This design comes from an exercise in tuning for small area, a short achievable clock period and few clock cycles per item on the open sky130 flow, not from production work. Only simulation tests tie the RTL to the original design; equivalence was not proved. Some runs may be left out. An edit can pass the tests and still lose a function that they never use.

`design/flow/run.sh`:
```
#!/bin/bash
# synth_recipe.tcl (not shown) runs the flow's synth.tcl, then flattens the netlist and writes it again
# the make line also repeats each setting of config.mk as NAME=value (left out here)
make -C /OpenROAD-flow-scripts/flow DESIGN_CONFIG=/design/flow/config.mk WORK_HOME=/design/flow/orfs CLKGATE_MAP_FILE= SYNTH_SCRIPT=/design/flow/synth_recipe.tcl finish
```
`design/flow/config.mk`:
```
export PLATFORM = sky130hd
export DESIGN_NAME = mmult
export DESIGN_NICKNAME = mmult
export VERILOG_FILES = /design/flow/design.v
export SDC_FILE = /design/flow/constraint.sdc
export NUM_CORES = 4
export LEC_CHECK = 0
export CAP_MARGIN = 20
export CORE_MARGIN = 2
export CORE_UTILIZATION = 20
export PLACE_DENSITY = 0.35
export SLEW_MARGIN = 20
```
`design/flow/constraint.sdc`:
```
create_clock -name core_clock -period 90.0 [get_ports {clk}]
set_input_delay 18.0000 -clock core_clock [delete_from_list [all_inputs] [get_ports {clk}]]
set_output_delay 18.0000 -clock core_clock [all_outputs]
set_load 0.01 [all_outputs]
```
`design/flow/design.v`:
```
`timescale 1ns / 1ps
module mmult(
  input  clk,                  
  input  reset_n,              
  input  enable,               
  input  [0:9*8-1] A_mat,      
  input  [0:9*8-1] B_mat,      
  output valid,                
  output reg [0:9*17-1] C_mat  
);
reg [1:0] row;    
reg       done;
wire busy = enable & ~done;
always @(posedge clk or negedge reset_n)
begin
    if (!reset_n) begin
        row  <= 2'd0;
        done <= 1'b0;
    end else if (busy) begin
        row  <= row + 2'd1;
        if (row == 2'd2) done <= 1'b1;
    end
end
wire [0:23] a_row = (row == 2'd0) ? A_mat[0:23] :
                    (row == 2'd1) ? A_mat[24:47] : A_mat[48:71];
reg [16:0] c_row [0:2];
integer c, k;
always @(*) begin
    for (c = 0; c < 3; c = c + 1) begin
        c_row[c] = 17'd0;
        for (k = 0; k < 3; k = k + 1)
            c_row[c] = c_row[c] + a_row[8*k +: 8] * B_mat[24*k + 8*c +: 8];
    end
end
integer r, j;
always @(posedge clk)
begin
    for (r = 0; r < 3; r = r + 1)
        if (busy && row == r)
            for (j = 0; j < 3; j = j + 1)
                C_mat[51*r + 17*j +: 17] <= c_row[j];
end
assign valid = done;
endmodule
```
==> impl_metrics.yaml, run 1 <==
cts:
  cts_buffers: 17
  postCtsSetupRepairBufs: 0
  cts_tree: "yes"
status:
  status: "finished clean"
routing:
  routed_wl_mm: 84.4
  num_vias: 17600
  first_pass_iters: 5
final_layout:
  buf_share_pct: 10.0
  multi_input_area_mm2: 0.0185
  largest_class: "multi-input gates"
  area_growth_pct: 22.0
  seq_share_pct: 14.7
timing:
  period_share_pct: 27.5
  max_freq_mhz: 40.4
  maxSlewViolCount: 0
  maxSlewHeadroom_pct: 32.0
  hold_slack_ns: 0.516
  layout_setup_ws_ns: 65.25
placed_design:
  place.gp.congestion: 0.772
min_path:
  hp-start: "done"
  min_to: "done"
flow_run:
  maxCapViolations: 0
yosys:
  ys_seq_area_share_pct: 17.9
  synth_edf_count: 153
  synth_top_family_by_area: "adder cells"
  ys_ff_latch: 156
  synth_mux_area_share_pct: 1.00
die:
  start_util_pct: 20.1
  pin_count: 301
worst_setup_path:
  r2r_setup_slack_ns: 81.98
  r2r-start: "row[0]"
  cp-start-kind: "input port"
grt:
  grt_start_max_net_pins: 50
Testbench counts for the RTL of run 1, summed over its fixed seeds: cycles 1,600, mults 320.
Figure 1. Clock distribution (run 1).
Bar = 100 um.
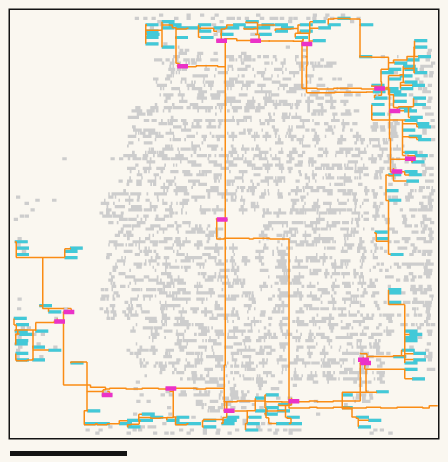
Cyan marks flip-flops, count 156. Magenta marks clock-net drivers, count 17. Orange marks clock wires, length 3430 um.
There are 18 routed clock nets.
Worst-Skew Late Latency: 0.53 ns
clock skew: 0.0184 ns

Figure 2. Cells coloured by class (run 1).
Bar = 100 um.
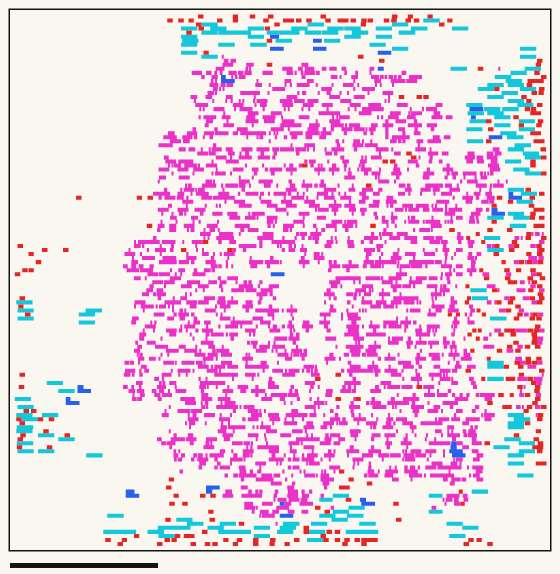
Blue marks clock drivers and dummy loads, cells 32. Magenta marks remaining logic cells, cells 2344. Cyan marks registers, cells 156. Red marks remaining buffers and delay cells, cells 325.

Figure 3. Power grid (run 1).
Bar = 100 um. Pins as bars on the die edge.
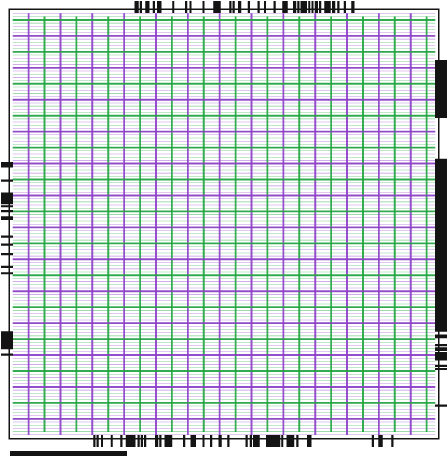
Green marks VDD. Purple marks VSS.
26 straps on met4. The core has 132 rows. 26 straps on met5.
Die X: 365 um
Die H: 365 um
core box area: 0.129 mm^2

Figure 4. Top view of the die (run 1).
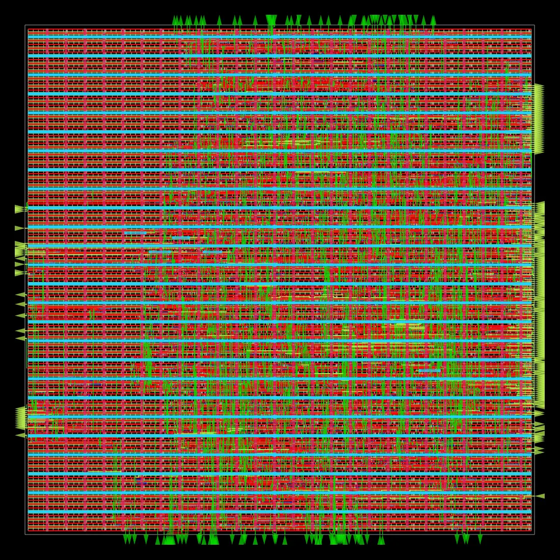
final core occ: 24.6%
final std cells w/o fill: 4603
design area: 0.0318 mm^2

--- run 2: outline of the changes from run 1 ---
design/flow/design.v: 44 -> 1654 lines; modules unchanged: 0
  mmult: edited, 43 -> 1649 lines
  fa: new, 4 lines
==> module fa as of run 2 <==
module fa(input a, input b, input c, output s, output co);
assign s  = a ^ b ^ c;
assign co = (a & b) | (a & c) | (b & c);
endmodule
--- a/design/flow/config.mk
+++ b/design/flow/config.mk
@@ -11,2 +11,4 @@
 export PLACE_DENSITY = 0.35
 export SLEW_MARGIN = 20
+export SYNTH_HIERARCHICAL = 1
+export SYNTH_MINIMUM_KEEP_SIZE = 0
Figure 5. Power grid (run 2).
Bar = 100 um. Pins as bars on the die edge.
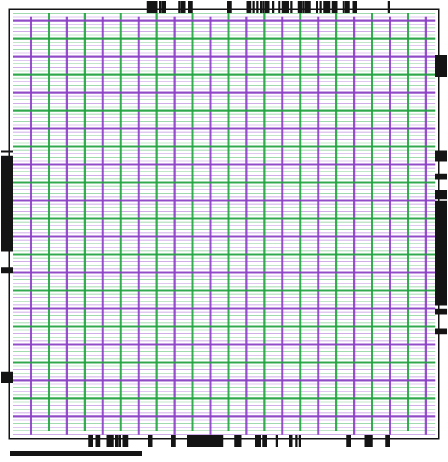
Green marks VDD. Purple marks VSS.
118 met1 rails follow the rows. 23 straps on met5.
Die H: 324 um
core box area: 0.102 mm^2

Figure 6. Cells coloured by class (run 2).
Bar = 100 um.
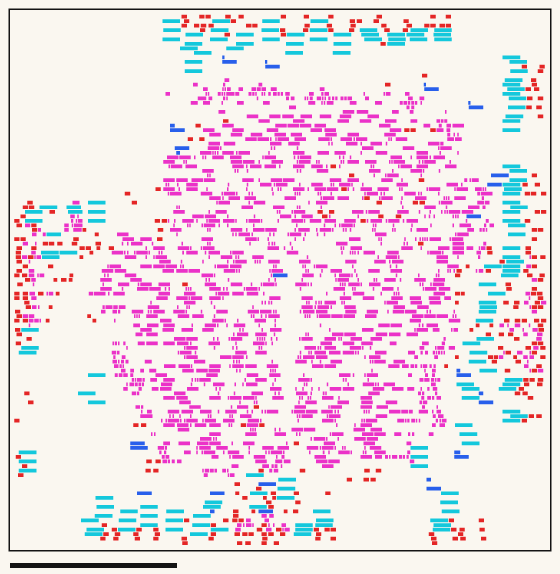
Blue marks clock drivers and dummy loads, cells 31. Magenta marks remaining logic cells, cells 1511. Red marks remaining buffers and delay cells, cells 328. Cyan marks registers, cells 156.

==> run 2 against run 1 <==
- count of clock-buffer cells in the layout stayed put
- wire length is 11% lower
- sequential share of layout area is 3.5 points higher
- register-to-register slack worse by 0.13 ns
- non-clock buffer count is 3 higher
==> impl_metrics.yaml, run 2 <==
yosys:
  synth_top_area_share_pct: 50.3
  synth_top_family_by_area: "adder cells"
  synth_edf_count: 153
  ys_seq_area_share_pct: 22.9
  ys_ff_latch: 156
die:
  start_util_pct: 20.1
  pin_count: 301
  tap_cells: 1368
  dieWidth_um: 324
worst_setup_path:
  r2r_setup_slack_ns: 81.85
  r2r-start: "row[1]"
  cp-start-kind: "input port"
  critical-path-top-delay-family: "adder cells"
routing:
  num_vias: 14200
  first_pass_iters: 5
  routed_wl_mm: 75.5
  dr_wl_met3_mm: 4.57
  detail-route-antenna-nets: 0
final_layout:
  multi_input_area_mm2: 0.0154
  stdcell_count: 3395
  nNonClkInverters: 19
  largest_class: "multi-input gates"
  buf_share_pct: 12.5
  area_growth_pct: 25.5
  fin_util_pct: 25.2
  final_area_mm2: 0.0256
  drive_gt1_share_pct: 4.89
status:
  status: "finished clean"
cts:
  cts_tree: "yes"
  postCtsSetupRepairBufs: 0
  clock_latency_ns: 0.51
grt:
  grt_start_max_net_pins: 53
timing:
  maxSlewHeadroom_pct: 29.8
  hold_slack_ns: 0.525
  maxSlewViolCount: 0
  rsz0062_at_grt: "false"
  max_freq_mhz: 40.6
  fin_worst_skew_ns: 0.0227
  layout_setup_ws_ns: 65.35
  period_share_pct: 27.4
  finalHoldViolCount: 0
flow_run:
  maxCapViolations: 0
min_path:
  hp-start: "done"
  min_to: "done"
placed_design:
  place.gp.congestion: 0.800
Testbench counts for the RTL of run 2, summed over its fixed seeds: cycles 1,600, mults 320.
Figure 7. Wiring by layer (run 2).
Bar = 100 um. Two of the layers only.
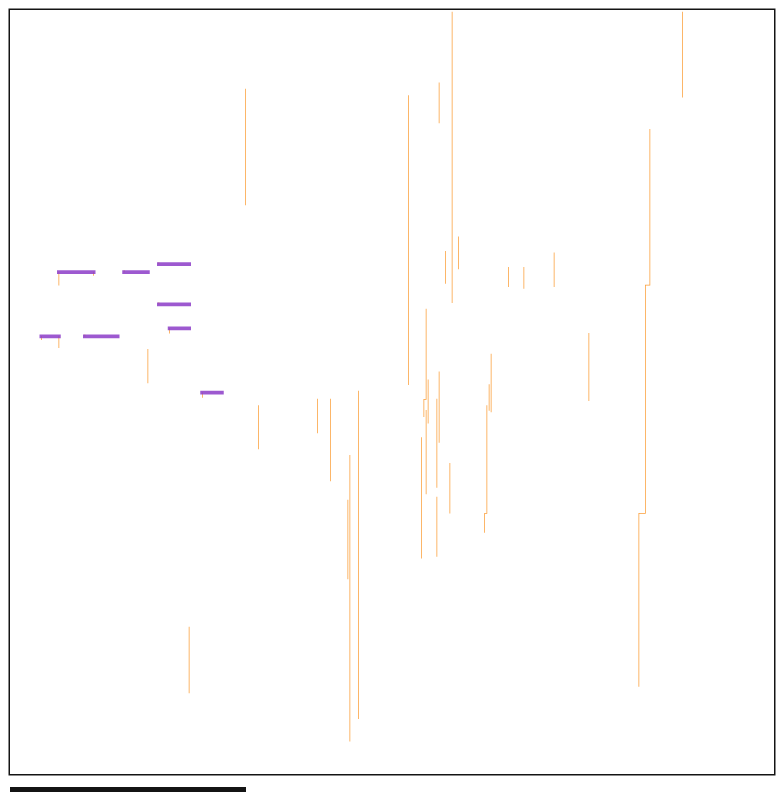

## Run 3: what changed since run 2
--- a/design/flow/config.mk
+++ b/design/flow/config.mk
@@ -7,7 +7,7 @@
 export LEC_CHECK = 0
-export CAP_MARGIN = 20
+export CAP_MARGIN = 5
 export CORE_MARGIN = 2
-export CORE_UTILIZATION = 20
-export PLACE_DENSITY = 0.35
-export SLEW_MARGIN = 20
+export CORE_UTILIZATION = 55
+export PLACE_DENSITY = 0.7
+export SLEW_MARGIN = 5
 export SYNTH_HIERARCHICAL = 1
Figure 8. Wiring by layer (run 3).
Bar = 50 um. Two of the layers only.
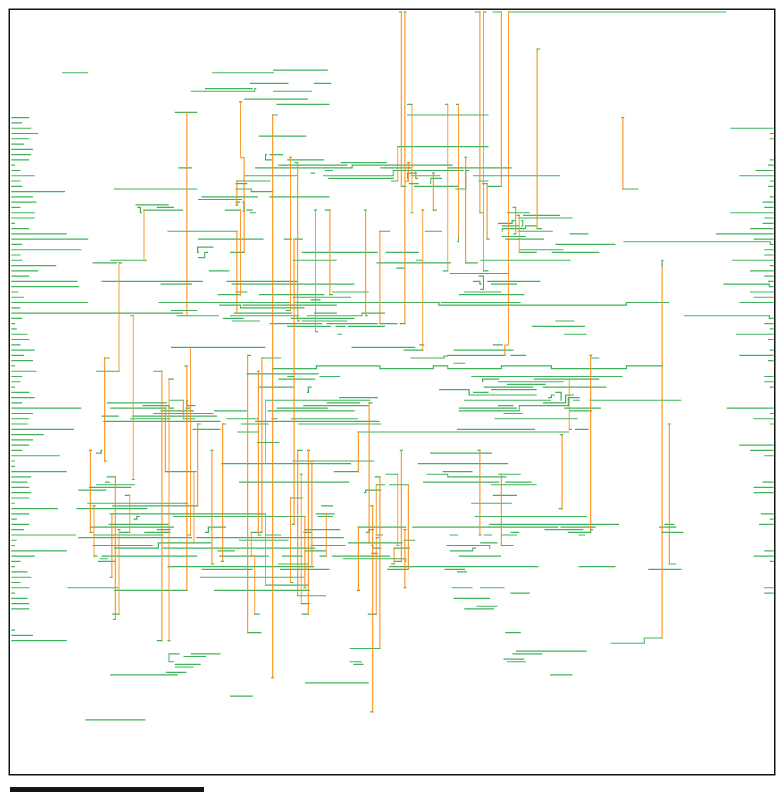
Green marks M3, wire length 4840 um. Orange marks M4, wire length 2740 um.

==> run 3 against run 2 <==
- design area decreased by 4.4%
- synthesized cell count unchanged
- register-to-register slack improved by 0.26 ns
==> impl_metrics.yaml, run 3 <==
timing:
  rsz0062_at_grt: "false"
  layout_setup_ws_ns: 65.48
  period_share_pct: 27.2
  hold_slack_ns: 0.528
  max_freq_mhz: 40.8
  maxSlewHeadroom_pct: 51.3
  fin_worst_skew_ns: 0.0187
  maxSlewViolCount: 0
placed_design:
  place.gp.congestion: 0.914
yosys:
  synth_edf_count: 153
  synth_mux_area_share_pct: 1.23
  synth_top_family_by_area: "adder cells"
  synth_top_area_share_pct: 50.3
  ys_seq_area_share_pct: 22.9
worst_setup_path:
  cp-start-kind: "input port"
  critical-path-top-delay-family: "adder cells"
  r2r-start: "row[1]"
min_path:
  min_to: "done"
  hp-start: "done"
  worstHoldPathType: "reg2reg"
die:
  tap_cells: 468
  pin_count: 301
  start_util_pct: 55.8
cts:
  clock_latency_ns: 0.46
  postCtsSetupRepairBufs: 0
  cts_tree: "yes"
grt:
  grt_start_max_net_pins: 49
  grt_pass1_vias: 16400
final_layout:
  stdcell_count: 2500
  final_area_mm2: 0.0245
  area_growth_pct: 19.9
  buf_share_pct: 13.2
  fin_util_pct: 66.9
  multi_input_area_mm2: 0.0154
  seq_share_pct: 19.1
  largest_class: "multi-input gates"
routing:
  routed_wl_mm: 57.8
  detail-route-antenna-nets: 0
  dr_wl_met3_mm: 4.84
  num_vias: 14800
flow_run:
  maxCapViolations: 0
status:
  status: "finished clean"
Figure 9. Power grid (run 3).
Bar = 50 um. Pins as bars on the die edge.
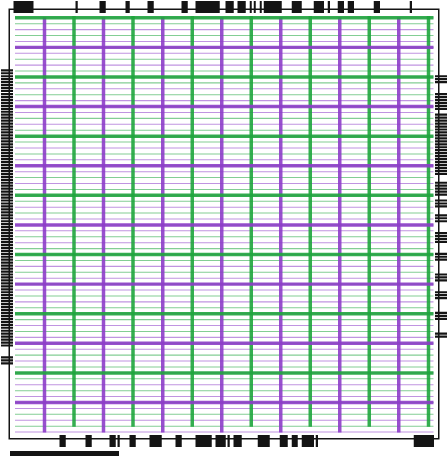
Green marks VDD. Purple marks VSS.
71 met1 rails follow the rows. 14 straps on met5. 14 straps on met4.
core box area: 0.0366 mm^2
Die X: 197 um
Die H: 197 um

Figure 10. Top view of the die (run 3).
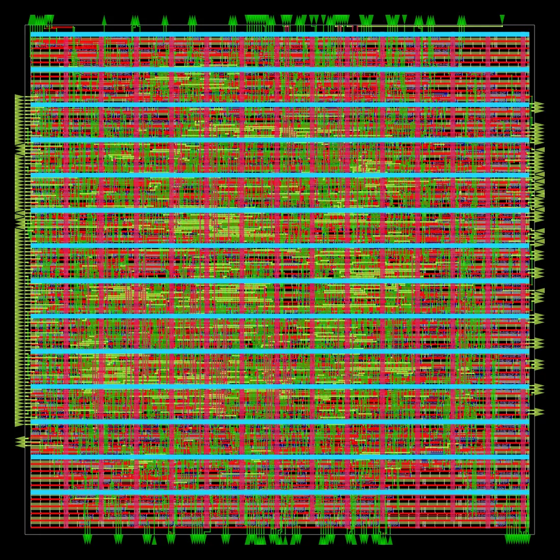

## Run 4: what changed since run 3
==> design/flow/flow/run.sh (new file) <==
#!/bin/bash
# The standard layout, with the smallest buffer on each port.
set -euo pipefail
bash standard.sh BUFFER_PORTS_ARGS="-buffer_cell sky130_fd_sc_hd__buf_1" finish > standard.log 2>&1
==> design/flow/standard.sh (new file) <==
#!/bin/bash
# synth_recipe.tcl (not shown) runs the flow's synth.tcl, then flattens the netlist and writes it again
# the make line also repeats each setting of config.mk as NAME=value (left out here)
make -C /OpenROAD-flow-scripts/flow DESIGN_CONFIG=/design/flow/config.mk WORK_HOME=/design/flow/orfs CLKGATE_MAP_FILE= SYNTH_SCRIPT=/design/flow/synth_recipe.tcl "${@:-finish}"
removed: design/flow/run.sh
Figure 11. Top view of the die (run 4).
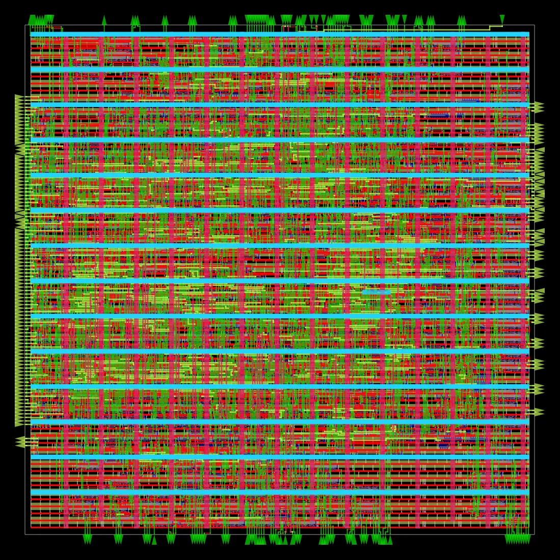
final core occ: 61.7%
die area: 0.0387 mm^2
design area: 0.0226 mm^2
I/O Pins: 301
Rows: 70

Figure 12. Wiring by layer (run 4).
Bar = 50 um. Two of the layers only.
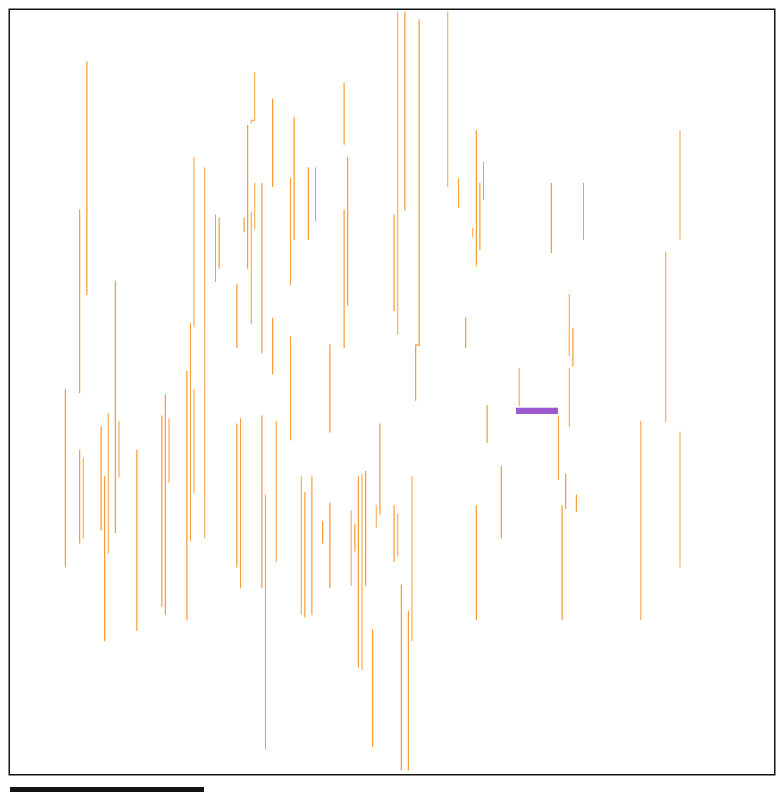
Orange marks M4, wire length 2740 um. Purple marks M5, wire length 9.20 um.

==> run 4 against run 3 <==
- largest cell class unchanged
- wire length shrank 1.3%
- critical path type unchanged
- cell count is essentially flat
- design area shrank 7.7%
- fmax grew 1.6%
- global-route usage shrank 0.56 points
- first-iteration DRC count grew 15%
- synthesized area is the same
==> impl_metrics.yaml, run 4 <==
status:
  status: "finished clean"
yosys:
  synth_top_area_share_pct: 50.3
  synth_mux_area_share_pct: 1.23
  ys_seq_area_share_pct: 22.9
die:
  tap_cells: 468
  dieWidth_um: 197
  core_mm2: 0.0366
  die_h_um: 197
timing:
  maxSlewViolCount: 0
  fin_worst_skew_ns: 0.0176
  rsz0062_at_grt: "false"
  hold_slack_ns: 0.520
  layout_setup_ws_ns: 65.86
min_path:
  hp-start: "done"
  worstHoldPathType: "reg2reg"
worst_setup_path:
  r2r-start: "row[0]"
  critical-path-top-delay-family: "adder cells"
placed_design:
  place.gp.congestion: 0.938
routing:
  num_vias: 15000
final_layout:
  area_growth_pct: 10.6
  largest_class: "multi-input gates"
  seq_share_pct: 20.7
  nNonClkInverters: 19
cts:
  postCtsSetupRepairBufs: 0
grt:
  grt_start_max_net_pins: 52
flow_run:
  maxCapViolations: 0
Figure 13. Clock distribution (run 4).
Bar = 50 um.
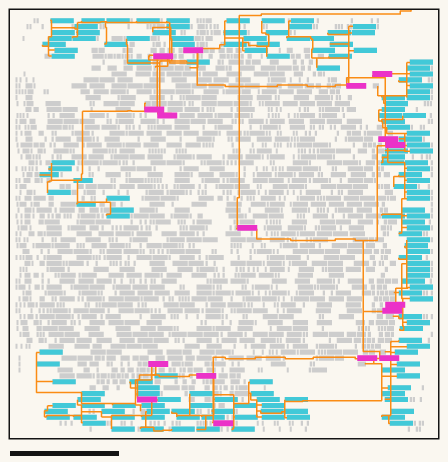

--- run 5: outline of the changes from run 4 ---
design/flow/design.v: 1654 -> 2038 lines; modules unchanged: 1
  mmult: edited, 1649 -> 2033 lines
Figure 14. Clock distribution (run 5).
Bar = 50 um.
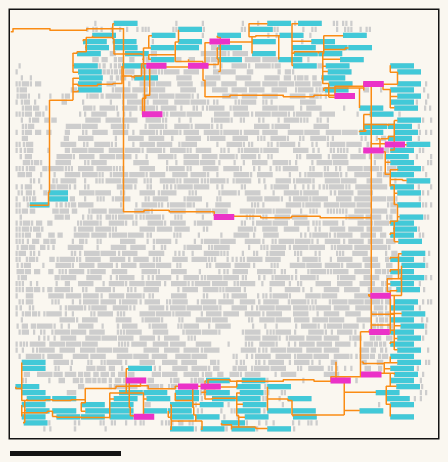
Magenta marks clock-net drivers, count 17. Cyan marks flip-flops, count 156. Orange marks clock wires, length 2060 um.
There are 18 routed clock nets.
clock skew: 0.0154 ns
Worst-Skew Late Latency: 0.45 ns

Figure 15. Cells coloured by class (run 5).
Bar = 50 um.
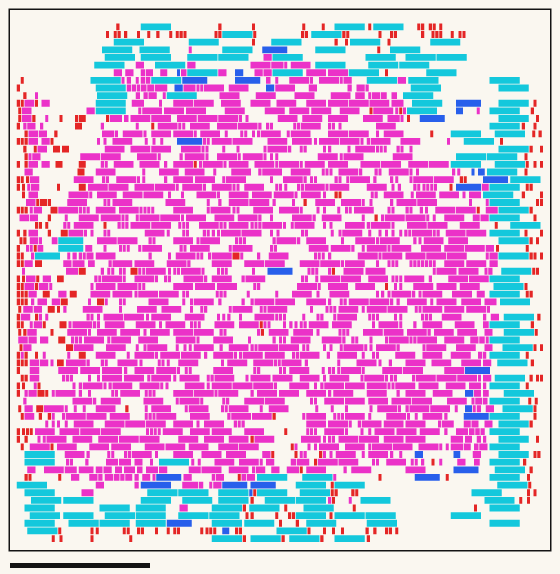
Magenta marks remaining logic cells, cells 1364. Cyan marks registers, cells 156. Red marks remaining buffers and delay cells, cells 328. Blue marks clock drivers and dummy loads, cells 31.
Rows: 68
design area: 0.0214 mm^2

==> run 5 against run 4 <==
- fmax increased by 1.3%
- wire length shrank 11%
- critical path type unchanged
==> impl_metrics.yaml, run 5 <==
yosys:
  synth_edf_count: 153
  synth_ff_type: "edfxtp_1"
  synth_mux_area_share_pct: 1.23
  synth_top_area_share_pct: 51.7
  ys_ff_latch: 156
  synth_cells: 1648
  ys_seq_area_share_pct: 23.9
  ys_warn_count: 7
routing:
  first_pass_iters: 7
  dr_wl_met3_mm: 4.51
  num_vias: 13500
  routed_wl_mm: 51.0
  wl_met2_mm: 25.3
  detail-route-antenna-nets: 0
die:
  core_mm2: 0.0347
  tap_cells: 455
  pin_count: 301
  dieArea_mm2: 0.0370
final_layout:
  largest_class: "multi-input gates"
  drive_gt1_share_pct: 4.90
  nFlopsAndLatches: 156
  final_common_cell: "nand2_1"
  multi_input_area_mm2: 0.0140
  stdcell_count: 2338
  layout_common_cells: "609 x nand2_1, 504 x fa_1, 300 x buf_1"
  nNonClkInverters: 53
  fin_util_pct: 61.6
  buf_share_pct: 6.25
  seq_share_pct: 21.8
  area_growth_pct: 9.59
  top_register: "C_mat"
timing:
  maxSlewHeadroom_pct: 27.2
  rsz0062_at_grt: "false"
  maxSlewViolCount: 0
  period_share_pct: 26.5
  layout_setup_ws_ns: 66.17
  finalHoldViolCount: 0
  max_freq_mhz: 42.0
worst_setup_path:
  r2r-start: "row[0]"
  r2r_setup_slack_ns: 82.28
  critical-path-top-delay-family: "adder cells"
  cp-start-kind: "input port"
placed_design:
  place.gp.congestion: 0.909
  place_ws_ns: 65.72
min_path:
  hp-start: "done"
  worstHoldPathType: "reg2reg"
  min_to: "done"
grt:
  grt_pass1_vias: 15000
  grt_pass1_wl_mm: 80.0
  grt_start_max_net_pins: 50
status:
  status: "finished clean"
cts:
  cts_buffers: 17
  postCtsSetupRepairBufs: 0
  htree_levels: 4
  cts_tree: "yes"
Testbench counts for the RTL of run 5, summed over its fixed seeds: cycles 1,600, mults 320.
Figure 16. Wiring by layer (run 5).
Bar = 50 um. Two of the layers only.
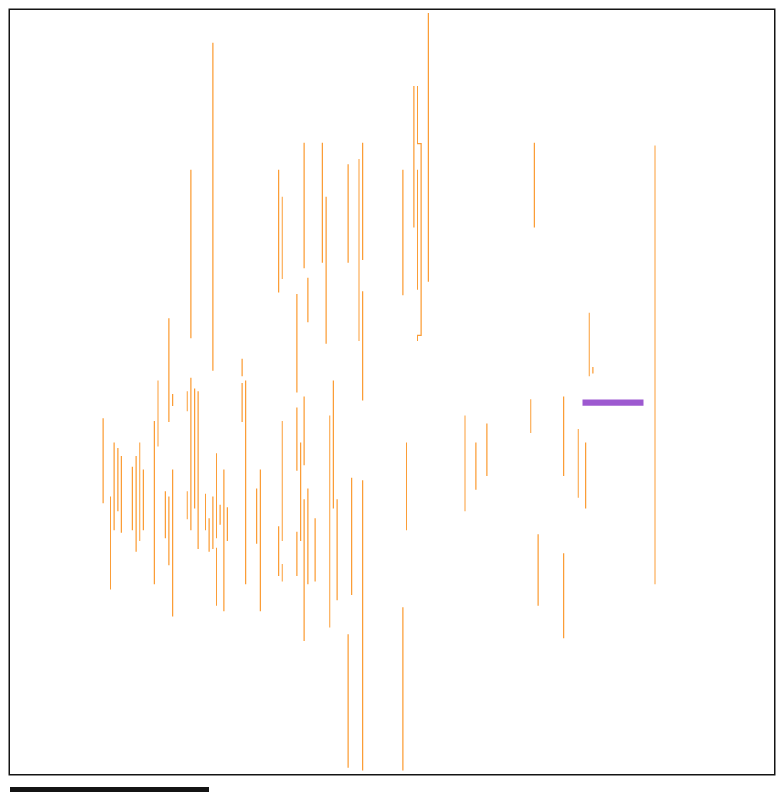

## Run 6: what changed since run 5
==> design/flow/flow/run.sh (replaced) <==
#!/bin/bash
# The standard layout, with the smallest buffer on each port and a clock tree
# without dummy loads.
set -euo pipefail
bash standard.sh BUFFER_PORTS_ARGS="-buffer_cell sky130_fd_sc_hd__buf_1" \
  CTS_ARGS="-sink_clustering_enable -repair_clock_nets -dont_use_dummy_load -buf_list sky130_fd_sc_hd__clkbuf_8" \
  finish > standard.log 2>&1
Figure 17. Wiring by layer (run 6).
Bar = 50 um. Two of the layers only.
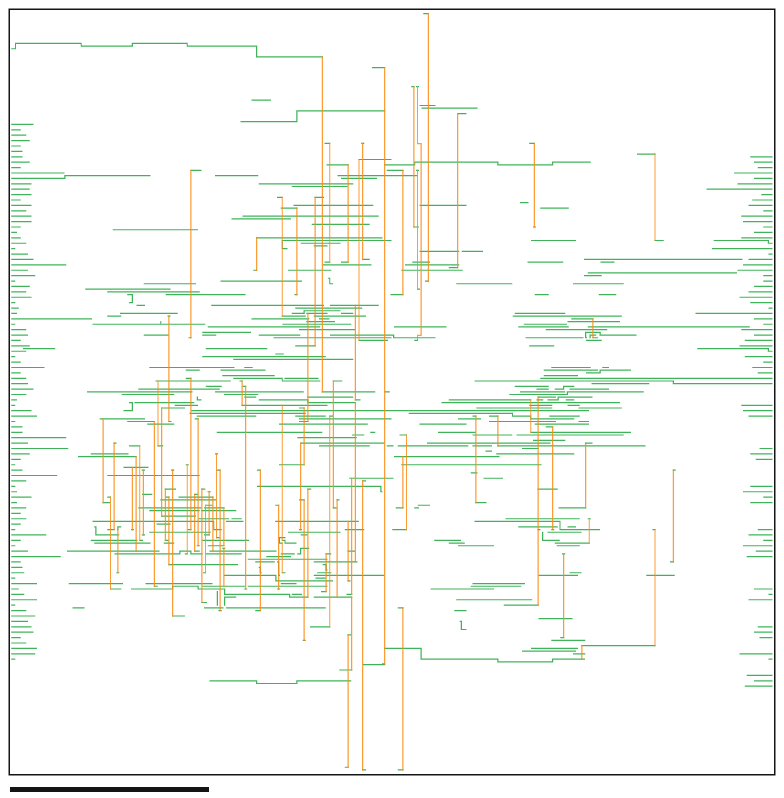
Orange marks M4, wire length 2330 um. Green marks M3, wire length 4770 um.
DRT Wirelength: 50.7 mm
DR WL/cell: 21.8 um
total global-route track usage: 29.1%
Vias: 13500

Figure 18. Power grid (run 6).
Bar = 50 um. Pins as bars on the die edge.
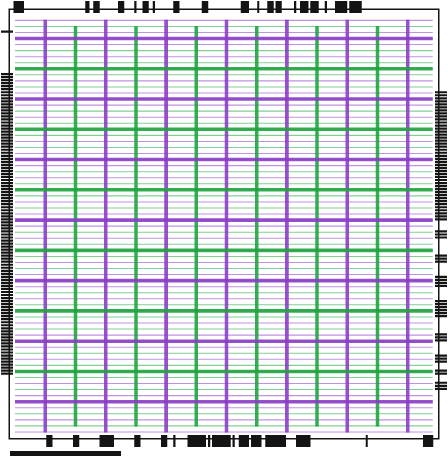
Purple marks VSS. Green marks VDD.
301 signal pins sit on the boundary. The core has 68 rows. 69 met1 rails follow the rows. 13 straps on met4. 13 straps on met5.
Die H: 192 um
core box area: 0.0347 mm^2

==> run 6 against run 5 <==
- global-route usage fell by 0.22 points
- critical path depth unchanged
- design area shrank 1.5%
- first-iteration DRC count is 4.4% lower
- core utilization shrank 0.90 points
- synthesized area unchanged
- register-to-register slack improved by 0.05 ns
- via count rose by 0.11%
- count of clock-buffer cells in the layout fell by 2
- critical path type unchanged
- critical endpoint unchanged
- highest routed layer is now met4
==> impl_metrics.yaml, run 6 <==
yosys:
  synth_fa_ha_area_share_pct: 53.5
  ys_seq_area_share_pct: 23.9
  ys_warn_count: 7
  synth_top_area_share_pct: 51.7
  synth_ff_type: "edfxtp_1"
  synth_cells: 1648
  synth_top_family_by_area: "adder cells"
  synth_edf_count: 153
final_layout:
  multi_input_area_mm2: 0.0140
  buf_share_pct: 6.34
  drive_gt1_share_pct: 4.34
  nNonClkInverters: 53
  top_regs: "C_mat: 153 flops, row: 2 flops, done: 1 flops"
  nFlopsAndLatches: 156
  final_common_cell: "nand2_1"
  top_register: "C_mat"
  stdcell_count: 2325
  area_growth_pct: 8.00
  final_area_mm2: 0.0211
  fin_util_pct: 60.7
  layout_common_cells: "609 x nand2_1, 504 x fa_1, 300 x buf_1"
min_path:
  worstHoldPathType: "reg2reg"
  min_to: "done"
  hp-start: "done"
die:
  start_util_pct: 56.2
  rows: 68
  dieWidth_um: 192
  pin_count: 301
  dieArea_mm2: 0.0370
cts:
  cts_root_buffer: "clkbuf_8"
  htree_levels: 4
  cts_tree: "yes"
  cts_buffers: 17
  postCtsSetupRepairBufs: 0
flow_run:
  maxCapViolations: 0
routing:
  first_pass_iters: 8
  wl_met2_mm: 25.1
timing:
  maxSlewViolCount: 0
  max_freq_mhz: 42.1
  layout_setup_ws_ns: 66.24
  fin_worst_skew_ns: 0.0181
  maxSlewHeadroom_pct: 27.5
  period_share_pct: 26.4
  hold_slack_ns: 0.522
  finalHoldViolCount: 0
grt:
  grt_start_max_net_pins: 50
  gr-max-usage-layer: "met2"
  grt_pass1_vias: 14900
status:
  status: "finished clean"
worst_setup_path:
  r2r_setup_slack_ns: 82.33
  cp-start-kind: "input port"
placed_design:
  place_ws_ns: 65.72
Figure 19. Cells coloured by class (run 6).
Bar = 50 um.
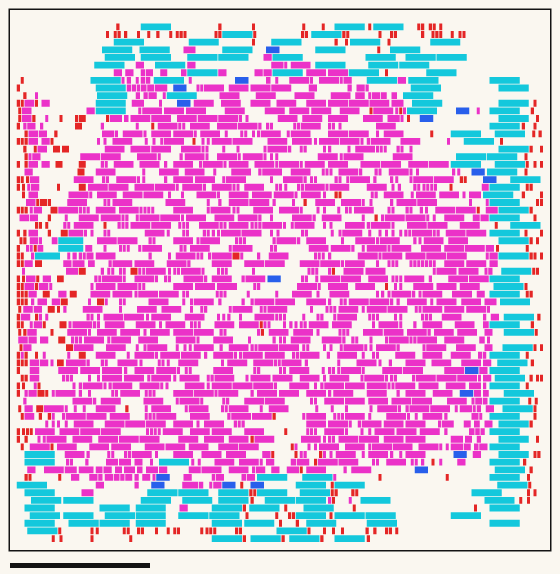

## Run 7: what changed since run 6
--- a/design/flow/config.mk
+++ b/design/flow/config.mk
@@ -9,4 +9,4 @@
 export CORE_MARGIN = 2
-export CORE_UTILIZATION = 55
-export PLACE_DENSITY = 0.7
+export CORE_UTILIZATION = 70
+export PLACE_DENSITY = 0.85
 export SLEW_MARGIN = 5
Figure 20. Cells coloured by class (run 7).
Bar = 50 um.
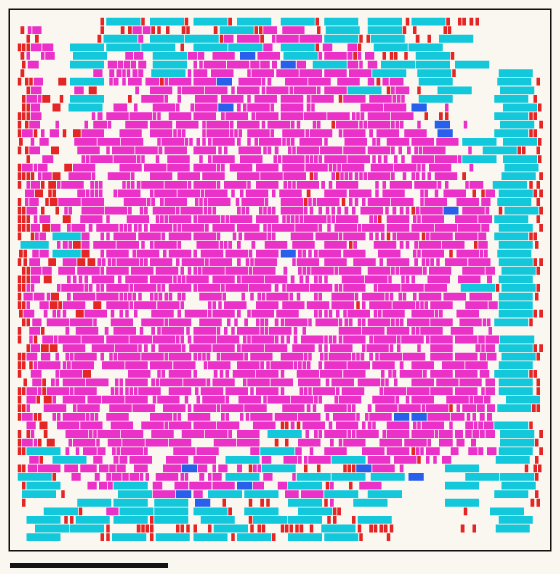
Red marks remaining buffers and delay cells, cells 329. Magenta marks remaining logic cells, cells 1364. Cyan marks registers, cells 156. Blue marks clock-net drivers, cells 17.

==> run 7 against run 6 <==
- hold slack worse by 0.0039 ns
- sequential cell count unchanged
- cell count down 3.4%
- via count up 3.9%
- die area down 21%
- core utilization up 15 points
- non-clock buffer count up 1
- critical path depth unchanged
- count of clock-buffer cells in the layout unchanged
==> impl_metrics.yaml, run 7 <==
status:
  status: "finished clean"
final_layout:
  nNonClkInverters: 53
  seq_share_pct: 22.3
  final_common_cell: "nand2_1"
  final_area_mm2: 0.0210
  buf_share_pct: 6.41
  nFlopsAndLatches: 156
  layout_common_cells: "609 x nand2_1, 504 x fa_1, 300 x buf_1"
  top_register: "C_mat"
  multi_input_area_mm2: 0.0140
  drive_gt1_share_pct: 4.39
  top_regs: "C_mat: 153 flops, row: 2 flops, done: 1 flops"
die:
  rows: 61
  tap_cells: 378
  start_util_pct: 70.6
  pin_count: 301
  core_mm2: 0.0276
worst_setup_path:
  r2r-start: "row[0]"
  critical-path-top-delay-family: "adder cells"
  r2r_setup_slack_ns: 82.61
  cp-start-kind: "input port"
yosys:
  synth_top_family_by_area: "adder cells"
  synth_cells: 1648
  synth_mux_area_share_pct: 1.23
  synth_ff_type: "edfxtp_1"
  synth_edf_count: 153
  synth_fa_ha_area_share_pct: 53.5
  ys_seq_area_share_pct: 23.9
grt:
  track_usage_pct: 36.6
  grt_pass1_vias: 15600
  grt_start_max_net_pins: 50
  gr-max-usage-layer: "met2"
timing:
  period_share_pct: 26.4
  layout_setup_ws_ns: 66.22
  maxSlewViolCount: 0
  hold_slack_ns: 0.518
  maxSlewHeadroom_pct: 49.7
  fin_worst_skew_ns: 0.0225
cts:
  clock_latency_ns: 0.47
  htree_levels: 4
  cts_buffers: 17
  cts_tree: "yes"
placed_design:
  place_ws_ns: 65.77
min_path:
  worstHoldPathType: "reg2reg"
  hp-start: "done"
routing:
  num_vias: 14100
  dr_wl_met3_mm: 5.97
Figure 21. Top view of the die (run 7).
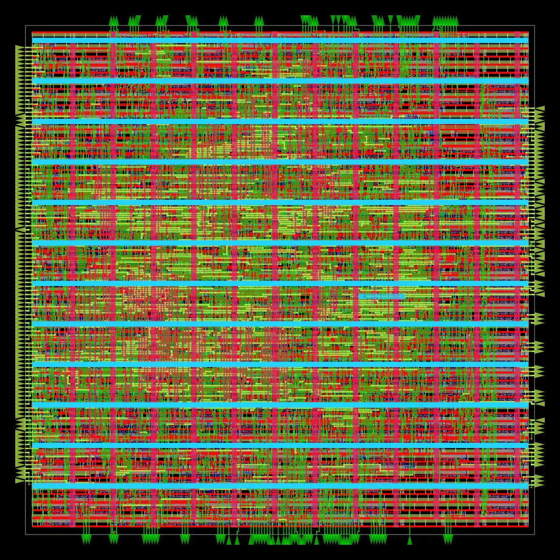
DRT Wirelength: 50.5 mm
die area: 0.0292 mm^2
Die H: 171 um

Figure 22. Clock distribution (run 7).
Bar = 50 um.
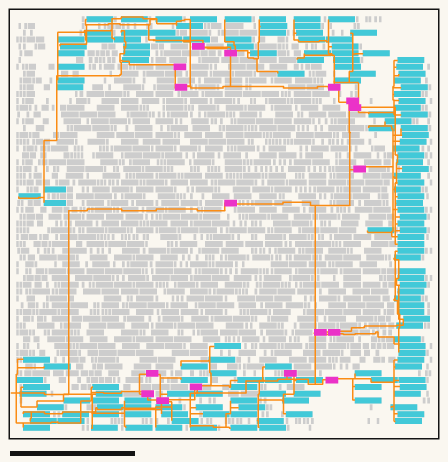

## Run 8: what changed since run 7
==> design/flow/flow/run.sh (replaced) <==
#!/bin/bash
# The standard layout, with the smallest buffer on each port, a clock tree
# without dummy loads, and timing repair that aims for 66 ns of setup slack
# (a period near 24 ns) instead of stopping at any positive slack.
set -euo pipefail
bash standard.sh BUFFER_PORTS_ARGS="-buffer_cell sky130_fd_sc_hd__buf_1" \
  CTS_ARGS="-sink_clustering_enable -repair_clock_nets -dont_use_dummy_load -buf_list sky130_fd_sc_hd__clkbuf_8" \
  SETUP_SLACK_MARGIN=66 \
  finish > standard.log 2>&1
--- a/design/flow/config.mk
+++ b/design/flow/config.mk
@@ -9,4 +9,4 @@
 export CORE_MARGIN = 2
-export CORE_UTILIZATION = 70
-export PLACE_DENSITY = 0.85
+export CORE_UTILIZATION = 55
+export PLACE_DENSITY = 0.7
 export SLEW_MARGIN = 5
Figure 23. Clock distribution (run 8).
Bar = 50 um.
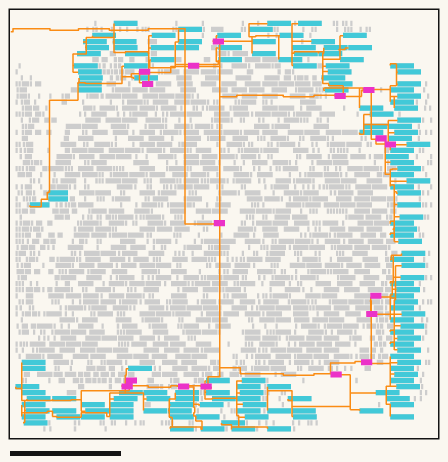
Cyan marks flip-flops, count 156. Magenta marks clock-net drivers, count 17. Orange marks clock wires, length 1930 um.
Position of the flops: all over the die.
clock skew: 0.0179 ns
Worst-Skew Late Latency: 0.48 ns

Figure 24. Cells coloured by class (run 8).
Bar = 50 um.
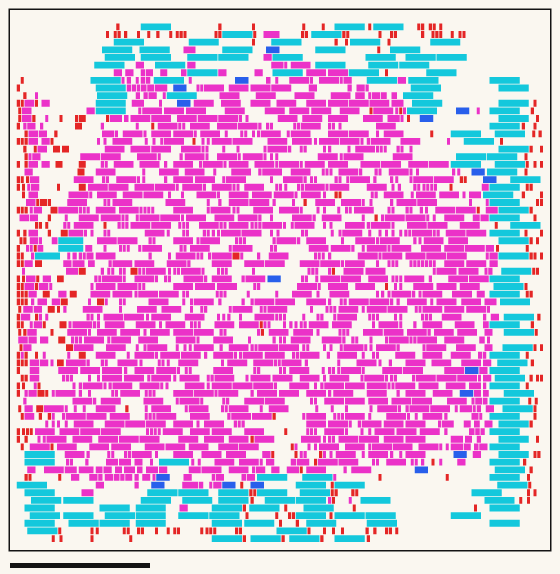
Magenta marks remaining logic cells, cells 1364. Blue marks clock-net drivers, cells 17. Red marks remaining buffers and delay cells, cells 328. Cyan marks registers, cells 156.
design area: 0.0211 mm^2
final core occ: 60.7%
sequential cell area share: 22.2%

==> run 8 against run 7 <==
- first-iteration DRC count decreased by 28%
- critical endpoint is now C_mat[85]
- register-to-register slack got worse by 0.21 ns
- via count decreased by 4.2%
- sequential cell count is the same
- critical path depth down 1
- cell count grew 3.5%
- fmax up 0.43%
- sequential share of layout area down 0.11 points
==> impl_metrics.yaml, run 8 <==
final_layout:
  buf_share_pct: 6.34
  stdcell_count: 2325
  nNonClkInverters: 53
  top_register: "C_mat"
  top_regs: "C_mat: 153 flops, row: 2 flops, done: 1 flops"
  drive_gt1_share_pct: 4.40
  layout_common_cells: "609 x nand2_1, 504 x fa_1, 300 x buf_1"
timing:
  finalHoldViolCount: 0
  maxSlewViolCount: 0
  period_share_pct: 26.3
  maxSlewHeadroom_pct: 27.6
  rsz0062_at_grt: "false"
  hold_slack_ns: 0.520
  layout_setup_ws_ns: 66.32
cts:
  postCtsSetupRepairBufs: 0
  htree_levels: 4
  cts_root_buffer: "clkbuf_8"
  cts_tree: "yes"
  cts_buffers: 17
worst_setup_path:
  r2r_setup_slack_ns: 82.40
  cp-end-kind: "flip-flop"
  r2r-start: "row[0]"
yosys:
  synth_cells: 1648
  synth_ff_type: "edfxtp_1"
  ys_warn_count: 7
  ys_seq_area_share_pct: 23.9
  synth_fa_ha_area_share_pct: 53.5
  synth_top_area_share_pct: 51.7
  synth_top_family_by_area: "adder cells"
placed_design:
  place_ws_ns: 65.72
routing:
  wire_per_inst_um: 21.9
  num_vias: 13500
  wl_met2_mm: 25.2
  dr_wl_met3_mm: 4.79
  detail-route-antenna-nets: 0
  routed_wl_mm: 50.8
  first_pass_iters: 8
grt:
  grt_start_max_net_pins: 50
  grt_pass1_vias: 14900
  gr-max-usage-layer: "met2"
  grt_pass1_wl_mm: 79.4
die:
  pin_count: 301
  rows: 68
  die_h_um: 192
  dieWidth_um: 192
  tap_cells: 455
  start_util_pct: 56.2
  core_mm2: 0.0347
min_path:
  min_to: "done"
  worstHoldPathType: "reg2reg"
  hp-start: "done"
status:
  status: "finished clean"
Figure 25. Wiring by layer (run 8).
Bar = 50 um. Two of the layers only.
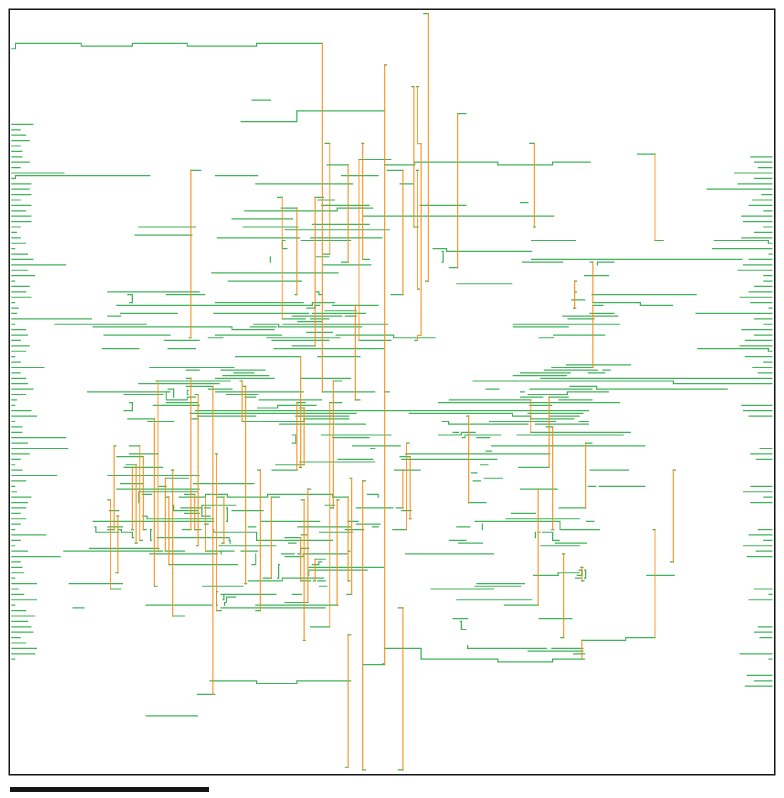

## Run 9: what changed since run 8
==> design/flow/flow/run.sh (replaced) <==
#!/bin/bash
# The standard layout, with the smallest buffer on each port, a clock tree
# without dummy loads, and timing repair that aims for 67 ns of setup slack
# (a period near 23 ns) instead of stopping at any positive slack.
set -euo pipefail
bash standard.sh BUFFER_PORTS_ARGS="-buffer_cell sky130_fd_sc_hd__buf_1" \
  CTS_ARGS="-sink_clustering_enable -repair_clock_nets -dont_use_dummy_load -buf_list sky130_fd_sc_hd__clkbuf_8" \
  SETUP_SLACK_MARGIN=67 \
  finish > standard.log 2>&1
Figure 26. Wiring by layer (run 9).
Bar = 50 um. Two of the layers only.
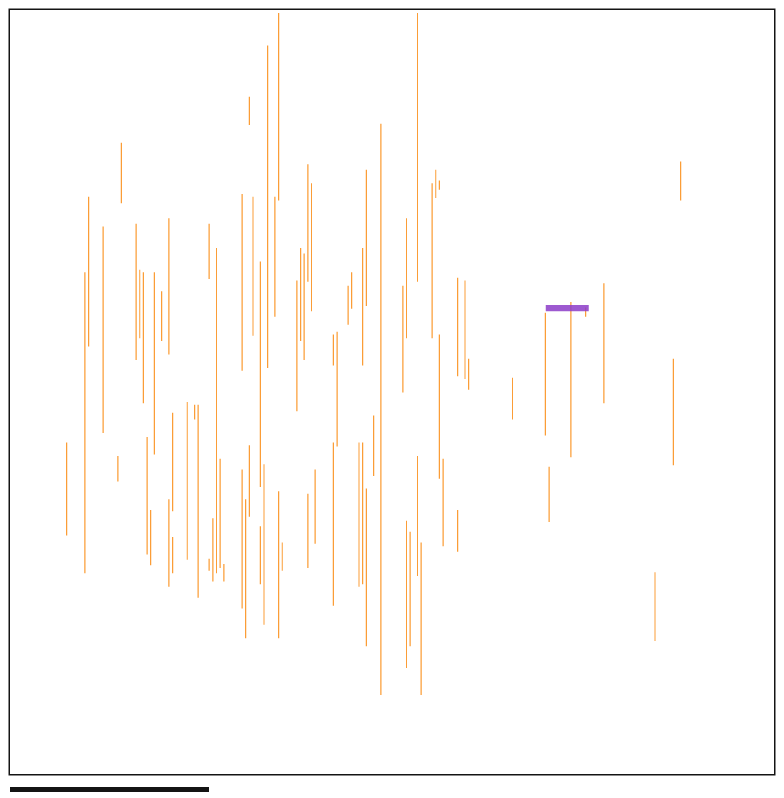
Orange marks M4, wire length 2420 um. Purple marks M5, wire length 9.20 um.

Figure 27. Cells coloured by class (run 9).
Bar = 50 um.
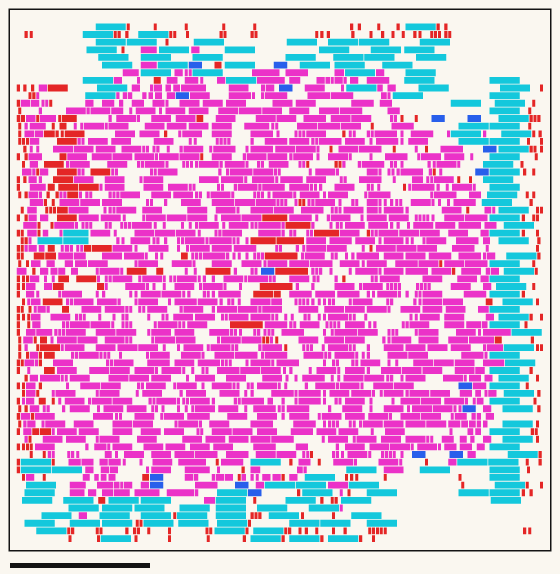
Magenta marks remaining logic cells, cells 1364. Blue marks clock-net drivers, cells 17. Cyan marks registers, cells 156. Red marks remaining buffers and delay cells, cells 357.

==> run 9 against run 8 <==
- first-iteration DRC count up 9.9%
- wire length up 6.7%
- cell count up 1.1%
- critical endpoint is now C_mat[119]
- largest cell class unchanged
==> impl_metrics.yaml, run 9 <==
final_layout:
  area_growth_pct: 14.5
  stdcell_count: 2350
  layout_common_cells: "603 x nand2_1, 415 x fa_1, 299 x buf_1"
  largest_class: "multi-input gates"
  nNonClkInverters: 53
  final_area_mm2: 0.0223
  seq_share_pct: 20.9
  top_register: "C_mat"
status:
  status: "finished clean"
worst_setup_path:
  cp-end-kind: "flip-flop"
  critical-path-top-delay-family: "adder cells"
  cp-start-kind: "input port"
  r2r_setup_slack_ns: 82.86
  r2r-start: "row[0]"
cts:
  clock_latency_ns: 0.48
  htree_levels: 4
  cts_buffers: 17
  cts_root_buffer: "clkbuf_8"
  postCtsSetupRepairBufs: 9
die:
  start_util_pct: 56.2
  core_mm2: 0.0347
  die_h_um: 192
  rows: 68
  pin_count: 301
grt:
  track_usage_pct: 29.8
  grt_pass1_wl_mm: 81.1
  grt_start_max_net_pins: 50
placed_design:
  place_ws_ns: 66.08
  place.gp.congestion: 0.884
yosys:
  ys_warn_count: 7
  synth_mux_area_share_pct: 1.23
  synth_fa_ha_area_share_pct: 53.5
  synth_top_area_share_pct: 51.7
  synth_ff_type: "edfxtp_1"
routing:
  first_pass_iters: 7
  num_vias: 13800
  detail-route-antenna-nets: 0
flow_run:
  maxCapViolations: 0
timing:
  period_share_pct: 25.7
  maxSlewViolCount: 0
  maxSlewHeadroom_pct: 22.9
min_path:
  min_to: "done"
Figure 28. Top view of the die (run 9).
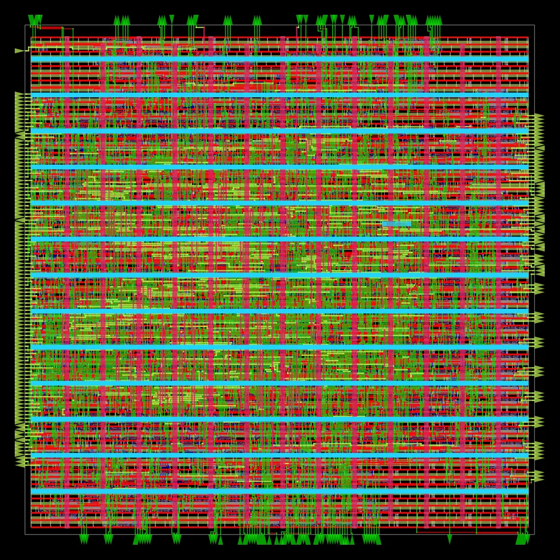

## Run 10: what changed since run 9
--- a/design/flow/design.v
+++ b/design/flow/design.v
@@ -10,3 +10,3 @@
 );
-reg [1:0] row;    
+reg [0:2] row;    
 reg       done;
@@ -16,11 +16,12 @@
     if (!reset_n) begin
-        row  <= 2'd0;
+        row  <= 3'b100;
         done <= 1'b0;
     end else if (busy) begin
-        row  <= row + 2'd1;
-        if (row == 2'd2) done <= 1'b1;
+        row  <= {1'b0, row[0:1]};
+        if (row[2]) done <= 1'b1;
     end
 end
-wire [0:23] a_row = (row == 2'd0) ? A_mat[0:23] :
-                    (row == 2'd1) ? A_mat[24:47] : A_mat[48:71];
+wire [0:23] a_row = ({24{row[0]}} & A_mat[0:23]) |
+                    ({24{row[1]}} & A_mat[24:47]) |
+                    ({24{row[2]}} & A_mat[48:71]);
 wire [7:0] a0 = a_row[0:7];
@@ -308,7 +309,7 @@
 wire t0_s39, t0_c39;
-fa u39 (.a(t0_s35), .b(t0_s36), .c(t0_c25), .s(t0_s39), .co(t0_c39));
+fa u39 (.a(t0_s35), .b(t0_s36), .c(t0_s37), .s(t0_s39), .co(t0_c39));
 wire t0_s40, t0_c40;
-fa u40 (.a(t0_s37), .b(t0_s38), .c(t0_c26), .s(t0_s40), .co(t0_c40));
+fa u40 (.a(t0_c25), .b(t0_s38), .c(t0_c26), .s(t0_s40), .co(t0_c40));
 wire t0_s41, t0_c41;
-fa u41 (.a(t0_s39), .b(t0_c27), .c(t0_s40), .s(t0_s41), .co(t0_c41));
+fa u41 (.a(t0_s39), .b(t0_s40), .c(t0_c27), .s(t0_s41), .co(t0_c41));
 wire t0_s42, t0_c42;
@@ -420,3 +421,3 @@
 wire t0_s95, t0_c95;
-fa u95 (.a(t0_c74), .b(t0_s91), .c(t0_s92), .s(t0_s95), .co(t0_c95));
+fa u95 (.a(t0_s91), .b(t0_c74), .c(t0_s92), .s(t0_s95), .co(t0_c95));
 wire t0_s96, t0_c96;
@@ -454,11 +455,11 @@
 wire t0_s112, t0_c112;
-fa u112 (.a(t0_s108), .b(t0_c91), .c(t0_c92), .s(t0_s112), .co(t0_c112));
+fa u112 (.a(t0_s108), .b(t0_c91), .c(t0_s109), .s(t0_s112), .co(t0_c112));
 wire t0_s113, t0_c113;
-fa u113 (.a(t0_s109), .b(t0_c93), .c(t0_s110), .s(t0_s113), .co(t0_c113));
+fa u113 (.a(t0_c92), .b(t0_c93), .c(t0_s110), .s(t0_s113), .co(t0_c113));
 wire t0_s114, t0_c114;
-fa u114 (.a(t0_s111), .b(t0_c94), .c(t0_c95), .s(t0_s114), .co(t0_c114));
+fa u114 (.a(t0_s111), .b(t0_c94), .c(t0_s112), .s(t0_s114), .co(t0_c114));
 wire t0_s115, t0_c115;
-fa u115 (.a(t0_s112), .b(t0_s113), .c(t0_c96), .s(t0_s115), .co(t0_c115));
+fa u115 (.a(t0_c95), .b(t0_s113), .c(t0_c96), .s(t0_s115), .co(t0_c115));
 wire t0_s116, t0_c116;
-fa u116 (.a(t0_s114), .b(t0_c97), .c(t0_s115), .s(t0_s116), .co(t0_c116));
+fa u116 (.a(t0_s114), .b(t0_s115), .c(t0_c97), .s(t0_s116), .co(t0_c116));
 wire t0_s117, t0_c117;
@@ -486,3 +487,3 @@
 wire t0_s128, t0_c128;
-fa u128 (.a(t0_c109), .b(t0_c110), .c(t0_s125), .s(t0_s128), .co(t0_c128));
+fa u128 (.a(t0_c109), .b(t0_s125), .c(t0_c110), .s(t0_s128), .co(t0_c128));
 wire t0_s129, t0_c129;
@@ -490,3 +491,3 @@
 wire t0_s130, t0_c130;
-fa u130 (.a(t0_c112), .b(t0_c113), .c(t0_s128), .s(t0_s130), .co(t0_c130));
+fa u130 (.a(t0_c112), .b(t0_s128), .c(t0_c113), .s(t0_s130), .co(t0_c130));
 wire t0_s131, t0_c131;
@@ -518,5 +519,5 @@
 wire t0_s144, t0_c144;
-fa u144 (.a(t0_c129), .b(t0_s142), .c(t0_c130), .s(t0_s144), .co(t0_c144));
+fa u144 (.a(t0_s142), .b(t0_c129), .c(t0_s143), .s(t0_s144), .co(t0_c144));
 wire t0_s145, t0_c145;
-fa u145 (.a(t0_s143), .b(t0_c131), .c(t0_s144), .s(t0_s145), .co(t0_c145));
+fa u145 (.a(t0_c130), .b(t0_s144), .c(t0_c131), .s(t0_s145), .co(t0_c145));
 wire t0_s146, t0_c146;
@@ -536,3 +537,3 @@
 wire t0_s153, t0_c153;
-fa u153 (.a(t0_c140), .b(t0_c141), .c(t0_s151), .s(t0_s153), .co(t0_c153));
+fa u153 (.a(t0_c140), .b(t0_s151), .c(t0_c141), .s(t0_s153), .co(t0_c153));
 wire t0_s154, t0_c154;
@@ -552,5 +553,5 @@
 wire t0_s161, t0_c161;
-fa u161 (.a(t0_s159), .b(t0_c152), .c(t0_c153), .s(t0_s161), .co(t0_c161));
+fa u161 (.a(t0_s159), .b(t0_c152), .c(t0_s160), .s(t0_s161), .co(t0_c161));
 wire t0_s162, t0_c162;
-fa u162 (.a(t0_s160), .b(t0_c154), .c(t0_s161), .s(t0_s162), .co(t0_c162));
+fa u162 (.a(t0_c153), .b(t0_s161), .c(t0_c154), .s(t0_s162), .co(t0_c162));
 wire t0_s163, t0_c163;
@@ -565,4 +566,4 @@
 fa u167 (.a(t0_c163), .b(t0_c164), .c(t0_c165), .s(t0_s167), .co(t0_c167));
-wire [16:0] x0 = {t0_c167, t0_s167, t0_c162, t0_s162, t0_c145, t0_s145, t0_s132, t0_s116, t0_s98, t0_s78, t0_s58, t0_s41, t0_s27, t0_s16, t0_s7, t0_s3, t0_s0};
-wire [16:0] y0 = {1'b1, t0_c166, t0_s166, t0_c155, t0_s155, t0_c132, 1'b1, t0_c98, 1'b1, 1'b1, 1'b1, 1'b1, 1'b1, 1'b1, t0_s8, 1'b1, 1'b1};
+wire [16:0] x0 = {t0_c167, t0_s167, t0_s166, t0_s162, t0_s155, t0_s145, t0_s132, t0_s116, t0_s98, t0_s78, t0_s58, t0_s41, t0_s27, t0_s16, t0_s7, t0_s3, t0_s0};
+wire [16:0] y0 = {1'b1, t0_c166, t0_c162, t0_c155, t0_c145, t0_c132, 1'b1, t0_c98, 1'b1, 1'b1, 1'b1, 1'b1, 1'b1, 1'b1, t0_s8, 1'b1, 1'b1};
 wire p0_0 = t0_s0 ^ 1'b1;
@@ -591,8 +592,8 @@
 wire g0_11 = ~(t0_s145 | t0_c132);
-wire p0_12 = t0_c145 ^ t0_s155;
-wire g0_12 = ~(t0_c145 | t0_s155);
+wire p0_12 = t0_s155 ^ t0_c145;
+wire g0_12 = ~(t0_s155 | t0_c145);
 wire p0_13 = t0_s162 ^ t0_c155;
 wire g0_13 = ~(t0_s162 | t0_c155);
-wire p0_14 = t0_c162 ^ t0_s166;
-wire g0_14 = ~(t0_c162 | t0_s166);
+wire p0_14 = t0_s166 ^ t0_c162;
+wire g0_14 = ~(t0_s166 | t0_c162);
 wire p0_15 = t0_s167 ^ t0_c166;
@@ -971,7 +972,7 @@
 wire t1_s207, t1_c207;
-fa u207 (.a(t1_s203), .b(t1_s204), .c(t1_c193), .s(t1_s207), .co(t1_c207));
+fa u207 (.a(t1_s203), .b(t1_s204), .c(t1_s205), .s(t1_s207), .co(t1_c207));
 wire t1_s208, t1_c208;
-fa u208 (.a(t1_s205), .b(t1_s206), .c(t1_c194), .s(t1_s208), .co(t1_c208));
+fa u208 (.a(t1_c193), .b(t1_s206), .c(t1_c194), .s(t1_s208), .co(t1_c208));
 wire t1_s209, t1_c209;
-fa u209 (.a(t1_s207), .b(t1_c195), .c(t1_s208), .s(t1_s209), .co(t1_c209));
+fa u209 (.a(t1_s207), .b(t1_s208), .c(t1_c195), .s(t1_s209), .co(t1_c209));
 wire t1_s210, t1_c210;
@@ -1083,3 +1084,3 @@
 wire t1_s263, t1_c263;
-fa u263 (.a(t1_c242), .b(t1_s259), .c(t1_s260), .s(t1_s263), .co(t1_c263));
+fa u263 (.a(t1_s259), .b(t1_c242), .c(t1_s260), .s(t1_s263), .co(t1_c263));
 wire t1_s264, t1_c264;
@@ -1117,11 +1118,11 @@
 wire t1_s280, t1_c280;
-fa u280 (.a(t1_s276), .b(t1_c259), .c(t1_c260), .s(t1_s280), .co(t1_c280));
+fa u280 (.a(t1_s276), .b(t1_c259), .c(t1_s277), .s(t1_s280), .co(t1_c280));
 wire t1_s281, t1_c281;
-fa u281 (.a(t1_s277), .b(t1_c261), .c(t1_s278), .s(t1_s281), .co(t1_c281));
+fa u281 (.a(t1_c260), .b(t1_c261), .c(t1_s278), .s(t1_s281), .co(t1_c281));
 wire t1_s282, t1_c282;
-fa u282 (.a(t1_s279), .b(t1_c262), .c(t1_c263), .s(t1_s282), .co(t1_c282));
+fa u282 (.a(t1_s279), .b(t1_c262), .c(t1_s280), .s(t1_s282), .co(t1_c282));
 wire t1_s283, t1_c283;
-fa u283 (.a(t1_s280), .b(t1_s281), .c(t1_c264), .s(t1_s283), .co(t1_c283));
+fa u283 (.a(t1_c263), .b(t1_s281), .c(t1_c264), .s(t1_s283), .co(t1_c283));
 wire t1_s284, t1_c284;
-fa u284 (.a(t1_s282), .b(t1_c265), .c(t1_s283), .s(t1_s284), .co(t1_c284));
+fa u284 (.a(t1_s282), .b(t1_s283), .c(t1_c265), .s(t1_s284), .co(t1_c284));
 wire t1_s285, t1_c285;
@@ -1149,3 +1150,3 @@
 wire t1_s296, t1_c296;
-fa u296 (.a(t1_c277), .b(t1_c278), .c(t1_s293), .s(t1_s296), .co(t1_c296));
+fa u296 (.a(t1_c277), .b(t1_s293), .c(t1_c278), .s(t1_s296), .co(t1_c296));
 wire t1_s297, t1_c297;
@@ -1153,3 +1154,3 @@
 wire t1_s298, t1_c298;
-fa u298 (.a(t1_c280), .b(t1_c281), .c(t1_s296), .s(t1_s298), .co(t1_c298));
+fa u298 (.a(t1_c280), .b(t1_s296), .c(t1_c281), .s(t1_s298), .co(t1_c298));
 wire t1_s299, t1_c299;
@@ -1181,5 +1182,5 @@
 wire t1_s312, t1_c312;
-fa u312 (.a(t1_c297), .b(t1_s310), .c(t1_c298), .s(t1_s312), .co(t1_c312));
+fa u312 (.a(t1_s310), .b(t1_c297), .c(t1_s311), .s(t1_s312), .co(t1_c312));
 wire t1_s313, t1_c313;
-fa u313 (.a(t1_s311), .b(t1_c299), .c(t1_s312), .s(t1_s313), .co(t1_c313));
+fa u313 (.a(t1_c298), .b(t1_s312), .c(t1_c299), .s(t1_s313), .co(t1_c313));
 wire t1_s314, t1_c314;
@@ -1199,3 +1200,3 @@
 wire t1_s321, t1_c321;
-fa u321 (.a(t1_c308), .b(t1_c309), .c(t1_s319), .s(t1_s321), .co(t1_c321));
+fa u321 (.a(t1_c308), .b(t1_s319), .c(t1_c309), .s(t1_s321), .co(t1_c321));
 wire t1_s322, t1_c322;
@@ -1215,5 +1216,5 @@
 wire t1_s329, t1_c329;
-fa u329 (.a(t1_s327), .b(t1_c320), .c(t1_c321), .s(t1_s329), .co(t1_c329));
+fa u329 (.a(t1_s327), .b(t1_c320), .c(t1_s328), .s(t1_s329), .co(t1_c329));
 wire t1_s330, t1_c330;
-fa u330 (.a(t1_s328), .b(t1_c322), .c(t1_s329), .s(t1_s330), .co(t1_c330));
+fa u330 (.a(t1_c321), .b(t1_s329), .c(t1_c322), .s(t1_s330), .co(t1_c330));
 wire t1_s331, t1_c331;
@@ -1228,4 +1229,4 @@
 fa u335 (.a(t1_c331), .b(t1_c332), .c(t1_c333), .s(t1_s335), .co(t1_c335));
-wire [16:0] x1 = {t1_c335, t1_s335, t1_c330, t1_s330, t1_c313, t1_s313, t1_s300, t1_s284, t1_s266, t1_s246, t1_s226, t1_s209, t1_s195, t1_s184, t1_s175, t1_s171, t1_s168};
-wire [16:0] y1 = {1'b1, t1_c334, t1_s334, t1_c323, t1_s323, t1_c300, 1'b1, t1_c266, 1'b1, 1'b1, 1'b1, 1'b1, 1'b1, 1'b1, t1_s176, 1'b1, 1'b1};
+wire [16:0] x1 = {t1_c335, t1_s335, t1_s334, t1_s330, t1_s323, t1_s313, t1_s300, t1_s284, t1_s266, t1_s246, t1_s226, t1_s209, t1_s195, t1_s184, t1_s175, t1_s171, t1_s168};
+wire [16:0] y1 = {1'b1, t1_c334, t1_c330, t1_c323, t1_c313, t1_c300, 1'b1, t1_c266, 1'b1, 1'b1, 1'b1, 1'b1, 1'b1, 1'b1, t1_s176, 1'b1, 1'b1};
 wire p1_0 = t1_s168 ^ 1'b1;
@@ -1254,8 +1255,8 @@
 wire g1_11 = ~(t1_s313 | t1_c300);
-wire p1_12 = t1_c313 ^ t1_s323;
-wire g1_12 = ~(t1_c313 | t1_s323);
+wire p1_12 = t1_s323 ^ t1_c313;
+wire g1_12 = ~(t1_s323 | t1_c313);
 wire p1_13 = t1_s330 ^ t1_c323;
 wire g1_13 = ~(t1_s330 | t1_c323);
-wire p1_14 = t1_c330 ^ t1_s334;
-wire g1_14 = ~(t1_c330 | t1_s334);
+wire p1_14 = t1_s334 ^ t1_c330;
+wire g1_14 = ~(t1_s334 | t1_c330);
 wire p1_15 = t1_s335 ^ t1_c334;
@@ -1634,7 +1635,7 @@
 wire t2_s375, t2_c375;
-fa u375 (.a(t2_s371), .b(t2_s372), .c(t2_c361), .s(t2_s375), .co(t2_c375));
+fa u375 (.a(t2_s371), .b(t2_s372), .c(t2_s373), .s(t2_s375), .co(t2_c375));
 wire t2_s376, t2_c376;
-fa u376 (.a(t2_s373), .b(t2_s374), .c(t2_c362), .s(t2_s376), .co(t2_c376));
+fa u376 (.a(t2_c361), .b(t2_s374), .c(t2_c362), .s(t2_s376), .co(t2_c376));
 wire t2_s377, t2_c377;
-fa u377 (.a(t2_s375), .b(t2_c363), .c(t2_s376), .s(t2_s377), .co(t2_c377));
+fa u377 (.a(t2_s375), .b(t2_s376), .c(t2_c363), .s(t2_s377), .co(t2_c377));
 wire t2_s378, t2_c378;
@@ -1746,3 +1747,3 @@
 wire t2_s431, t2_c431;
-fa u431 (.a(t2_c410), .b(t2_s427), .c(t2_s428), .s(t2_s431), .co(t2_c431));
+fa u431 (.a(t2_s427), .b(t2_c410), .c(t2_s428), .s(t2_s431), .co(t2_c431));
 wire t2_s432, t2_c432;
@@ -1780,11 +1781,11 @@
 wire t2_s448, t2_c448;
-fa u448 (.a(t2_s444), .b(t2_c427), .c(t2_c428), .s(t2_s448), .co(t2_c448));
+fa u448 (.a(t2_s444), .b(t2_c427), .c(t2_s445), .s(t2_s448), .co(t2_c448));
 wire t2_s449, t2_c449;
-fa u449 (.a(t2_s445), .b(t2_c429), .c(t2_s446), .s(t2_s449), .co(t2_c449));
+fa u449 (.a(t2_c428), .b(t2_c429), .c(t2_s446), .s(t2_s449), .co(t2_c449));
 wire t2_s450, t2_c450;
-fa u450 (.a(t2_s447), .b(t2_c430), .c(t2_c431), .s(t2_s450), .co(t2_c450));
+fa u450 (.a(t2_s447), .b(t2_c430), .c(t2_s448), .s(t2_s450), .co(t2_c450));
 wire t2_s451, t2_c451;
-fa u451 (.a(t2_s448), .b(t2_s449), .c(t2_c432), .s(t2_s451), .co(t2_c451));
+fa u451 (.a(t2_c431), .b(t2_s449), .c(t2_c432), .s(t2_s451), .co(t2_c451));
 wire t2_s452, t2_c452;
-fa u452 (.a(t2_s450), .b(t2_c433), .c(t2_s451), .s(t2_s452), .co(t2_c452));
+fa u452 (.a(t2_s450), .b(t2_s451), .c(t2_c433), .s(t2_s452), .co(t2_c452));
 wire t2_s453, t2_c453;
@@ -1812,3 +1813,3 @@
 wire t2_s464, t2_c464;
-fa u464 (.a(t2_c445), .b(t2_c446), .c(t2_s461), .s(t2_s464), .co(t2_c464));
+fa u464 (.a(t2_c445), .b(t2_s461), .c(t2_c446), .s(t2_s464), .co(t2_c464));
 wire t2_s465, t2_c465;
@@ -1816,3 +1817,3 @@
 wire t2_s466, t2_c466;
-fa u466 (.a(t2_c448), .b(t2_c449), .c(t2_s464), .s(t2_s466), .co(t2_c466));
+fa u466 (.a(t2_c448), .b(t2_s464), .c(t2_c449), .s(t2_s466), .co(t2_c466));
 wire t2_s467, t2_c467;
@@ -1844,5 +1845,5 @@
 wire t2_s480, t2_c480;
-fa u480 (.a(t2_c465), .b(t2_s478), .c(t2_c466), .s(t2_s480), .co(t2_c480));
+fa u480 (.a(t2_s478), .b(t2_c465), .c(t2_s479), .s(t2_s480), .co(t2_c480));
 wire t2_s481, t2_c481;
-fa u481 (.a(t2_s479), .b(t2_c467), .c(t2_s480), .s(t2_s481), .co(t2_c481));
+fa u481 (.a(t2_c466), .b(t2_s480), .c(t2_c467), .s(t2_s481), .co(t2_c481));
 wire t2_s482, t2_c482;
@@ -1862,3 +1863,3 @@
 wire t2_s489, t2_c489;
-fa u489 (.a(t2_c476), .b(t2_c477), .c(t2_s487), .s(t2_s489), .co(t2_c489));
+fa u489 (.a(t2_c476), .b(t2_s487), .c(t2_c477), .s(t2_s489), .co(t2_c489));
 wire t2_s490, t2_c490;
@@ -1878,5 +1879,5 @@
 wire t2_s497, t2_c497;
-fa u497 (.a(t2_s495), .b(t2_c488), .c(t2_c489), .s(t2_s497), .co(t2_c497));
+fa u497 (.a(t2_s495), .b(t2_c488), .c(t2_s496), .s(t2_s497), .co(t2_c497));
 wire t2_s498, t2_c498;
-fa u498 (.a(t2_s496), .b(t2_c490), .c(t2_s497), .s(t2_s498), .co(t2_c498));
+fa u498 (.a(t2_c489), .b(t2_s497), .c(t2_c490), .s(t2_s498), .co(t2_c498));
 wire t2_s499, t2_c499;
@@ -1891,4 +1892,4 @@
 fa u503 (.a(t2_c499), .b(t2_c500), .c(t2_c501), .s(t2_s503), .co(t2_c503));
-wire [16:0] x2 = {t2_c503, t2_s503, t2_c498, t2_s498, t2_c481, t2_s481, t2_s468, t2_s452, t2_s434, t2_s414, t2_s394, t2_s377, t2_s363, t2_s352, t2_s343, t2_s339, t2_s336};
-wire [16:0] y2 = {1'b1, t2_c502, t2_s502, t2_c491, t2_s491, t2_c468, 1'b1, t2_c434, 1'b1, 1'b1, 1'b1, 1'b1, 1'b1, 1'b1, t2_s344, 1'b1, 1'b1};
+wire [16:0] x2 = {t2_c503, t2_s503, t2_s502, t2_s498, t2_s491, t2_s481, t2_s468, t2_s452, t2_s434, t2_s414, t2_s394, t2_s377, t2_s363, t2_s352, t2_s343, t2_s339, t2_s336};
+wire [16:0] y2 = {1'b1, t2_c502, t2_c498, t2_c491, t2_c481, t2_c468, 1'b1, t2_c434, 1'b1, 1'b1, 1'b1, 1'b1, 1'b1, 1'b1, t2_s344, 1'b1, 1'b1};
 wire p2_0 = t2_s336 ^ 1'b1;
@@ -1917,8 +1918,8 @@
 wire g2_11 = ~(t2_s481 | t2_c468);
-wire p2_12 = t2_c481 ^ t2_s491;
-wire g2_12 = ~(t2_c481 | t2_s491);
+wire p2_12 = t2_s491 ^ t2_c481;
+wire g2_12 = ~(t2_s491 | t2_c481);
 wire p2_13 = t2_s498 ^ t2_c491;
 wire g2_13 = ~(t2_s498 | t2_c491);
-wire p2_14 = t2_c498 ^ t2_s502;
-wire g2_14 = ~(t2_c498 | t2_s502);
+wire p2_14 = t2_s502 ^ t2_c498;
+wire g2_14 = ~(t2_s502 | t2_c498);
 wire p2_15 = t2_s503 ^ t2_c502;
@@ -2028,5 +2029,5 @@
 begin
-    if (busy && row == 2'd0) C_mat[0:50]    <= {c_row0, c_row1, c_row2};
-    if (busy && row == 2'd1) C_mat[51:101]  <= {c_row0, c_row1, c_row2};
-    if (busy && row == 2'd2) C_mat[102:152] <= {c_row0, c_row1, c_row2};
+    if (busy && row[0]) C_mat[0:50]    <= {c_row0, c_row1, c_row2};
+    if (busy && row[1]) C_mat[51:101]  <= {c_row0, c_row1, c_row2};
+    if (busy && row[2]) C_mat[102:152] <= {c_row0, c_row1, c_row2};
 end
==> design/flow/flow/run.sh (replaced) <==
#!/bin/bash
# The standard layout, with the smallest buffer on each port and a clock tree
# without dummy loads.
set -euo pipefail
bash standard.sh BUFFER_PORTS_ARGS="-buffer_cell sky130_fd_sc_hd__buf_1" \
  CTS_ARGS="-sink_clustering_enable -repair_clock_nets -dont_use_dummy_load -buf_list sky130_fd_sc_hd__clkbuf_8" \
  finish > standard.log 2>&1
Figure 29. Top view of the die (run 10).
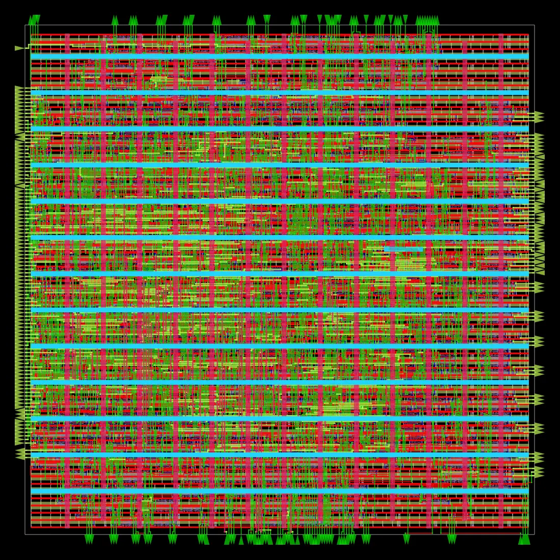
Die H: 191 um
DRT Wirelength: 51.7 mm
die area: 0.0366 mm^2
Die X: 191 um
final core occ: 60.5%

==> run 10 against run 9 <==
- global-route usage up 0.079 points
- count of clock-buffer cells in the layout unchanged
- first-iteration DRC count fell by 10%
- clock skew hardly changed
- register-to-register slack worse by 0.40 ns
- sequential share of layout area up 1.6 points
- hold slack improved by 0.0097 ns
- worst setup slack lost 1.1 ns
- synthesized cell count down 0.42%
- wire length shrank 4.7%
- critical path type unchanged
==> impl_metrics.yaml, run 10 <==
status:
  status: "finished clean"
timing:
  maxSlewHeadroom_pct: 14.3
  layout_setup_ws_ns: 65.81
  finalHoldViolCount: 0
  rsz0062_at_grt: "false"
  fin_worst_skew_ns: 0.0289
  max_freq_mhz: 41.3
min_path:
  min_to: "done"
  hp-start: "done"
  worstHoldPathType: "reg2reg"
die:
  start_util_pct: 55.9
  tap_cells: 455
  rows: 68
  core_mm2: 0.0345
yosys:
  synth_top_area_share_pct: 52.3
  ys_ff_latch: 157
  synth_mux_area_share_pct: 0.117
  synth_top_family_by_area: "adder cells"
  ys_seq_area_share_pct: 24.3
  synth_fa_ha_area_share_pct: 53.8
  synth_edf_count: 153
cts:
  cts_root_buffer: "clkbuf_8"
  cts_buffers: 17
  clock_latency_ns: 0.49
  cts_tree: "yes"
final_layout:
  top_register: "C_mat"
  final_common_cell: "nand2_1"
  multi_input_area_mm2: 0.0139
  area_growth_pct: 8.31
  layout_common_cells: "630 x nand2_1, 504 x fa_1, 300 x buf_1"
  seq_share_pct: 22.5
  buf_share_pct: 6.32
  nNonClkInverters: 57
  final_area_mm2: 0.0209
  nFlopsAndLatches: 157
  stdcell_count: 2315
grt:
  track_usage_pct: 29.9
  grt_pass1_wl_mm: 80.6
  grt_start_max_net_pins: 30
  grt_pass1_vias: 15000
routing:
  num_vias: 13400
  wire_per_inst_um: 22.3
  first_pass_iters: 9
worst_setup_path:
  critical-path-top-delay-family: "adder cells"
  r2r-start: "row[0]"
  cp-end-kind: "flip-flop"
placed_design:
  place.gp.congestion: 0.882
  place_ws_ns: 65.38
Testbench counts for the RTL of run 10, summed over its fixed seeds: cycles 1,600, mults 320.
Figure 30. Clock distribution (run 10).
Bar = 50 um.
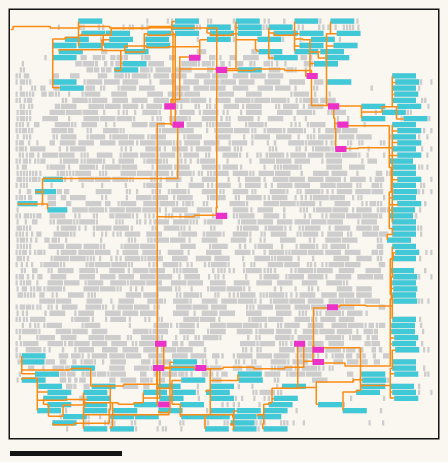
Orange marks clock wires, length 2320 um. Magenta marks clock-net drivers, count 17. Cyan marks flip-flops, count 157.
There are 18 routed clock nets. Position of the flops: all over the die.

Figure 31. Wiring by layer (run 10).
Bar = 50 um. Two of the layers only.
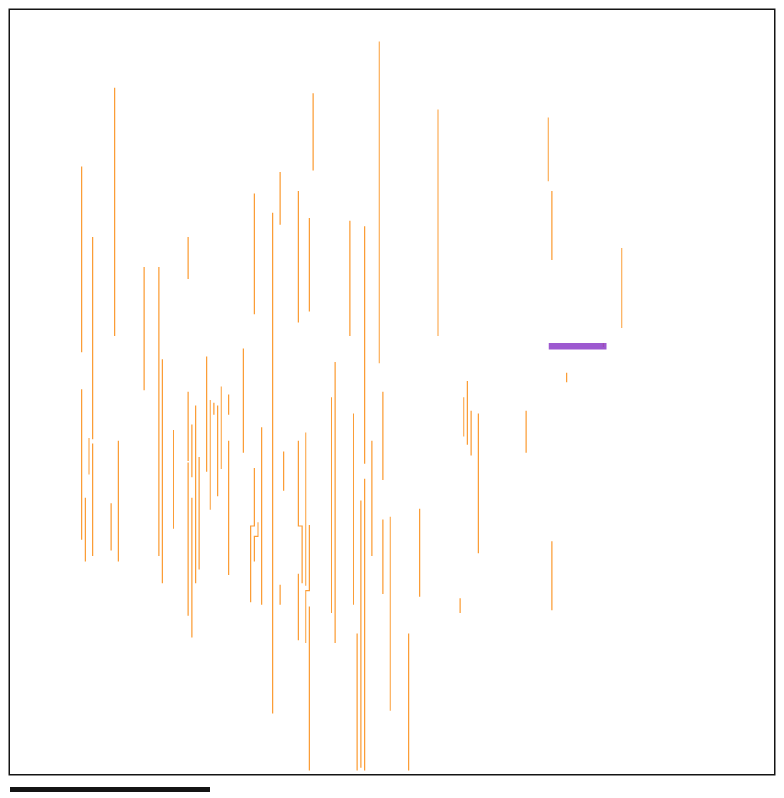

## Run 11: large edit since run 10, in outline
design/flow/design.v: 2039 -> 1823 lines; modules unchanged: 1
  mmult: edited, 2034 -> 1809 lines
  mul3: new, 3 lines
  sel2: new, 3 lines
  sel3: new, 3 lines
==> module mul3 as of run 11 <==
module mul3(input [7:0] a, output [9:0] t);
assign t = {2'b00, a} + {1'b0, a, 1'b0};
endmodule
==> module sel3 as of run 11 <==
module sel3(input s0, input d0, input s1, input d1, input s2, input d2, output n);
assign n = ~((s0 & d0) | (s1 & d1) | (s2 & d2));
endmodule
==> module sel2 as of run 11 <==
module sel2(input s0, input d0, input s1, input d1, output n);
assign n = ~((s0 & d0) | (s1 & d1));
endmodule
Figure 32. Wiring by layer (run 11).
Bar = 50 um. Two of the layers only.
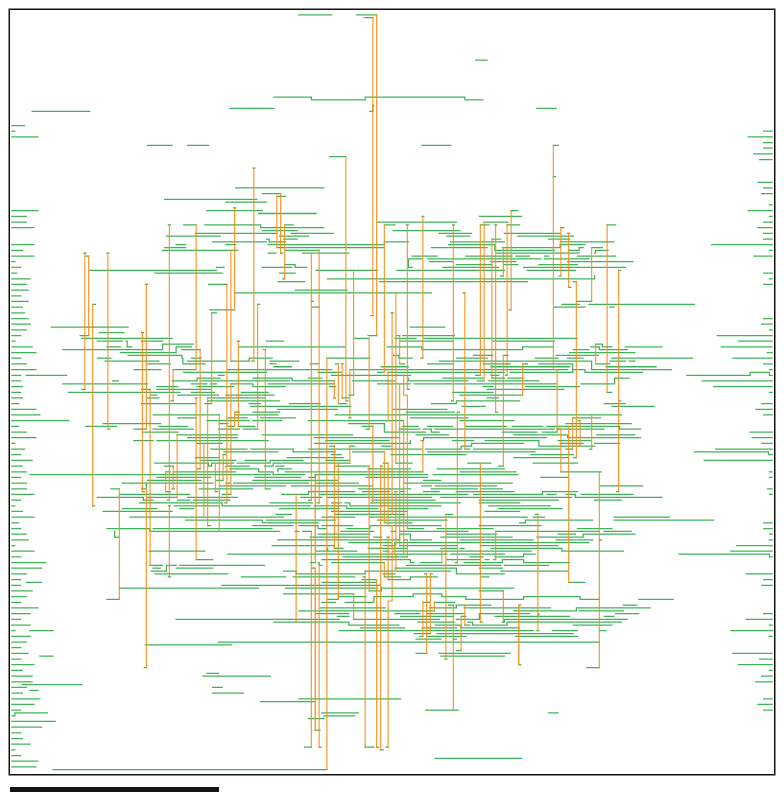
Orange marks M4, wire length 3320 um. Green marks M3, wire length 7750 um.
DRT Wirelength: 56.1 mm
Vias: 15300
total global-route track usage: 33.9%

==> run 11 against run 10 <==
- still clean on timing, DRC and antenna
- synthesized cell count shrank 19%
- non-clock buffer count is 9 higher
- global-route usage grew 3.9 points
- wire length increased by 8.5%
- critical path type unchanged
- highest routed layer is now met4
==> impl_metrics.yaml, run 11 <==
final_layout:
  buf_share_pct: 7.04
  seq_share_pct: 23.7
  nFlopsAndLatches: 156
  top_regs: "C_mat: 153 flops, row: 3 flops"
  drive_gt1_share_pct: 8.97
  layout_common_cells: "300 x buf_1, 285 x fa_1, 276 x a222oi_1"
  largest_class: "multi-input gates"
status:
  status: "finished clean"
routing:
  detail-route-antenna-nets: 0
  dr_wl_met3_mm: 7.75
yosys:
  synth_edf_count: 153
  ys_ff_latch: 156
  synth_ff_type: "edfxtp_1"
  synth_fa_ha_area_share_pct: 36.2
  synth_top_family_by_area: "adder cells"
timing:
  hold_slack_ns: 0.708
  rsz0062_at_grt: "false"
  max_freq_mhz: 39.5
  maxSlewHeadroom_pct: 22.1
  period_share_pct: 28.2
min_path:
  worstHoldPathType: "reg2reg"
  min_to: "row[0]"
  hp-start: "row[0]"
die:
  tap_cells: 402
  dieArea_mm2: 0.0335
worst_setup_path:
  r2r-start: "row[1]"
  critical-path-top-delay-family: "adder cells"
  r2r_setup_slack_ns: 81.67
grt:
  grt_pass1_wl_mm: 86.3
  grt_start_max_net_pins: 52
placed_design:
  place_ws_ns: 64.46
cts:
  htree_levels: 4
Testbench counts for the RTL of run 11, summed over its fixed seeds: cycles 1,600, mults 320.
Figure 33. Clock distribution (run 11).
Bar = 50 um.
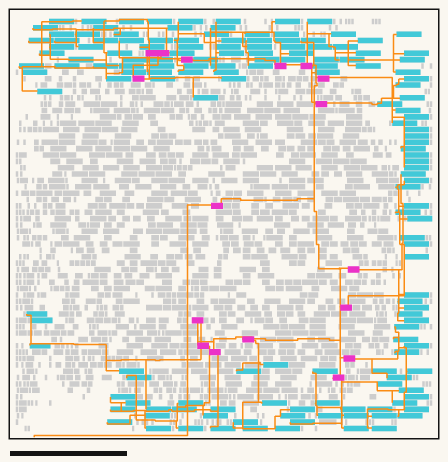
Cyan marks flip-flops, count 156. Magenta marks clock-net drivers, count 17. Orange marks clock wires, length 2330 um.
There are 18 routed clock nets. Position of the flops: all over the die.
Worst-Skew Late Latency: 0.50 ns
clock skew: 0.0337 ns

Figure 34. Top view of the die (run 11).
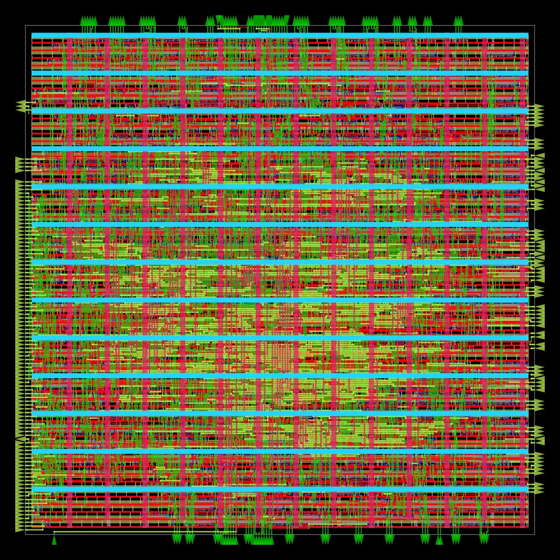

## Run 12: what changed since run 11
--- a/design/flow/config.mk
+++ b/design/flow/config.mk
@@ -9,4 +9,4 @@
 export CORE_MARGIN = 2
-export CORE_UTILIZATION = 55
-export PLACE_DENSITY = 0.7
+export CORE_UTILIZATION = 35
+export PLACE_DENSITY = 0.45
 export SLEW_MARGIN = 5
Figure 35. Top view of the die (run 12).
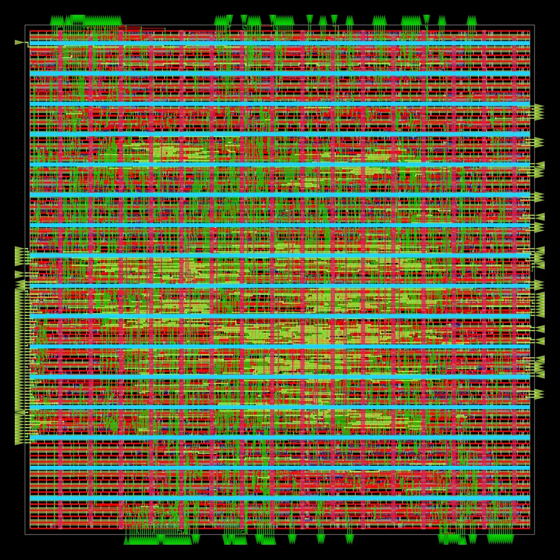
Die X: 228 um
final core occ: 40.2%

Figure 36. Power grid (run 12).
Bar = 50 um. Pins as bars on the die edge.
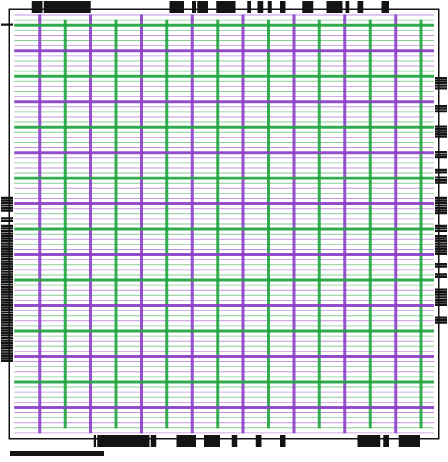
Purple marks VSS. Green marks VDD.
The core has 82 rows. 16 straps on met5.
Die H: 228 um
core box area: 0.0500 mm^2

==> run 12 against run 11 <==
- synthesized area is the same
- wire length grew 15%
- fmax grew 1.2%
- via count shrank 3.7%
- global-route usage shrank 9.0 points
- worst setup slack gained 0.30 ns
- non-clock buffer count grew 4
- highest routed layer unchanged
==> impl_metrics.yaml, run 12 <==
status:
  status: "finished clean"
yosys:
  synth_ff_type: "edfxtp_1"
  ys_warn_count: 7
  ys_ff_latch: 156
cts:
  htree_levels: 4
  cts_tree: "yes"
timing:
  rsz0062_at_grt: "false"
  maxSlewHeadroom_pct: 23.9
  fin_worst_skew_ns: 0.0346
  layout_setup_ws_ns: 64.96
  hold_slack_ns: 0.732
  maxSlewViolCount: 0
  period_share_pct: 27.8
  max_freq_mhz: 39.9
final_layout:
  area_growth_pct: 14.0
  layout_common_cells: "300 x buf_1, 285 x fa_1, 276 x a222oi_1"
  buf_share_pct: 7.06
  stdcell_count: 2349
  top_register: "C_mat"
worst_setup_path:
  cp-end-kind: "flip-flop"
  critical-path-top-delay-family: "adder cells"
  r2r-start: "row[1]"
  cp-start-kind: "input port"
  r2r_setup_slack_ns: 81.53
die:
  pin_count: 301
  tap_cells: 672
  rows: 82
routing:
  detail-route-antenna-nets: 0
  num_vias: 14800
  routed_wl_mm: 64.3
  wl_met2_mm: 30.7
grt:
  grt_start_max_net_pins: 38
  grt_pass1_vias: 15300
  grt_pass1_wl_mm: 96.2
  gr-max-usage-layer: "met2"
placed_design:
  place_ws_ns: 64.51
  place.gp.congestion: 0.846
Figure 37. Cells coloured by class (run 12).
Bar = 50 um.
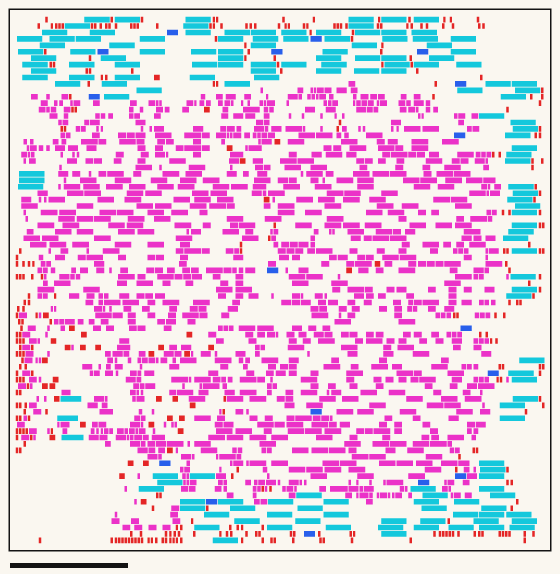

## Run 13: what changed since run 12
==> design/flow/flow/run.sh (replaced) <==
#!/bin/bash
# The standard layout, with the smallest buffer on each port, a clock tree
# without dummy loads, and timing repair that aims for 65 ns of setup slack
# (a period near 25 ns) instead of stopping at any positive slack.
set -euo pipefail
bash standard.sh BUFFER_PORTS_ARGS="-buffer_cell sky130_fd_sc_hd__buf_1" \
  CTS_ARGS="-sink_clustering_enable -repair_clock_nets -dont_use_dummy_load -buf_list sky130_fd_sc_hd__clkbuf_8" \
  SETUP_SLACK_MARGIN=65 \
  finish > standard.log 2>&1
--- a/design/flow/config.mk
+++ b/design/flow/config.mk
@@ -9,4 +9,4 @@
 export CORE_MARGIN = 2
-export CORE_UTILIZATION = 35
-export PLACE_DENSITY = 0.45
+export CORE_UTILIZATION = 55
+export PLACE_DENSITY = 0.7
 export SLEW_MARGIN = 5
Figure 38. Cells coloured by class (run 13).
Bar = 50 um.
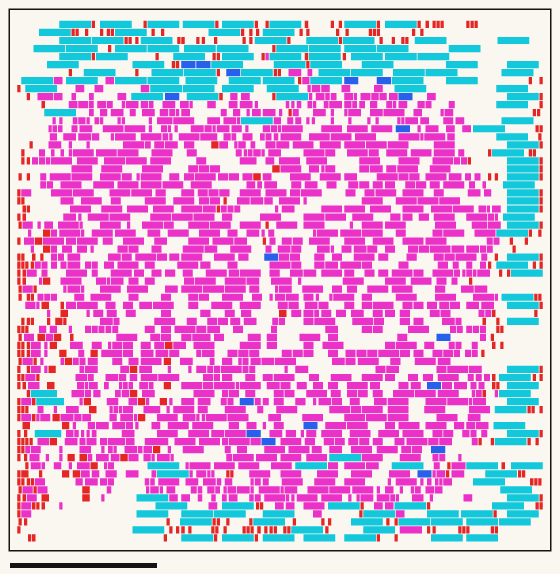
Blue marks clock-net drivers, cells 17. Cyan marks registers, cells 156. Red marks remaining buffers and delay cells, cells 344. Magenta marks remaining logic cells, cells 1168.
Rows: 65
final core occ: 63.0%
core box area: 0.0316 mm^2

Figure 39. Power grid (run 13).
Bar = 50 um. Pins as bars on the die edge.
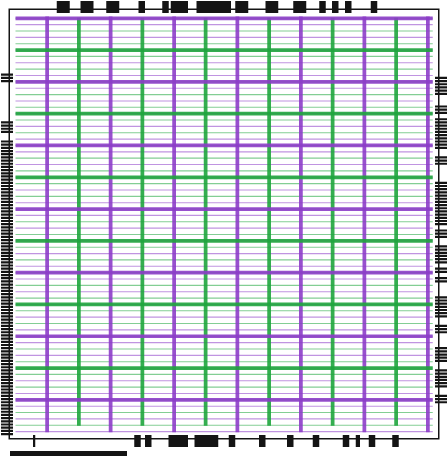
Green marks VDD. Purple marks VSS.
13 straps on met5. 66 met1 rails follow the rows. The core has 65 rows.
Die X: 183 um
Die H: 183 um

==> run 13 against run 12 <==
- wire length fell by 12%
- hold slack got worse by 0.026 ns
- fmax rose by 1.4%
- sequential share of layout area rose by 0.26 points
- still clean
- highest routed layer unchanged
- core utilization rose by 23 points
- synthesized area did not move
==> impl_metrics.yaml, run 13 <==
status:
  status: "finished clean"
final_layout:
  layout_common_cells: "300 x buf_1, 284 x fa_1, 276 x a222oi_1"
  final_area_mm2: 0.0199
  largest_class: "multi-input gates"
  final_common_cell: "buf_1"
  stdcell_count: 2090
  nFlopsAndLatches: 156
  top_register: "C_mat"
cts:
  cts_tree: "yes"
  postCtsSetupRepairBufs: 2
  cts_root_buffer: "clkbuf_8"
routing:
  wl_met2_mm: 25.2
worst_setup_path:
  critical-path-top-delay-family: "adder cells"
  cp-start-kind: "input port"
  r2r-start: "row[0]"
  cp-end-kind: "flip-flop"
die:
  start_util_pct: 55.9
yosys:
  synth_ff_type: "edfxtp_1"
  synth_top_area_share_pct: 32.4
timing:
  max_freq_mhz: 40.5
  period_share_pct: 27.4
  hold_slack_ns: 0.705
  maxSlewHeadroom_pct: 26.8
placed_design:
  place_ws_ns: 64.46
Figure 40. Clock distribution (run 13).
Bar = 50 um.
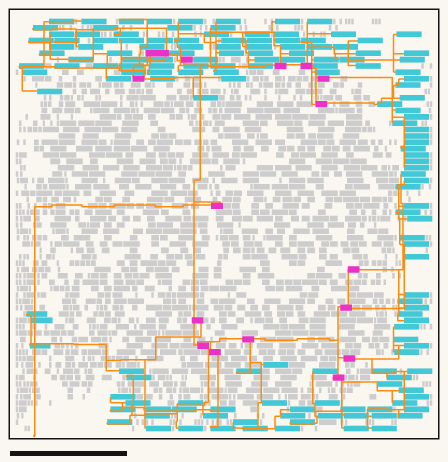

## Run 14: what changed since run 13
--- a/design/flow/design.v
+++ b/design/flow/design.v
@@ -386,3 +386,3 @@
 wire t0_s40, t0_c40;
-fa u40 (.a(t0_c29), .b(t0_s39), .c(t0_c30), .s(t0_s40), .co(t0_c40));
+fa u40 (.a(t0_c29), .b(t0_s39), .c(1'b1), .s(t0_s40), .co(t0_c40));
 wire t0_s41, t0_c41;
@@ -493,4 +493,4 @@
 fa u93 (.a(t0_c89), .b(t0_s92), .c(t0_c90), .s(t0_s93), .co(t0_c93));
-wire [16:0] x0 = {t0_c92, t0_s93, t0_s91, t0_s88, t0_s83, t0_s77, t0_s69, t0_c50, t0_s50, t0_s40, t0_s30, t0_s21, t0_s14, t0_s8, t0_s4, t0_c0, t0_s0};
-wire [16:0] y0 = {t0_c93, t0_c91, t0_c88, t0_c83, t0_c77, t0_c69, 1'b1, t0_s60, t0_c40, 1'b1, 1'b1, 1'b1, 1'b1, 1'b1, 1'b1, t0_s1, 1'b1};
+wire [16:0] x0 = {t0_c92, t0_s93, t0_s91, t0_s88, t0_s83, t0_s77, t0_s69, t0_c50, t0_c40, t0_s40, t0_s30, t0_s21, t0_s14, t0_s8, t0_s4, t0_c0, t0_s0};
+wire [16:0] y0 = {t0_c93, t0_c91, t0_c88, t0_c83, t0_c77, t0_c69, 1'b1, t0_s60, t0_s50, t0_c30, 1'b1, 1'b1, 1'b1, 1'b1, 1'b1, t0_s1, 1'b1};
 wire p0_0 = t0_s0 ^ 1'b1;
@@ -509,6 +509,6 @@
 wire g0_6 = ~(t0_s30 | 1'b1);
-wire p0_7 = t0_s40 ^ 1'b1;
-wire g0_7 = ~(t0_s40 | 1'b1);
-wire p0_8 = t0_s50 ^ t0_c40;
-wire g0_8 = ~(t0_s50 | t0_c40);
+wire p0_7 = t0_s40 ^ t0_c30;
+wire g0_7 = ~(t0_s40 | t0_c30);
+wire p0_8 = t0_c40 ^ t0_s50;
+wire g0_8 = ~(t0_c40 | t0_s50);
 wire p0_9 = t0_c50 ^ t0_s60;
@@ -973,3 +973,3 @@
 wire t1_s134, t1_c134;
-fa u134 (.a(t1_c123), .b(t1_s133), .c(t1_c124), .s(t1_s134), .co(t1_c134));
+fa u134 (.a(t1_c123), .b(t1_s133), .c(1'b1), .s(t1_s134), .co(t1_c134));
 wire t1_s135, t1_c135;
@@ -1080,4 +1080,4 @@
 fa u187 (.a(t1_c183), .b(t1_s186), .c(t1_c184), .s(t1_s187), .co(t1_c187));
-wire [16:0] x1 = {t1_c186, t1_s187, t1_s185, t1_s182, t1_s177, t1_s171, t1_s163, t1_c144, t1_s144, t1_s134, t1_s124, t1_s115, t1_s108, t1_s102, t1_s98, t1_c94, t1_s94};
-wire [16:0] y1 = {t1_c187, t1_c185, t1_c182, t1_c177, t1_c171, t1_c163, 1'b1, t1_s154, t1_c134, 1'b1, 1'b1, 1'b1, 1'b1, 1'b1, 1'b1, t1_s95, 1'b1};
+wire [16:0] x1 = {t1_c186, t1_s187, t1_s185, t1_s182, t1_s177, t1_s171, t1_s163, t1_c144, t1_c134, t1_s134, t1_s124, t1_s115, t1_s108, t1_s102, t1_s98, t1_c94, t1_s94};
+wire [16:0] y1 = {t1_c187, t1_c185, t1_c182, t1_c177, t1_c171, t1_c163, 1'b1, t1_s154, t1_s144, t1_c124, 1'b1, 1'b1, 1'b1, 1'b1, 1'b1, t1_s95, 1'b1};
 wire p1_0 = t1_s94 ^ 1'b1;
@@ -1096,6 +1096,6 @@
 wire g1_6 = ~(t1_s124 | 1'b1);
-wire p1_7 = t1_s134 ^ 1'b1;
-wire g1_7 = ~(t1_s134 | 1'b1);
-wire p1_8 = t1_s144 ^ t1_c134;
-wire g1_8 = ~(t1_s144 | t1_c134);
+wire p1_7 = t1_s134 ^ t1_c124;
+wire g1_7 = ~(t1_s134 | t1_c124);
+wire p1_8 = t1_c134 ^ t1_s144;
+wire g1_8 = ~(t1_c134 | t1_s144);
 wire p1_9 = t1_c144 ^ t1_s154;
@@ -1560,3 +1560,3 @@
 wire t2_s228, t2_c228;
-fa u228 (.a(t2_c217), .b(t2_s227), .c(t2_c218), .s(t2_s228), .co(t2_c228));
+fa u228 (.a(t2_c217), .b(t2_s227), .c(1'b1), .s(t2_s228), .co(t2_c228));
 wire t2_s229, t2_c229;
@@ -1667,4 +1667,4 @@
 fa u281 (.a(t2_c277), .b(t2_s280), .c(t2_c278), .s(t2_s281), .co(t2_c281));
-wire [16:0] x2 = {t2_c280, t2_s281, t2_s279, t2_s276, t2_s271, t2_s265, t2_s257, t2_c238, t2_s238, t2_s228, t2_s218, t2_s209, t2_s202, t2_s196, t2_s192, t2_c188, t2_s188};
-wire [16:0] y2 = {t2_c281, t2_c279, t2_c276, t2_c271, t2_c265, t2_c257, 1'b1, t2_s248, t2_c228, 1'b1, 1'b1, 1'b1, 1'b1, 1'b1, 1'b1, t2_s189, 1'b1};
+wire [16:0] x2 = {t2_c280, t2_s281, t2_s279, t2_s276, t2_s271, t2_s265, t2_s257, t2_c238, t2_c228, t2_s228, t2_s218, t2_s209, t2_s202, t2_s196, t2_s192, t2_c188, t2_s188};
+wire [16:0] y2 = {t2_c281, t2_c279, t2_c276, t2_c271, t2_c265, t2_c257, 1'b1, t2_s248, t2_s238, t2_c218, 1'b1, 1'b1, 1'b1, 1'b1, 1'b1, t2_s189, 1'b1};
 wire p2_0 = t2_s188 ^ 1'b1;
@@ -1683,6 +1683,6 @@
 wire g2_6 = ~(t2_s218 | 1'b1);
-wire p2_7 = t2_s228 ^ 1'b1;
-wire g2_7 = ~(t2_s228 | 1'b1);
-wire p2_8 = t2_s238 ^ t2_c228;
-wire g2_8 = ~(t2_s238 | t2_c228);
+wire p2_7 = t2_s228 ^ t2_c218;
+wire g2_7 = ~(t2_s228 | t2_c218);
+wire p2_8 = t2_c228 ^ t2_s238;
+wire g2_8 = ~(t2_c228 | t2_s238);
 wire p2_9 = t2_c238 ^ t2_s248;
==> design/flow/flow/run.sh (replaced) <==
#!/bin/bash
# The standard layout, with the smallest buffer on each port, a clock tree
# without dummy loads, and timing repair that aims for 65.5 ns of setup slack
# (a period near 24.5 ns) instead of stopping at any positive slack.
set -euo pipefail
bash standard.sh BUFFER_PORTS_ARGS="-buffer_cell sky130_fd_sc_hd__buf_1" \
  CTS_ARGS="-sink_clustering_enable -repair_clock_nets -dont_use_dummy_load -buf_list sky130_fd_sc_hd__clkbuf_8" \
  SETUP_SLACK_MARGIN=65.5 \
  finish > standard.log 2>&1
--- a/design/flow/config.mk
+++ b/design/flow/config.mk
@@ -9,4 +9,4 @@
 export CORE_MARGIN = 2
-export CORE_UTILIZATION = 55
-export PLACE_DENSITY = 0.7
+export CORE_UTILIZATION = 35
+export PLACE_DENSITY = 0.45
 export SLEW_MARGIN = 5
Figure 41. Clock distribution (run 14).
Bar = 50 um.
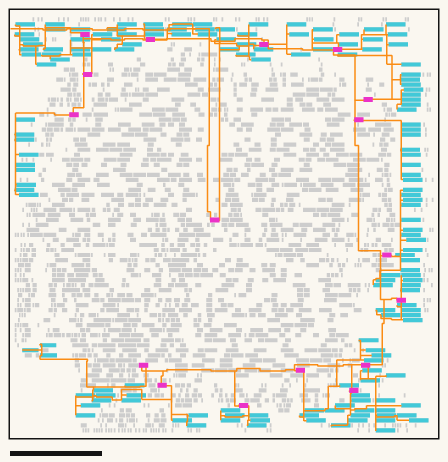
Magenta marks clock-net drivers, count 17. Cyan marks flip-flops, count 156. Orange marks clock wires, length 2330 um.
There are 18 routed clock nets.
clock skew: 0.0174 ns
Worst-Skew Late Latency: 0.53 ns

==> run 14 against run 13 <==
- core utilization fell by 20 points
- cell count rose by 21%
- die area increased by 61%
- sequential share of layout area down 2.3 points
- wire length up 31%
- sequential cell count unchanged
- hold slack better by 0.025 ns
- fmax up 1.2%
- highest routed layer unchanged
==> impl_metrics.yaml, run 14 <==
status:
  status: "finished clean"
die:
  die_h_um: 232
  dieWidth_um: 232
  pin_count: 301
  core_mm2: 0.0514
  start_util_pct: 35.5
timing:
  finalHoldViolCount: 0
  hold_slack_ns: 0.730
  period_share_pct: 27.1
yosys:
  ys_ff_latch: 156
  synth_fa_ha_area_share_pct: 35.2
  synth_edf_count: 153
  synth_top_family_by_area: "adder cells"
final_layout:
  final_area_mm2: 0.0221
  nFlopsAndLatches: 156
  buf_share_pct: 9.13
  final_common_cell: "buf_1"
  top_register: "C_mat"
  top_regs: "C_mat: 153 flops, row: 3 flops"
  area_growth_pct: 21.1
min_path:
  min_to: "row[0]"
  worstHoldPathType: "reg2reg"
flow_run:
  maxCapViolations: 0
routing:
  first_pass_iters: 11
cts:
  cts_tree: "yes"
  cts_root_buffer: "clkbuf_8"
  postCtsSetupRepairBufs: 56
grt:
  grt_start_max_net_pins: 38
  grt_pass1_wl_mm: 108
placed_design:
  place.gp.congestion: 0.885
Testbench counts for the RTL of run 14, summed over its fixed seeds: cycles 1,600, mults 320.
Figure 42. Wiring by layer (run 14).
Bar = 50 um. Two of the layers only.
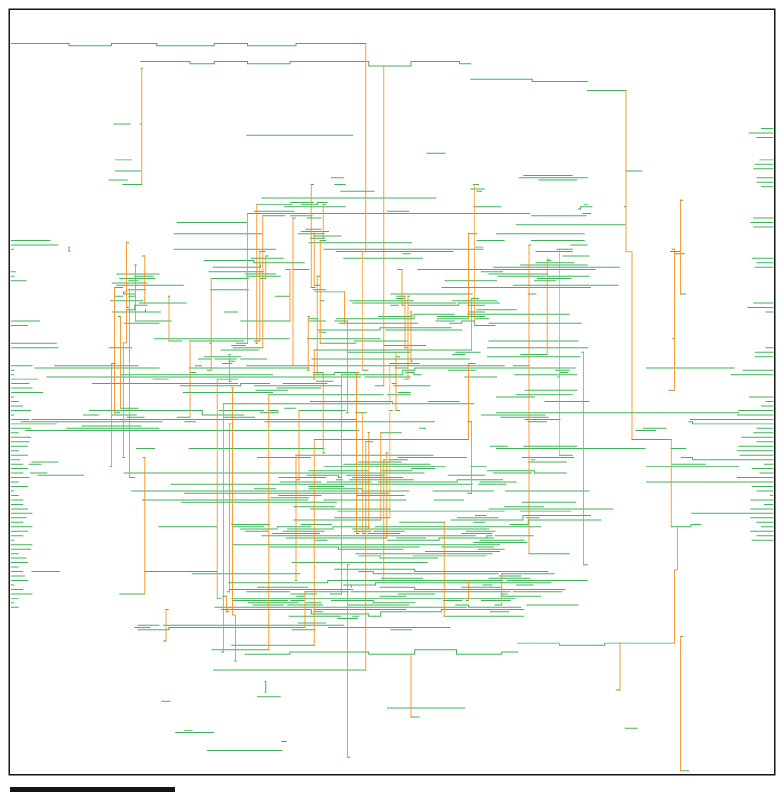
Orange marks M4, wire length 2790 um. Green marks M3, wire length 8790 um.
total global-route track usage: 27.3%
DRT Wirelength: 74.5 mm
DR WL/cell: 29.6 um
Vias: 16300

Figure 43. Cells coloured by class (run 14).
Bar = 50 um.
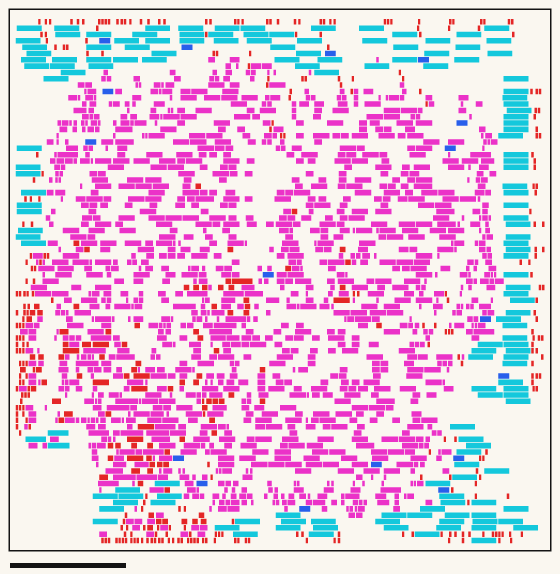

--- run 15: outline of the changes from run 14 ---
design/flow/design.v: 1823 -> 1823 lines; modules unchanged: 4
  mmult: edited, 1809 -> 1809 lines
==> design/flow/flow/run.sh (replaced) <==
#!/bin/bash
# The standard layout, with the smallest buffer on each port, a clock tree
# without dummy loads, and timing repair that aims for 65 ns of setup slack
# (a period near 25 ns) instead of stopping at any positive slack.
set -euo pipefail
bash standard.sh BUFFER_PORTS_ARGS="-buffer_cell sky130_fd_sc_hd__buf_1" \
  CTS_ARGS="-sink_clustering_enable -repair_clock_nets -dont_use_dummy_load -buf_list sky130_fd_sc_hd__clkbuf_8" \
  SETUP_SLACK_MARGIN=65 \
  finish > standard.log 2>&1
--- a/design/flow/config.mk
+++ b/design/flow/config.mk
@@ -8,6 +8,6 @@
 export CAP_MARGIN = 5
 export CORE_MARGIN = 2
-export CORE_UTILIZATION = 35
-export PLACE_DENSITY = 0.45
+export CORE_UTILIZATION = 55
+export PLACE_DENSITY = 0.7
 export SLEW_MARGIN = 5
 export SYNTH_HIERARCHICAL = 1
Figure 44. Cells coloured by class (run 15).
Bar = 50 um.
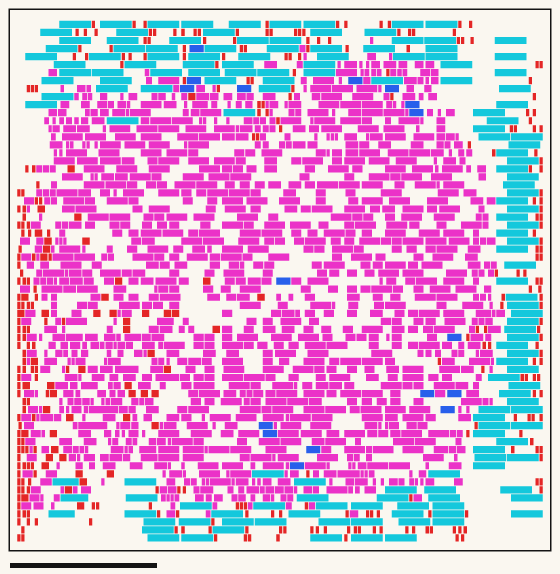
Red marks remaining buffers and delay cells, cells 351. Blue marks clock-net drivers, cells 17. Magenta marks remaining logic cells, cells 1170. Cyan marks registers, cells 156.

==> run 15 against run 14 <==
- worst setup slack got worse by 0.24 ns
- still clean on timing, DRC and antenna
- core utilization increased by 20 points
- largest cell class unchanged
- count of clock-buffer cells in the layout is the same
- non-clock buffer count shrank 47
- design area down 9.6%
- die area fell by 38%
- first-iteration DRC count up 34%
==> impl_metrics.yaml, run 15 <==
status:
  status: "finished clean"
yosys:
  ys_warn_count: 7
  synth_mux_area_share_pct: 0.128
  synth_fa_ha_area_share_pct: 36.2
  synth_cells: 1336
  ys_ff_latch: 156
  synth_top_family_by_area: "adder cells"
flow_run:
  maxCapViolations: 0
final_layout:
  layout_common_cells: "300 x buf_1, 283 x fa_1, 276 x a222oi_1"
  fin_util_pct: 63.2
  stdcell_count: 2096
  nFlopsAndLatches: 156
  area_growth_pct: 13.2
  drive_gt1_share_pct: 11.0
  top_regs: "C_mat: 153 flops, row: 3 flops"
  multi_input_area_mm2: 0.0126
grt:
  gr-max-usage-layer: "met2"
  track_usage_pct: 35.7
worst_setup_path:
  cp-start-kind: "input port"
timing:
  rsz0062_at_grt: "false"
  layout_setup_ws_ns: 65.37
  period_share_pct: 27.4
min_path:
  min_to: "row[0]"
  worstHoldPathType: "reg2reg"
placed_design:
  place.gp.congestion: 0.978
routing:
  dr_wl_met3_mm: 9.06
  first_pass_iters: 20
  routed_wl_mm: 61.2
  wire_per_inst_um: 29.2
cts:
  clock_latency_ns: 0.47
die:
  rows: 65
Testbench counts for the RTL of run 15, summed over its fixed seeds: cycles 1,600, mults 320.
Figure 45. Power grid (run 15).
Bar = 50 um. Pins as bars on the die edge.
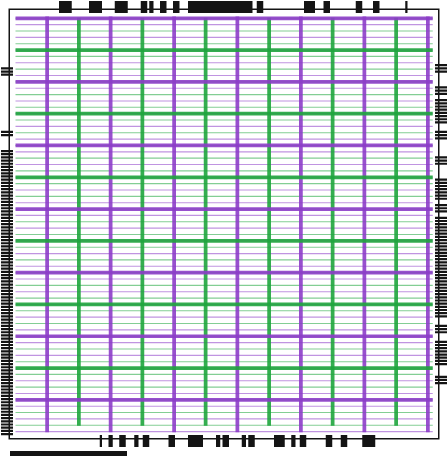
Green marks VDD. Purple marks VSS.
The core has 65 rows. 66 met1 rails follow the rows. 301 signal pins sit on the boundary.

Figure 46. Wiring by layer (run 15).
Bar = 50 um. Two of the layers only.
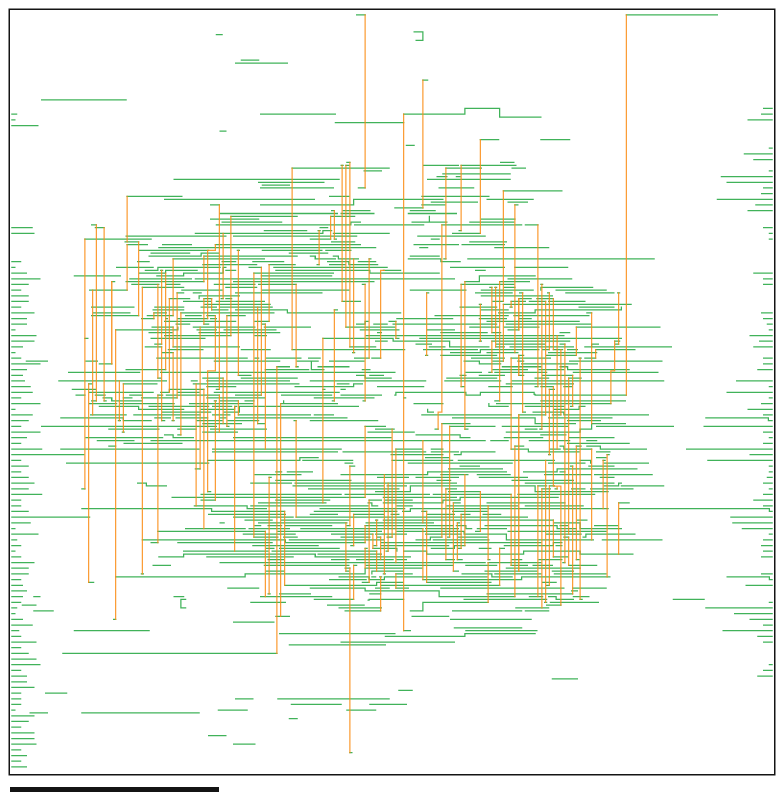

## Run 16: what changed since run 15
--- a/design/flow/config.mk
+++ b/design/flow/config.mk
@@ -9,4 +9,4 @@
 export CORE_MARGIN = 2
-export CORE_UTILIZATION = 55
-export PLACE_DENSITY = 0.7
+export CORE_UTILIZATION = 50
+export PLACE_DENSITY = 0.6
 export SLEW_MARGIN = 5
Figure 47. Wiring by layer (run 16).
Bar = 50 um. Two of the layers only.
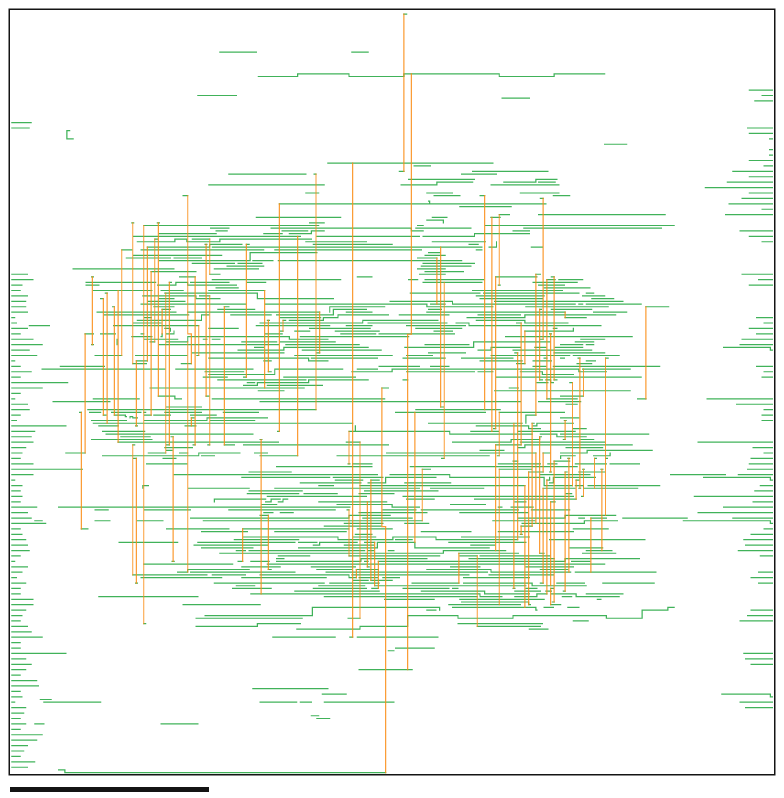
Orange marks M4, wire length 3030 um. Green marks M3, wire length 9190 um.

Figure 48. Clock distribution (run 16).
Bar = 50 um.
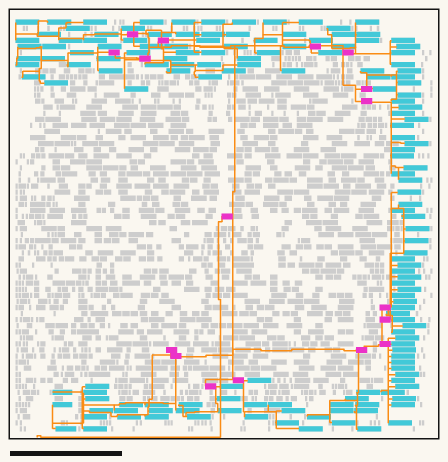
Orange marks clock wires, length 1970 um. Magenta marks clock-net drivers, count 17. Cyan marks flip-flops, count 156.
There are 18 routed clock nets.
clock skew: 0.0278 ns
Worst-Skew Late Latency: 0.48 ns

==> run 16 against run 15 <==
- register-to-register slack got worse by 0.22 ns
- hold slack improved by 0.0057 ns
- synthesized area did not move
- worst setup slack got worse by 0.15 ns
- sequential cell count did not move
- global-route usage fell by 2.0 points
- cell count rose by 2.3%
- fmax fell by 0.62%
- design area rose by 0.27%
- via count fell by 1.4%
- critical endpoint is now C_mat[34]
- largest cell class unchanged
==> impl_metrics.yaml, run 16 <==
status:
  status: "finished clean"
final_layout:
  area_growth_pct: 13.5
  seq_share_pct: 23.3
  fin_util_pct: 57.8
  buf_share_pct: 7.35
  nNonClkInverters: 99
  stdcell_count: 2144
  final_area_mm2: 0.0200
  nFlopsAndLatches: 156
  top_register: "C_mat"
  multi_input_area_mm2: 0.0127
routing:
  detail-route-antenna-nets: 0
  routed_wl_mm: 62.9
  wire_per_inst_um: 29.3
  wl_met2_mm: 27.9
grt:
  track_usage_pct: 33.7
  grt_start_max_net_pins: 38
  grt_pass1_vias: 15700
  grt_pass1_wl_mm: 91.5
placed_design:
  place.gp.congestion: 0.927
die:
  pin_count: 301
  start_util_pct: 50.9
  core_mm2: 0.0346
  dieArea_mm2: 0.0368
  tap_cells: 455
  dieWidth_um: 192
timing:
  maxSlewHeadroom_pct: 18.7
  rsz0062_at_grt: "false"
  hold_slack_ns: 0.713
  max_freq_mhz: 40.3
yosys:
  synth_fa_ha_area_share_pct: 36.2
  synth_mux_area_share_pct: 0.128
  ys_warn_count: 7
  synth_edf_count: 153
  synth_cells: 1336
worst_setup_path:
  r2r-start: "row[1]"
  critical-path-top-delay-family: "adder cells"
min_path:
  worstHoldPathType: "reg2reg"
  min_to: "row[0]"
cts:
  cts_root_buffer: "clkbuf_8"
  cts_tree: "yes"

==> screenshots <==
Top view of the die.
image #1
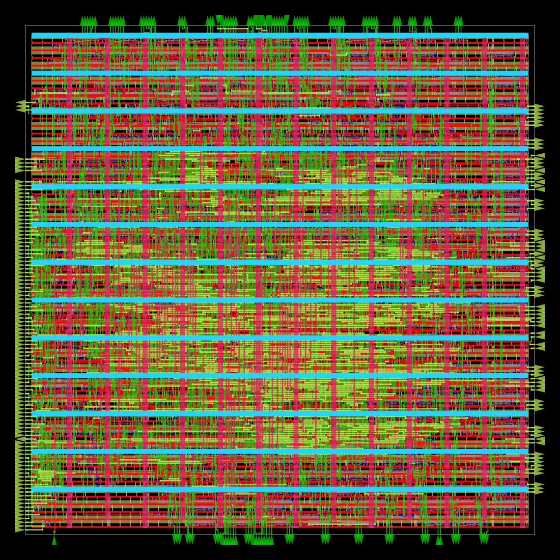
image #2
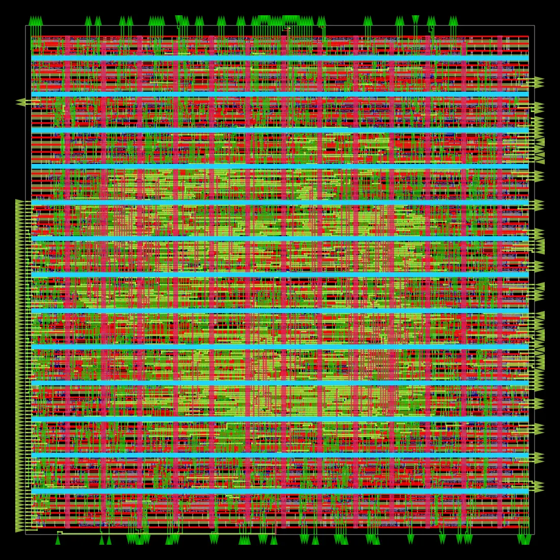
image #3
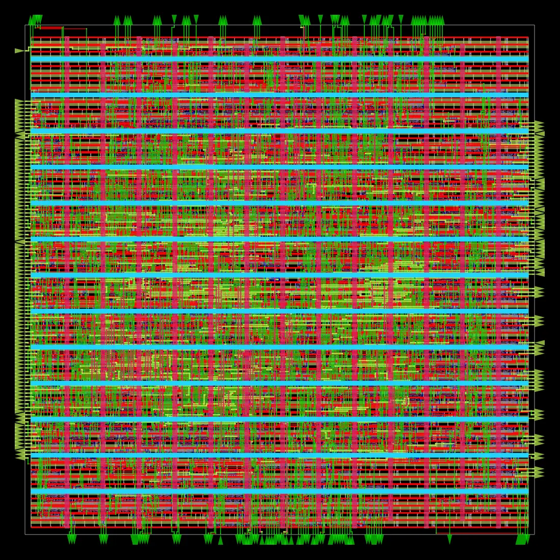
image #4
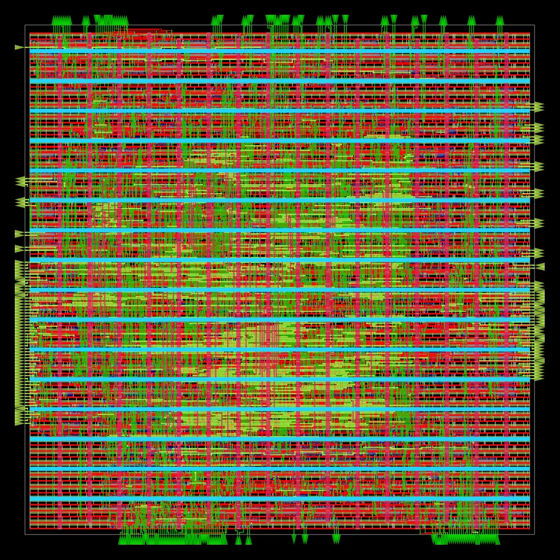
image #5
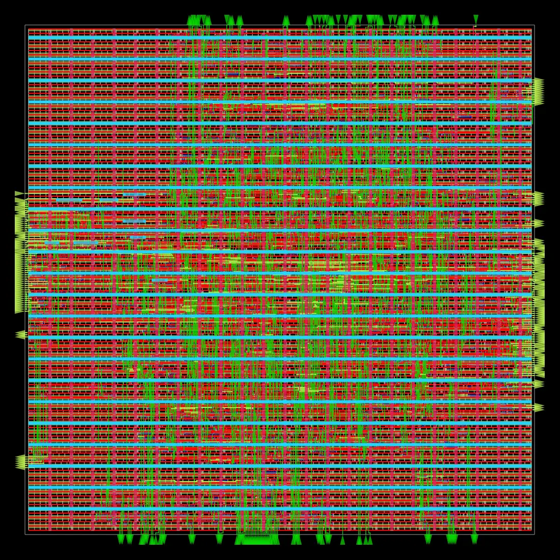
| from | picture |
|---|---|
| run 13 | image #1 |
| run 14 | image #4 |
| run 2 | image #5 |
| run 16 | image #2 |
| run 8 | image #3 |
- largest die: image #5
- most cells: image #5


==> layout pictures side by side <==
Cells coloured by class.
Bar = 50 um.
panel A
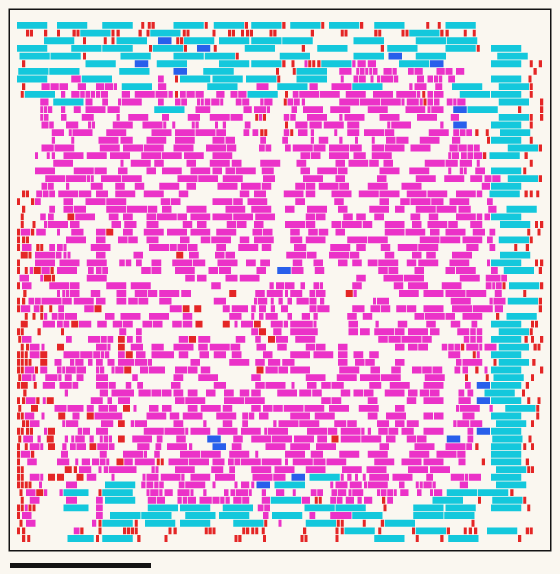
panel B
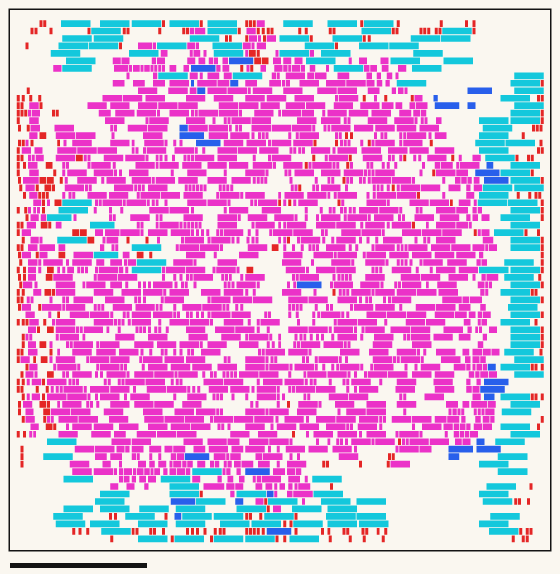
panel C
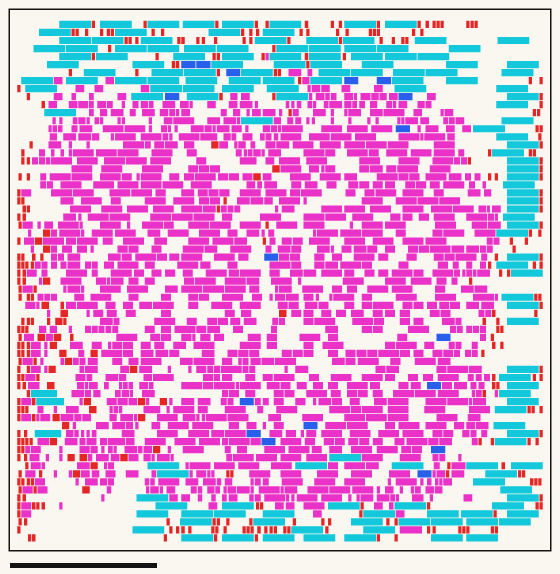
For run 4, see panel B.
For run 11, see panel C.
For run 16, see panel A.

## separate check: timing with driven ports
In the flow no input, the clock included, has a driving cell. The finished layouts below were timed again as built, in two steps. Step 1 (the two cells are an assumption about what drives the block):
set clk [get_ports {clk}]
set_driving_cell -lib_cell sky130_fd_sc_hd__clkbuf_16 $clk
set_driving_cell -lib_cell sky130_fd_sc_hd__buf_2 [delete_from_list [all_inputs] $clk]
Step 2 adds t to the input delays and takes it off the output delays; t is the mean of the earliest and latest rising clock arrival at the registers after step 1. Input paths then give back, and output paths get back, about the clock's delay inside the block. Slacks: ideal / step 1 / step 2; pairs: ideal / step 1.
run	shift t [ns]	setup slack, ns	hold slack, ns	slew at the worst register clock pin (ns)
run 1	0.593	65.250 / 65.298 / 64.705	0.516 / 0.516 / 0.516	0.08 / 0.08
run 2	0.570	65.349 / 65.385 / 64.815	0.525 / 0.525 / 0.525	0.08 / 0.08
run 3	0.508	65.476 / 65.504 / 64.996	0.528 / 0.528 / 0.528	0.08 / 0.08
run 4	0.513	65.860 / 65.884 / 65.371	0.520 / 0.520 / 0.520	0.07 / 0.07
run 5	0.494	66.166 / 66.194 / 65.700	0.520 / 0.520 / 0.520	0.07 / 0.07
run 6	0.521	66.240 / 66.263 / 65.742	0.522 / 0.522 / 0.522	0.09 / 0.09
run 7	0.510	66.218 / 66.245 / 65.735	0.518 / 0.518 / 0.518	0.09 / 0.09
run 8	0.522	66.321 / 66.345 / 65.823	0.520 / 0.520 / 0.520	0.09 / 0.09
run 9	0.516	66.878 / 66.847 / 66.331	0.505 / 0.505 / 0.505	0.09 / 0.09
run 10	0.522	65.811 / 65.834 / 65.313	0.514 / 0.514 / 0.514	0.10 / 0.10
run 11	0.520	64.655 / 64.682 / 64.162	0.708 / 0.708 / 0.708	0.11 / 0.11
run 12	0.574	64.959 / 64.991 / 64.418	0.732 / 0.732 / 0.732	0.10 / 0.10
run 13	0.520	65.313 / 65.347 / 64.827	0.705 / 0.705 / 0.705	0.11 / 0.11
run 14	0.576	65.609 / 65.640 / 65.065	0.730 / 0.730 / 0.730	0.08 / 0.08
run 15	0.504	65.366 / 65.394 / 64.890	0.707 / 0.707 / 0.707	0.11 / 0.11
run 16	0.519	65.213 / 65.239 / 64.720	0.713 / 0.713 / 0.713	0.10 / 0.10
After both steps every run listed still meets setup and hold. For run 9, which loses most, drivers alone change the setup slack by -0.031 ns; drivers and shift together by -0.547 ns.
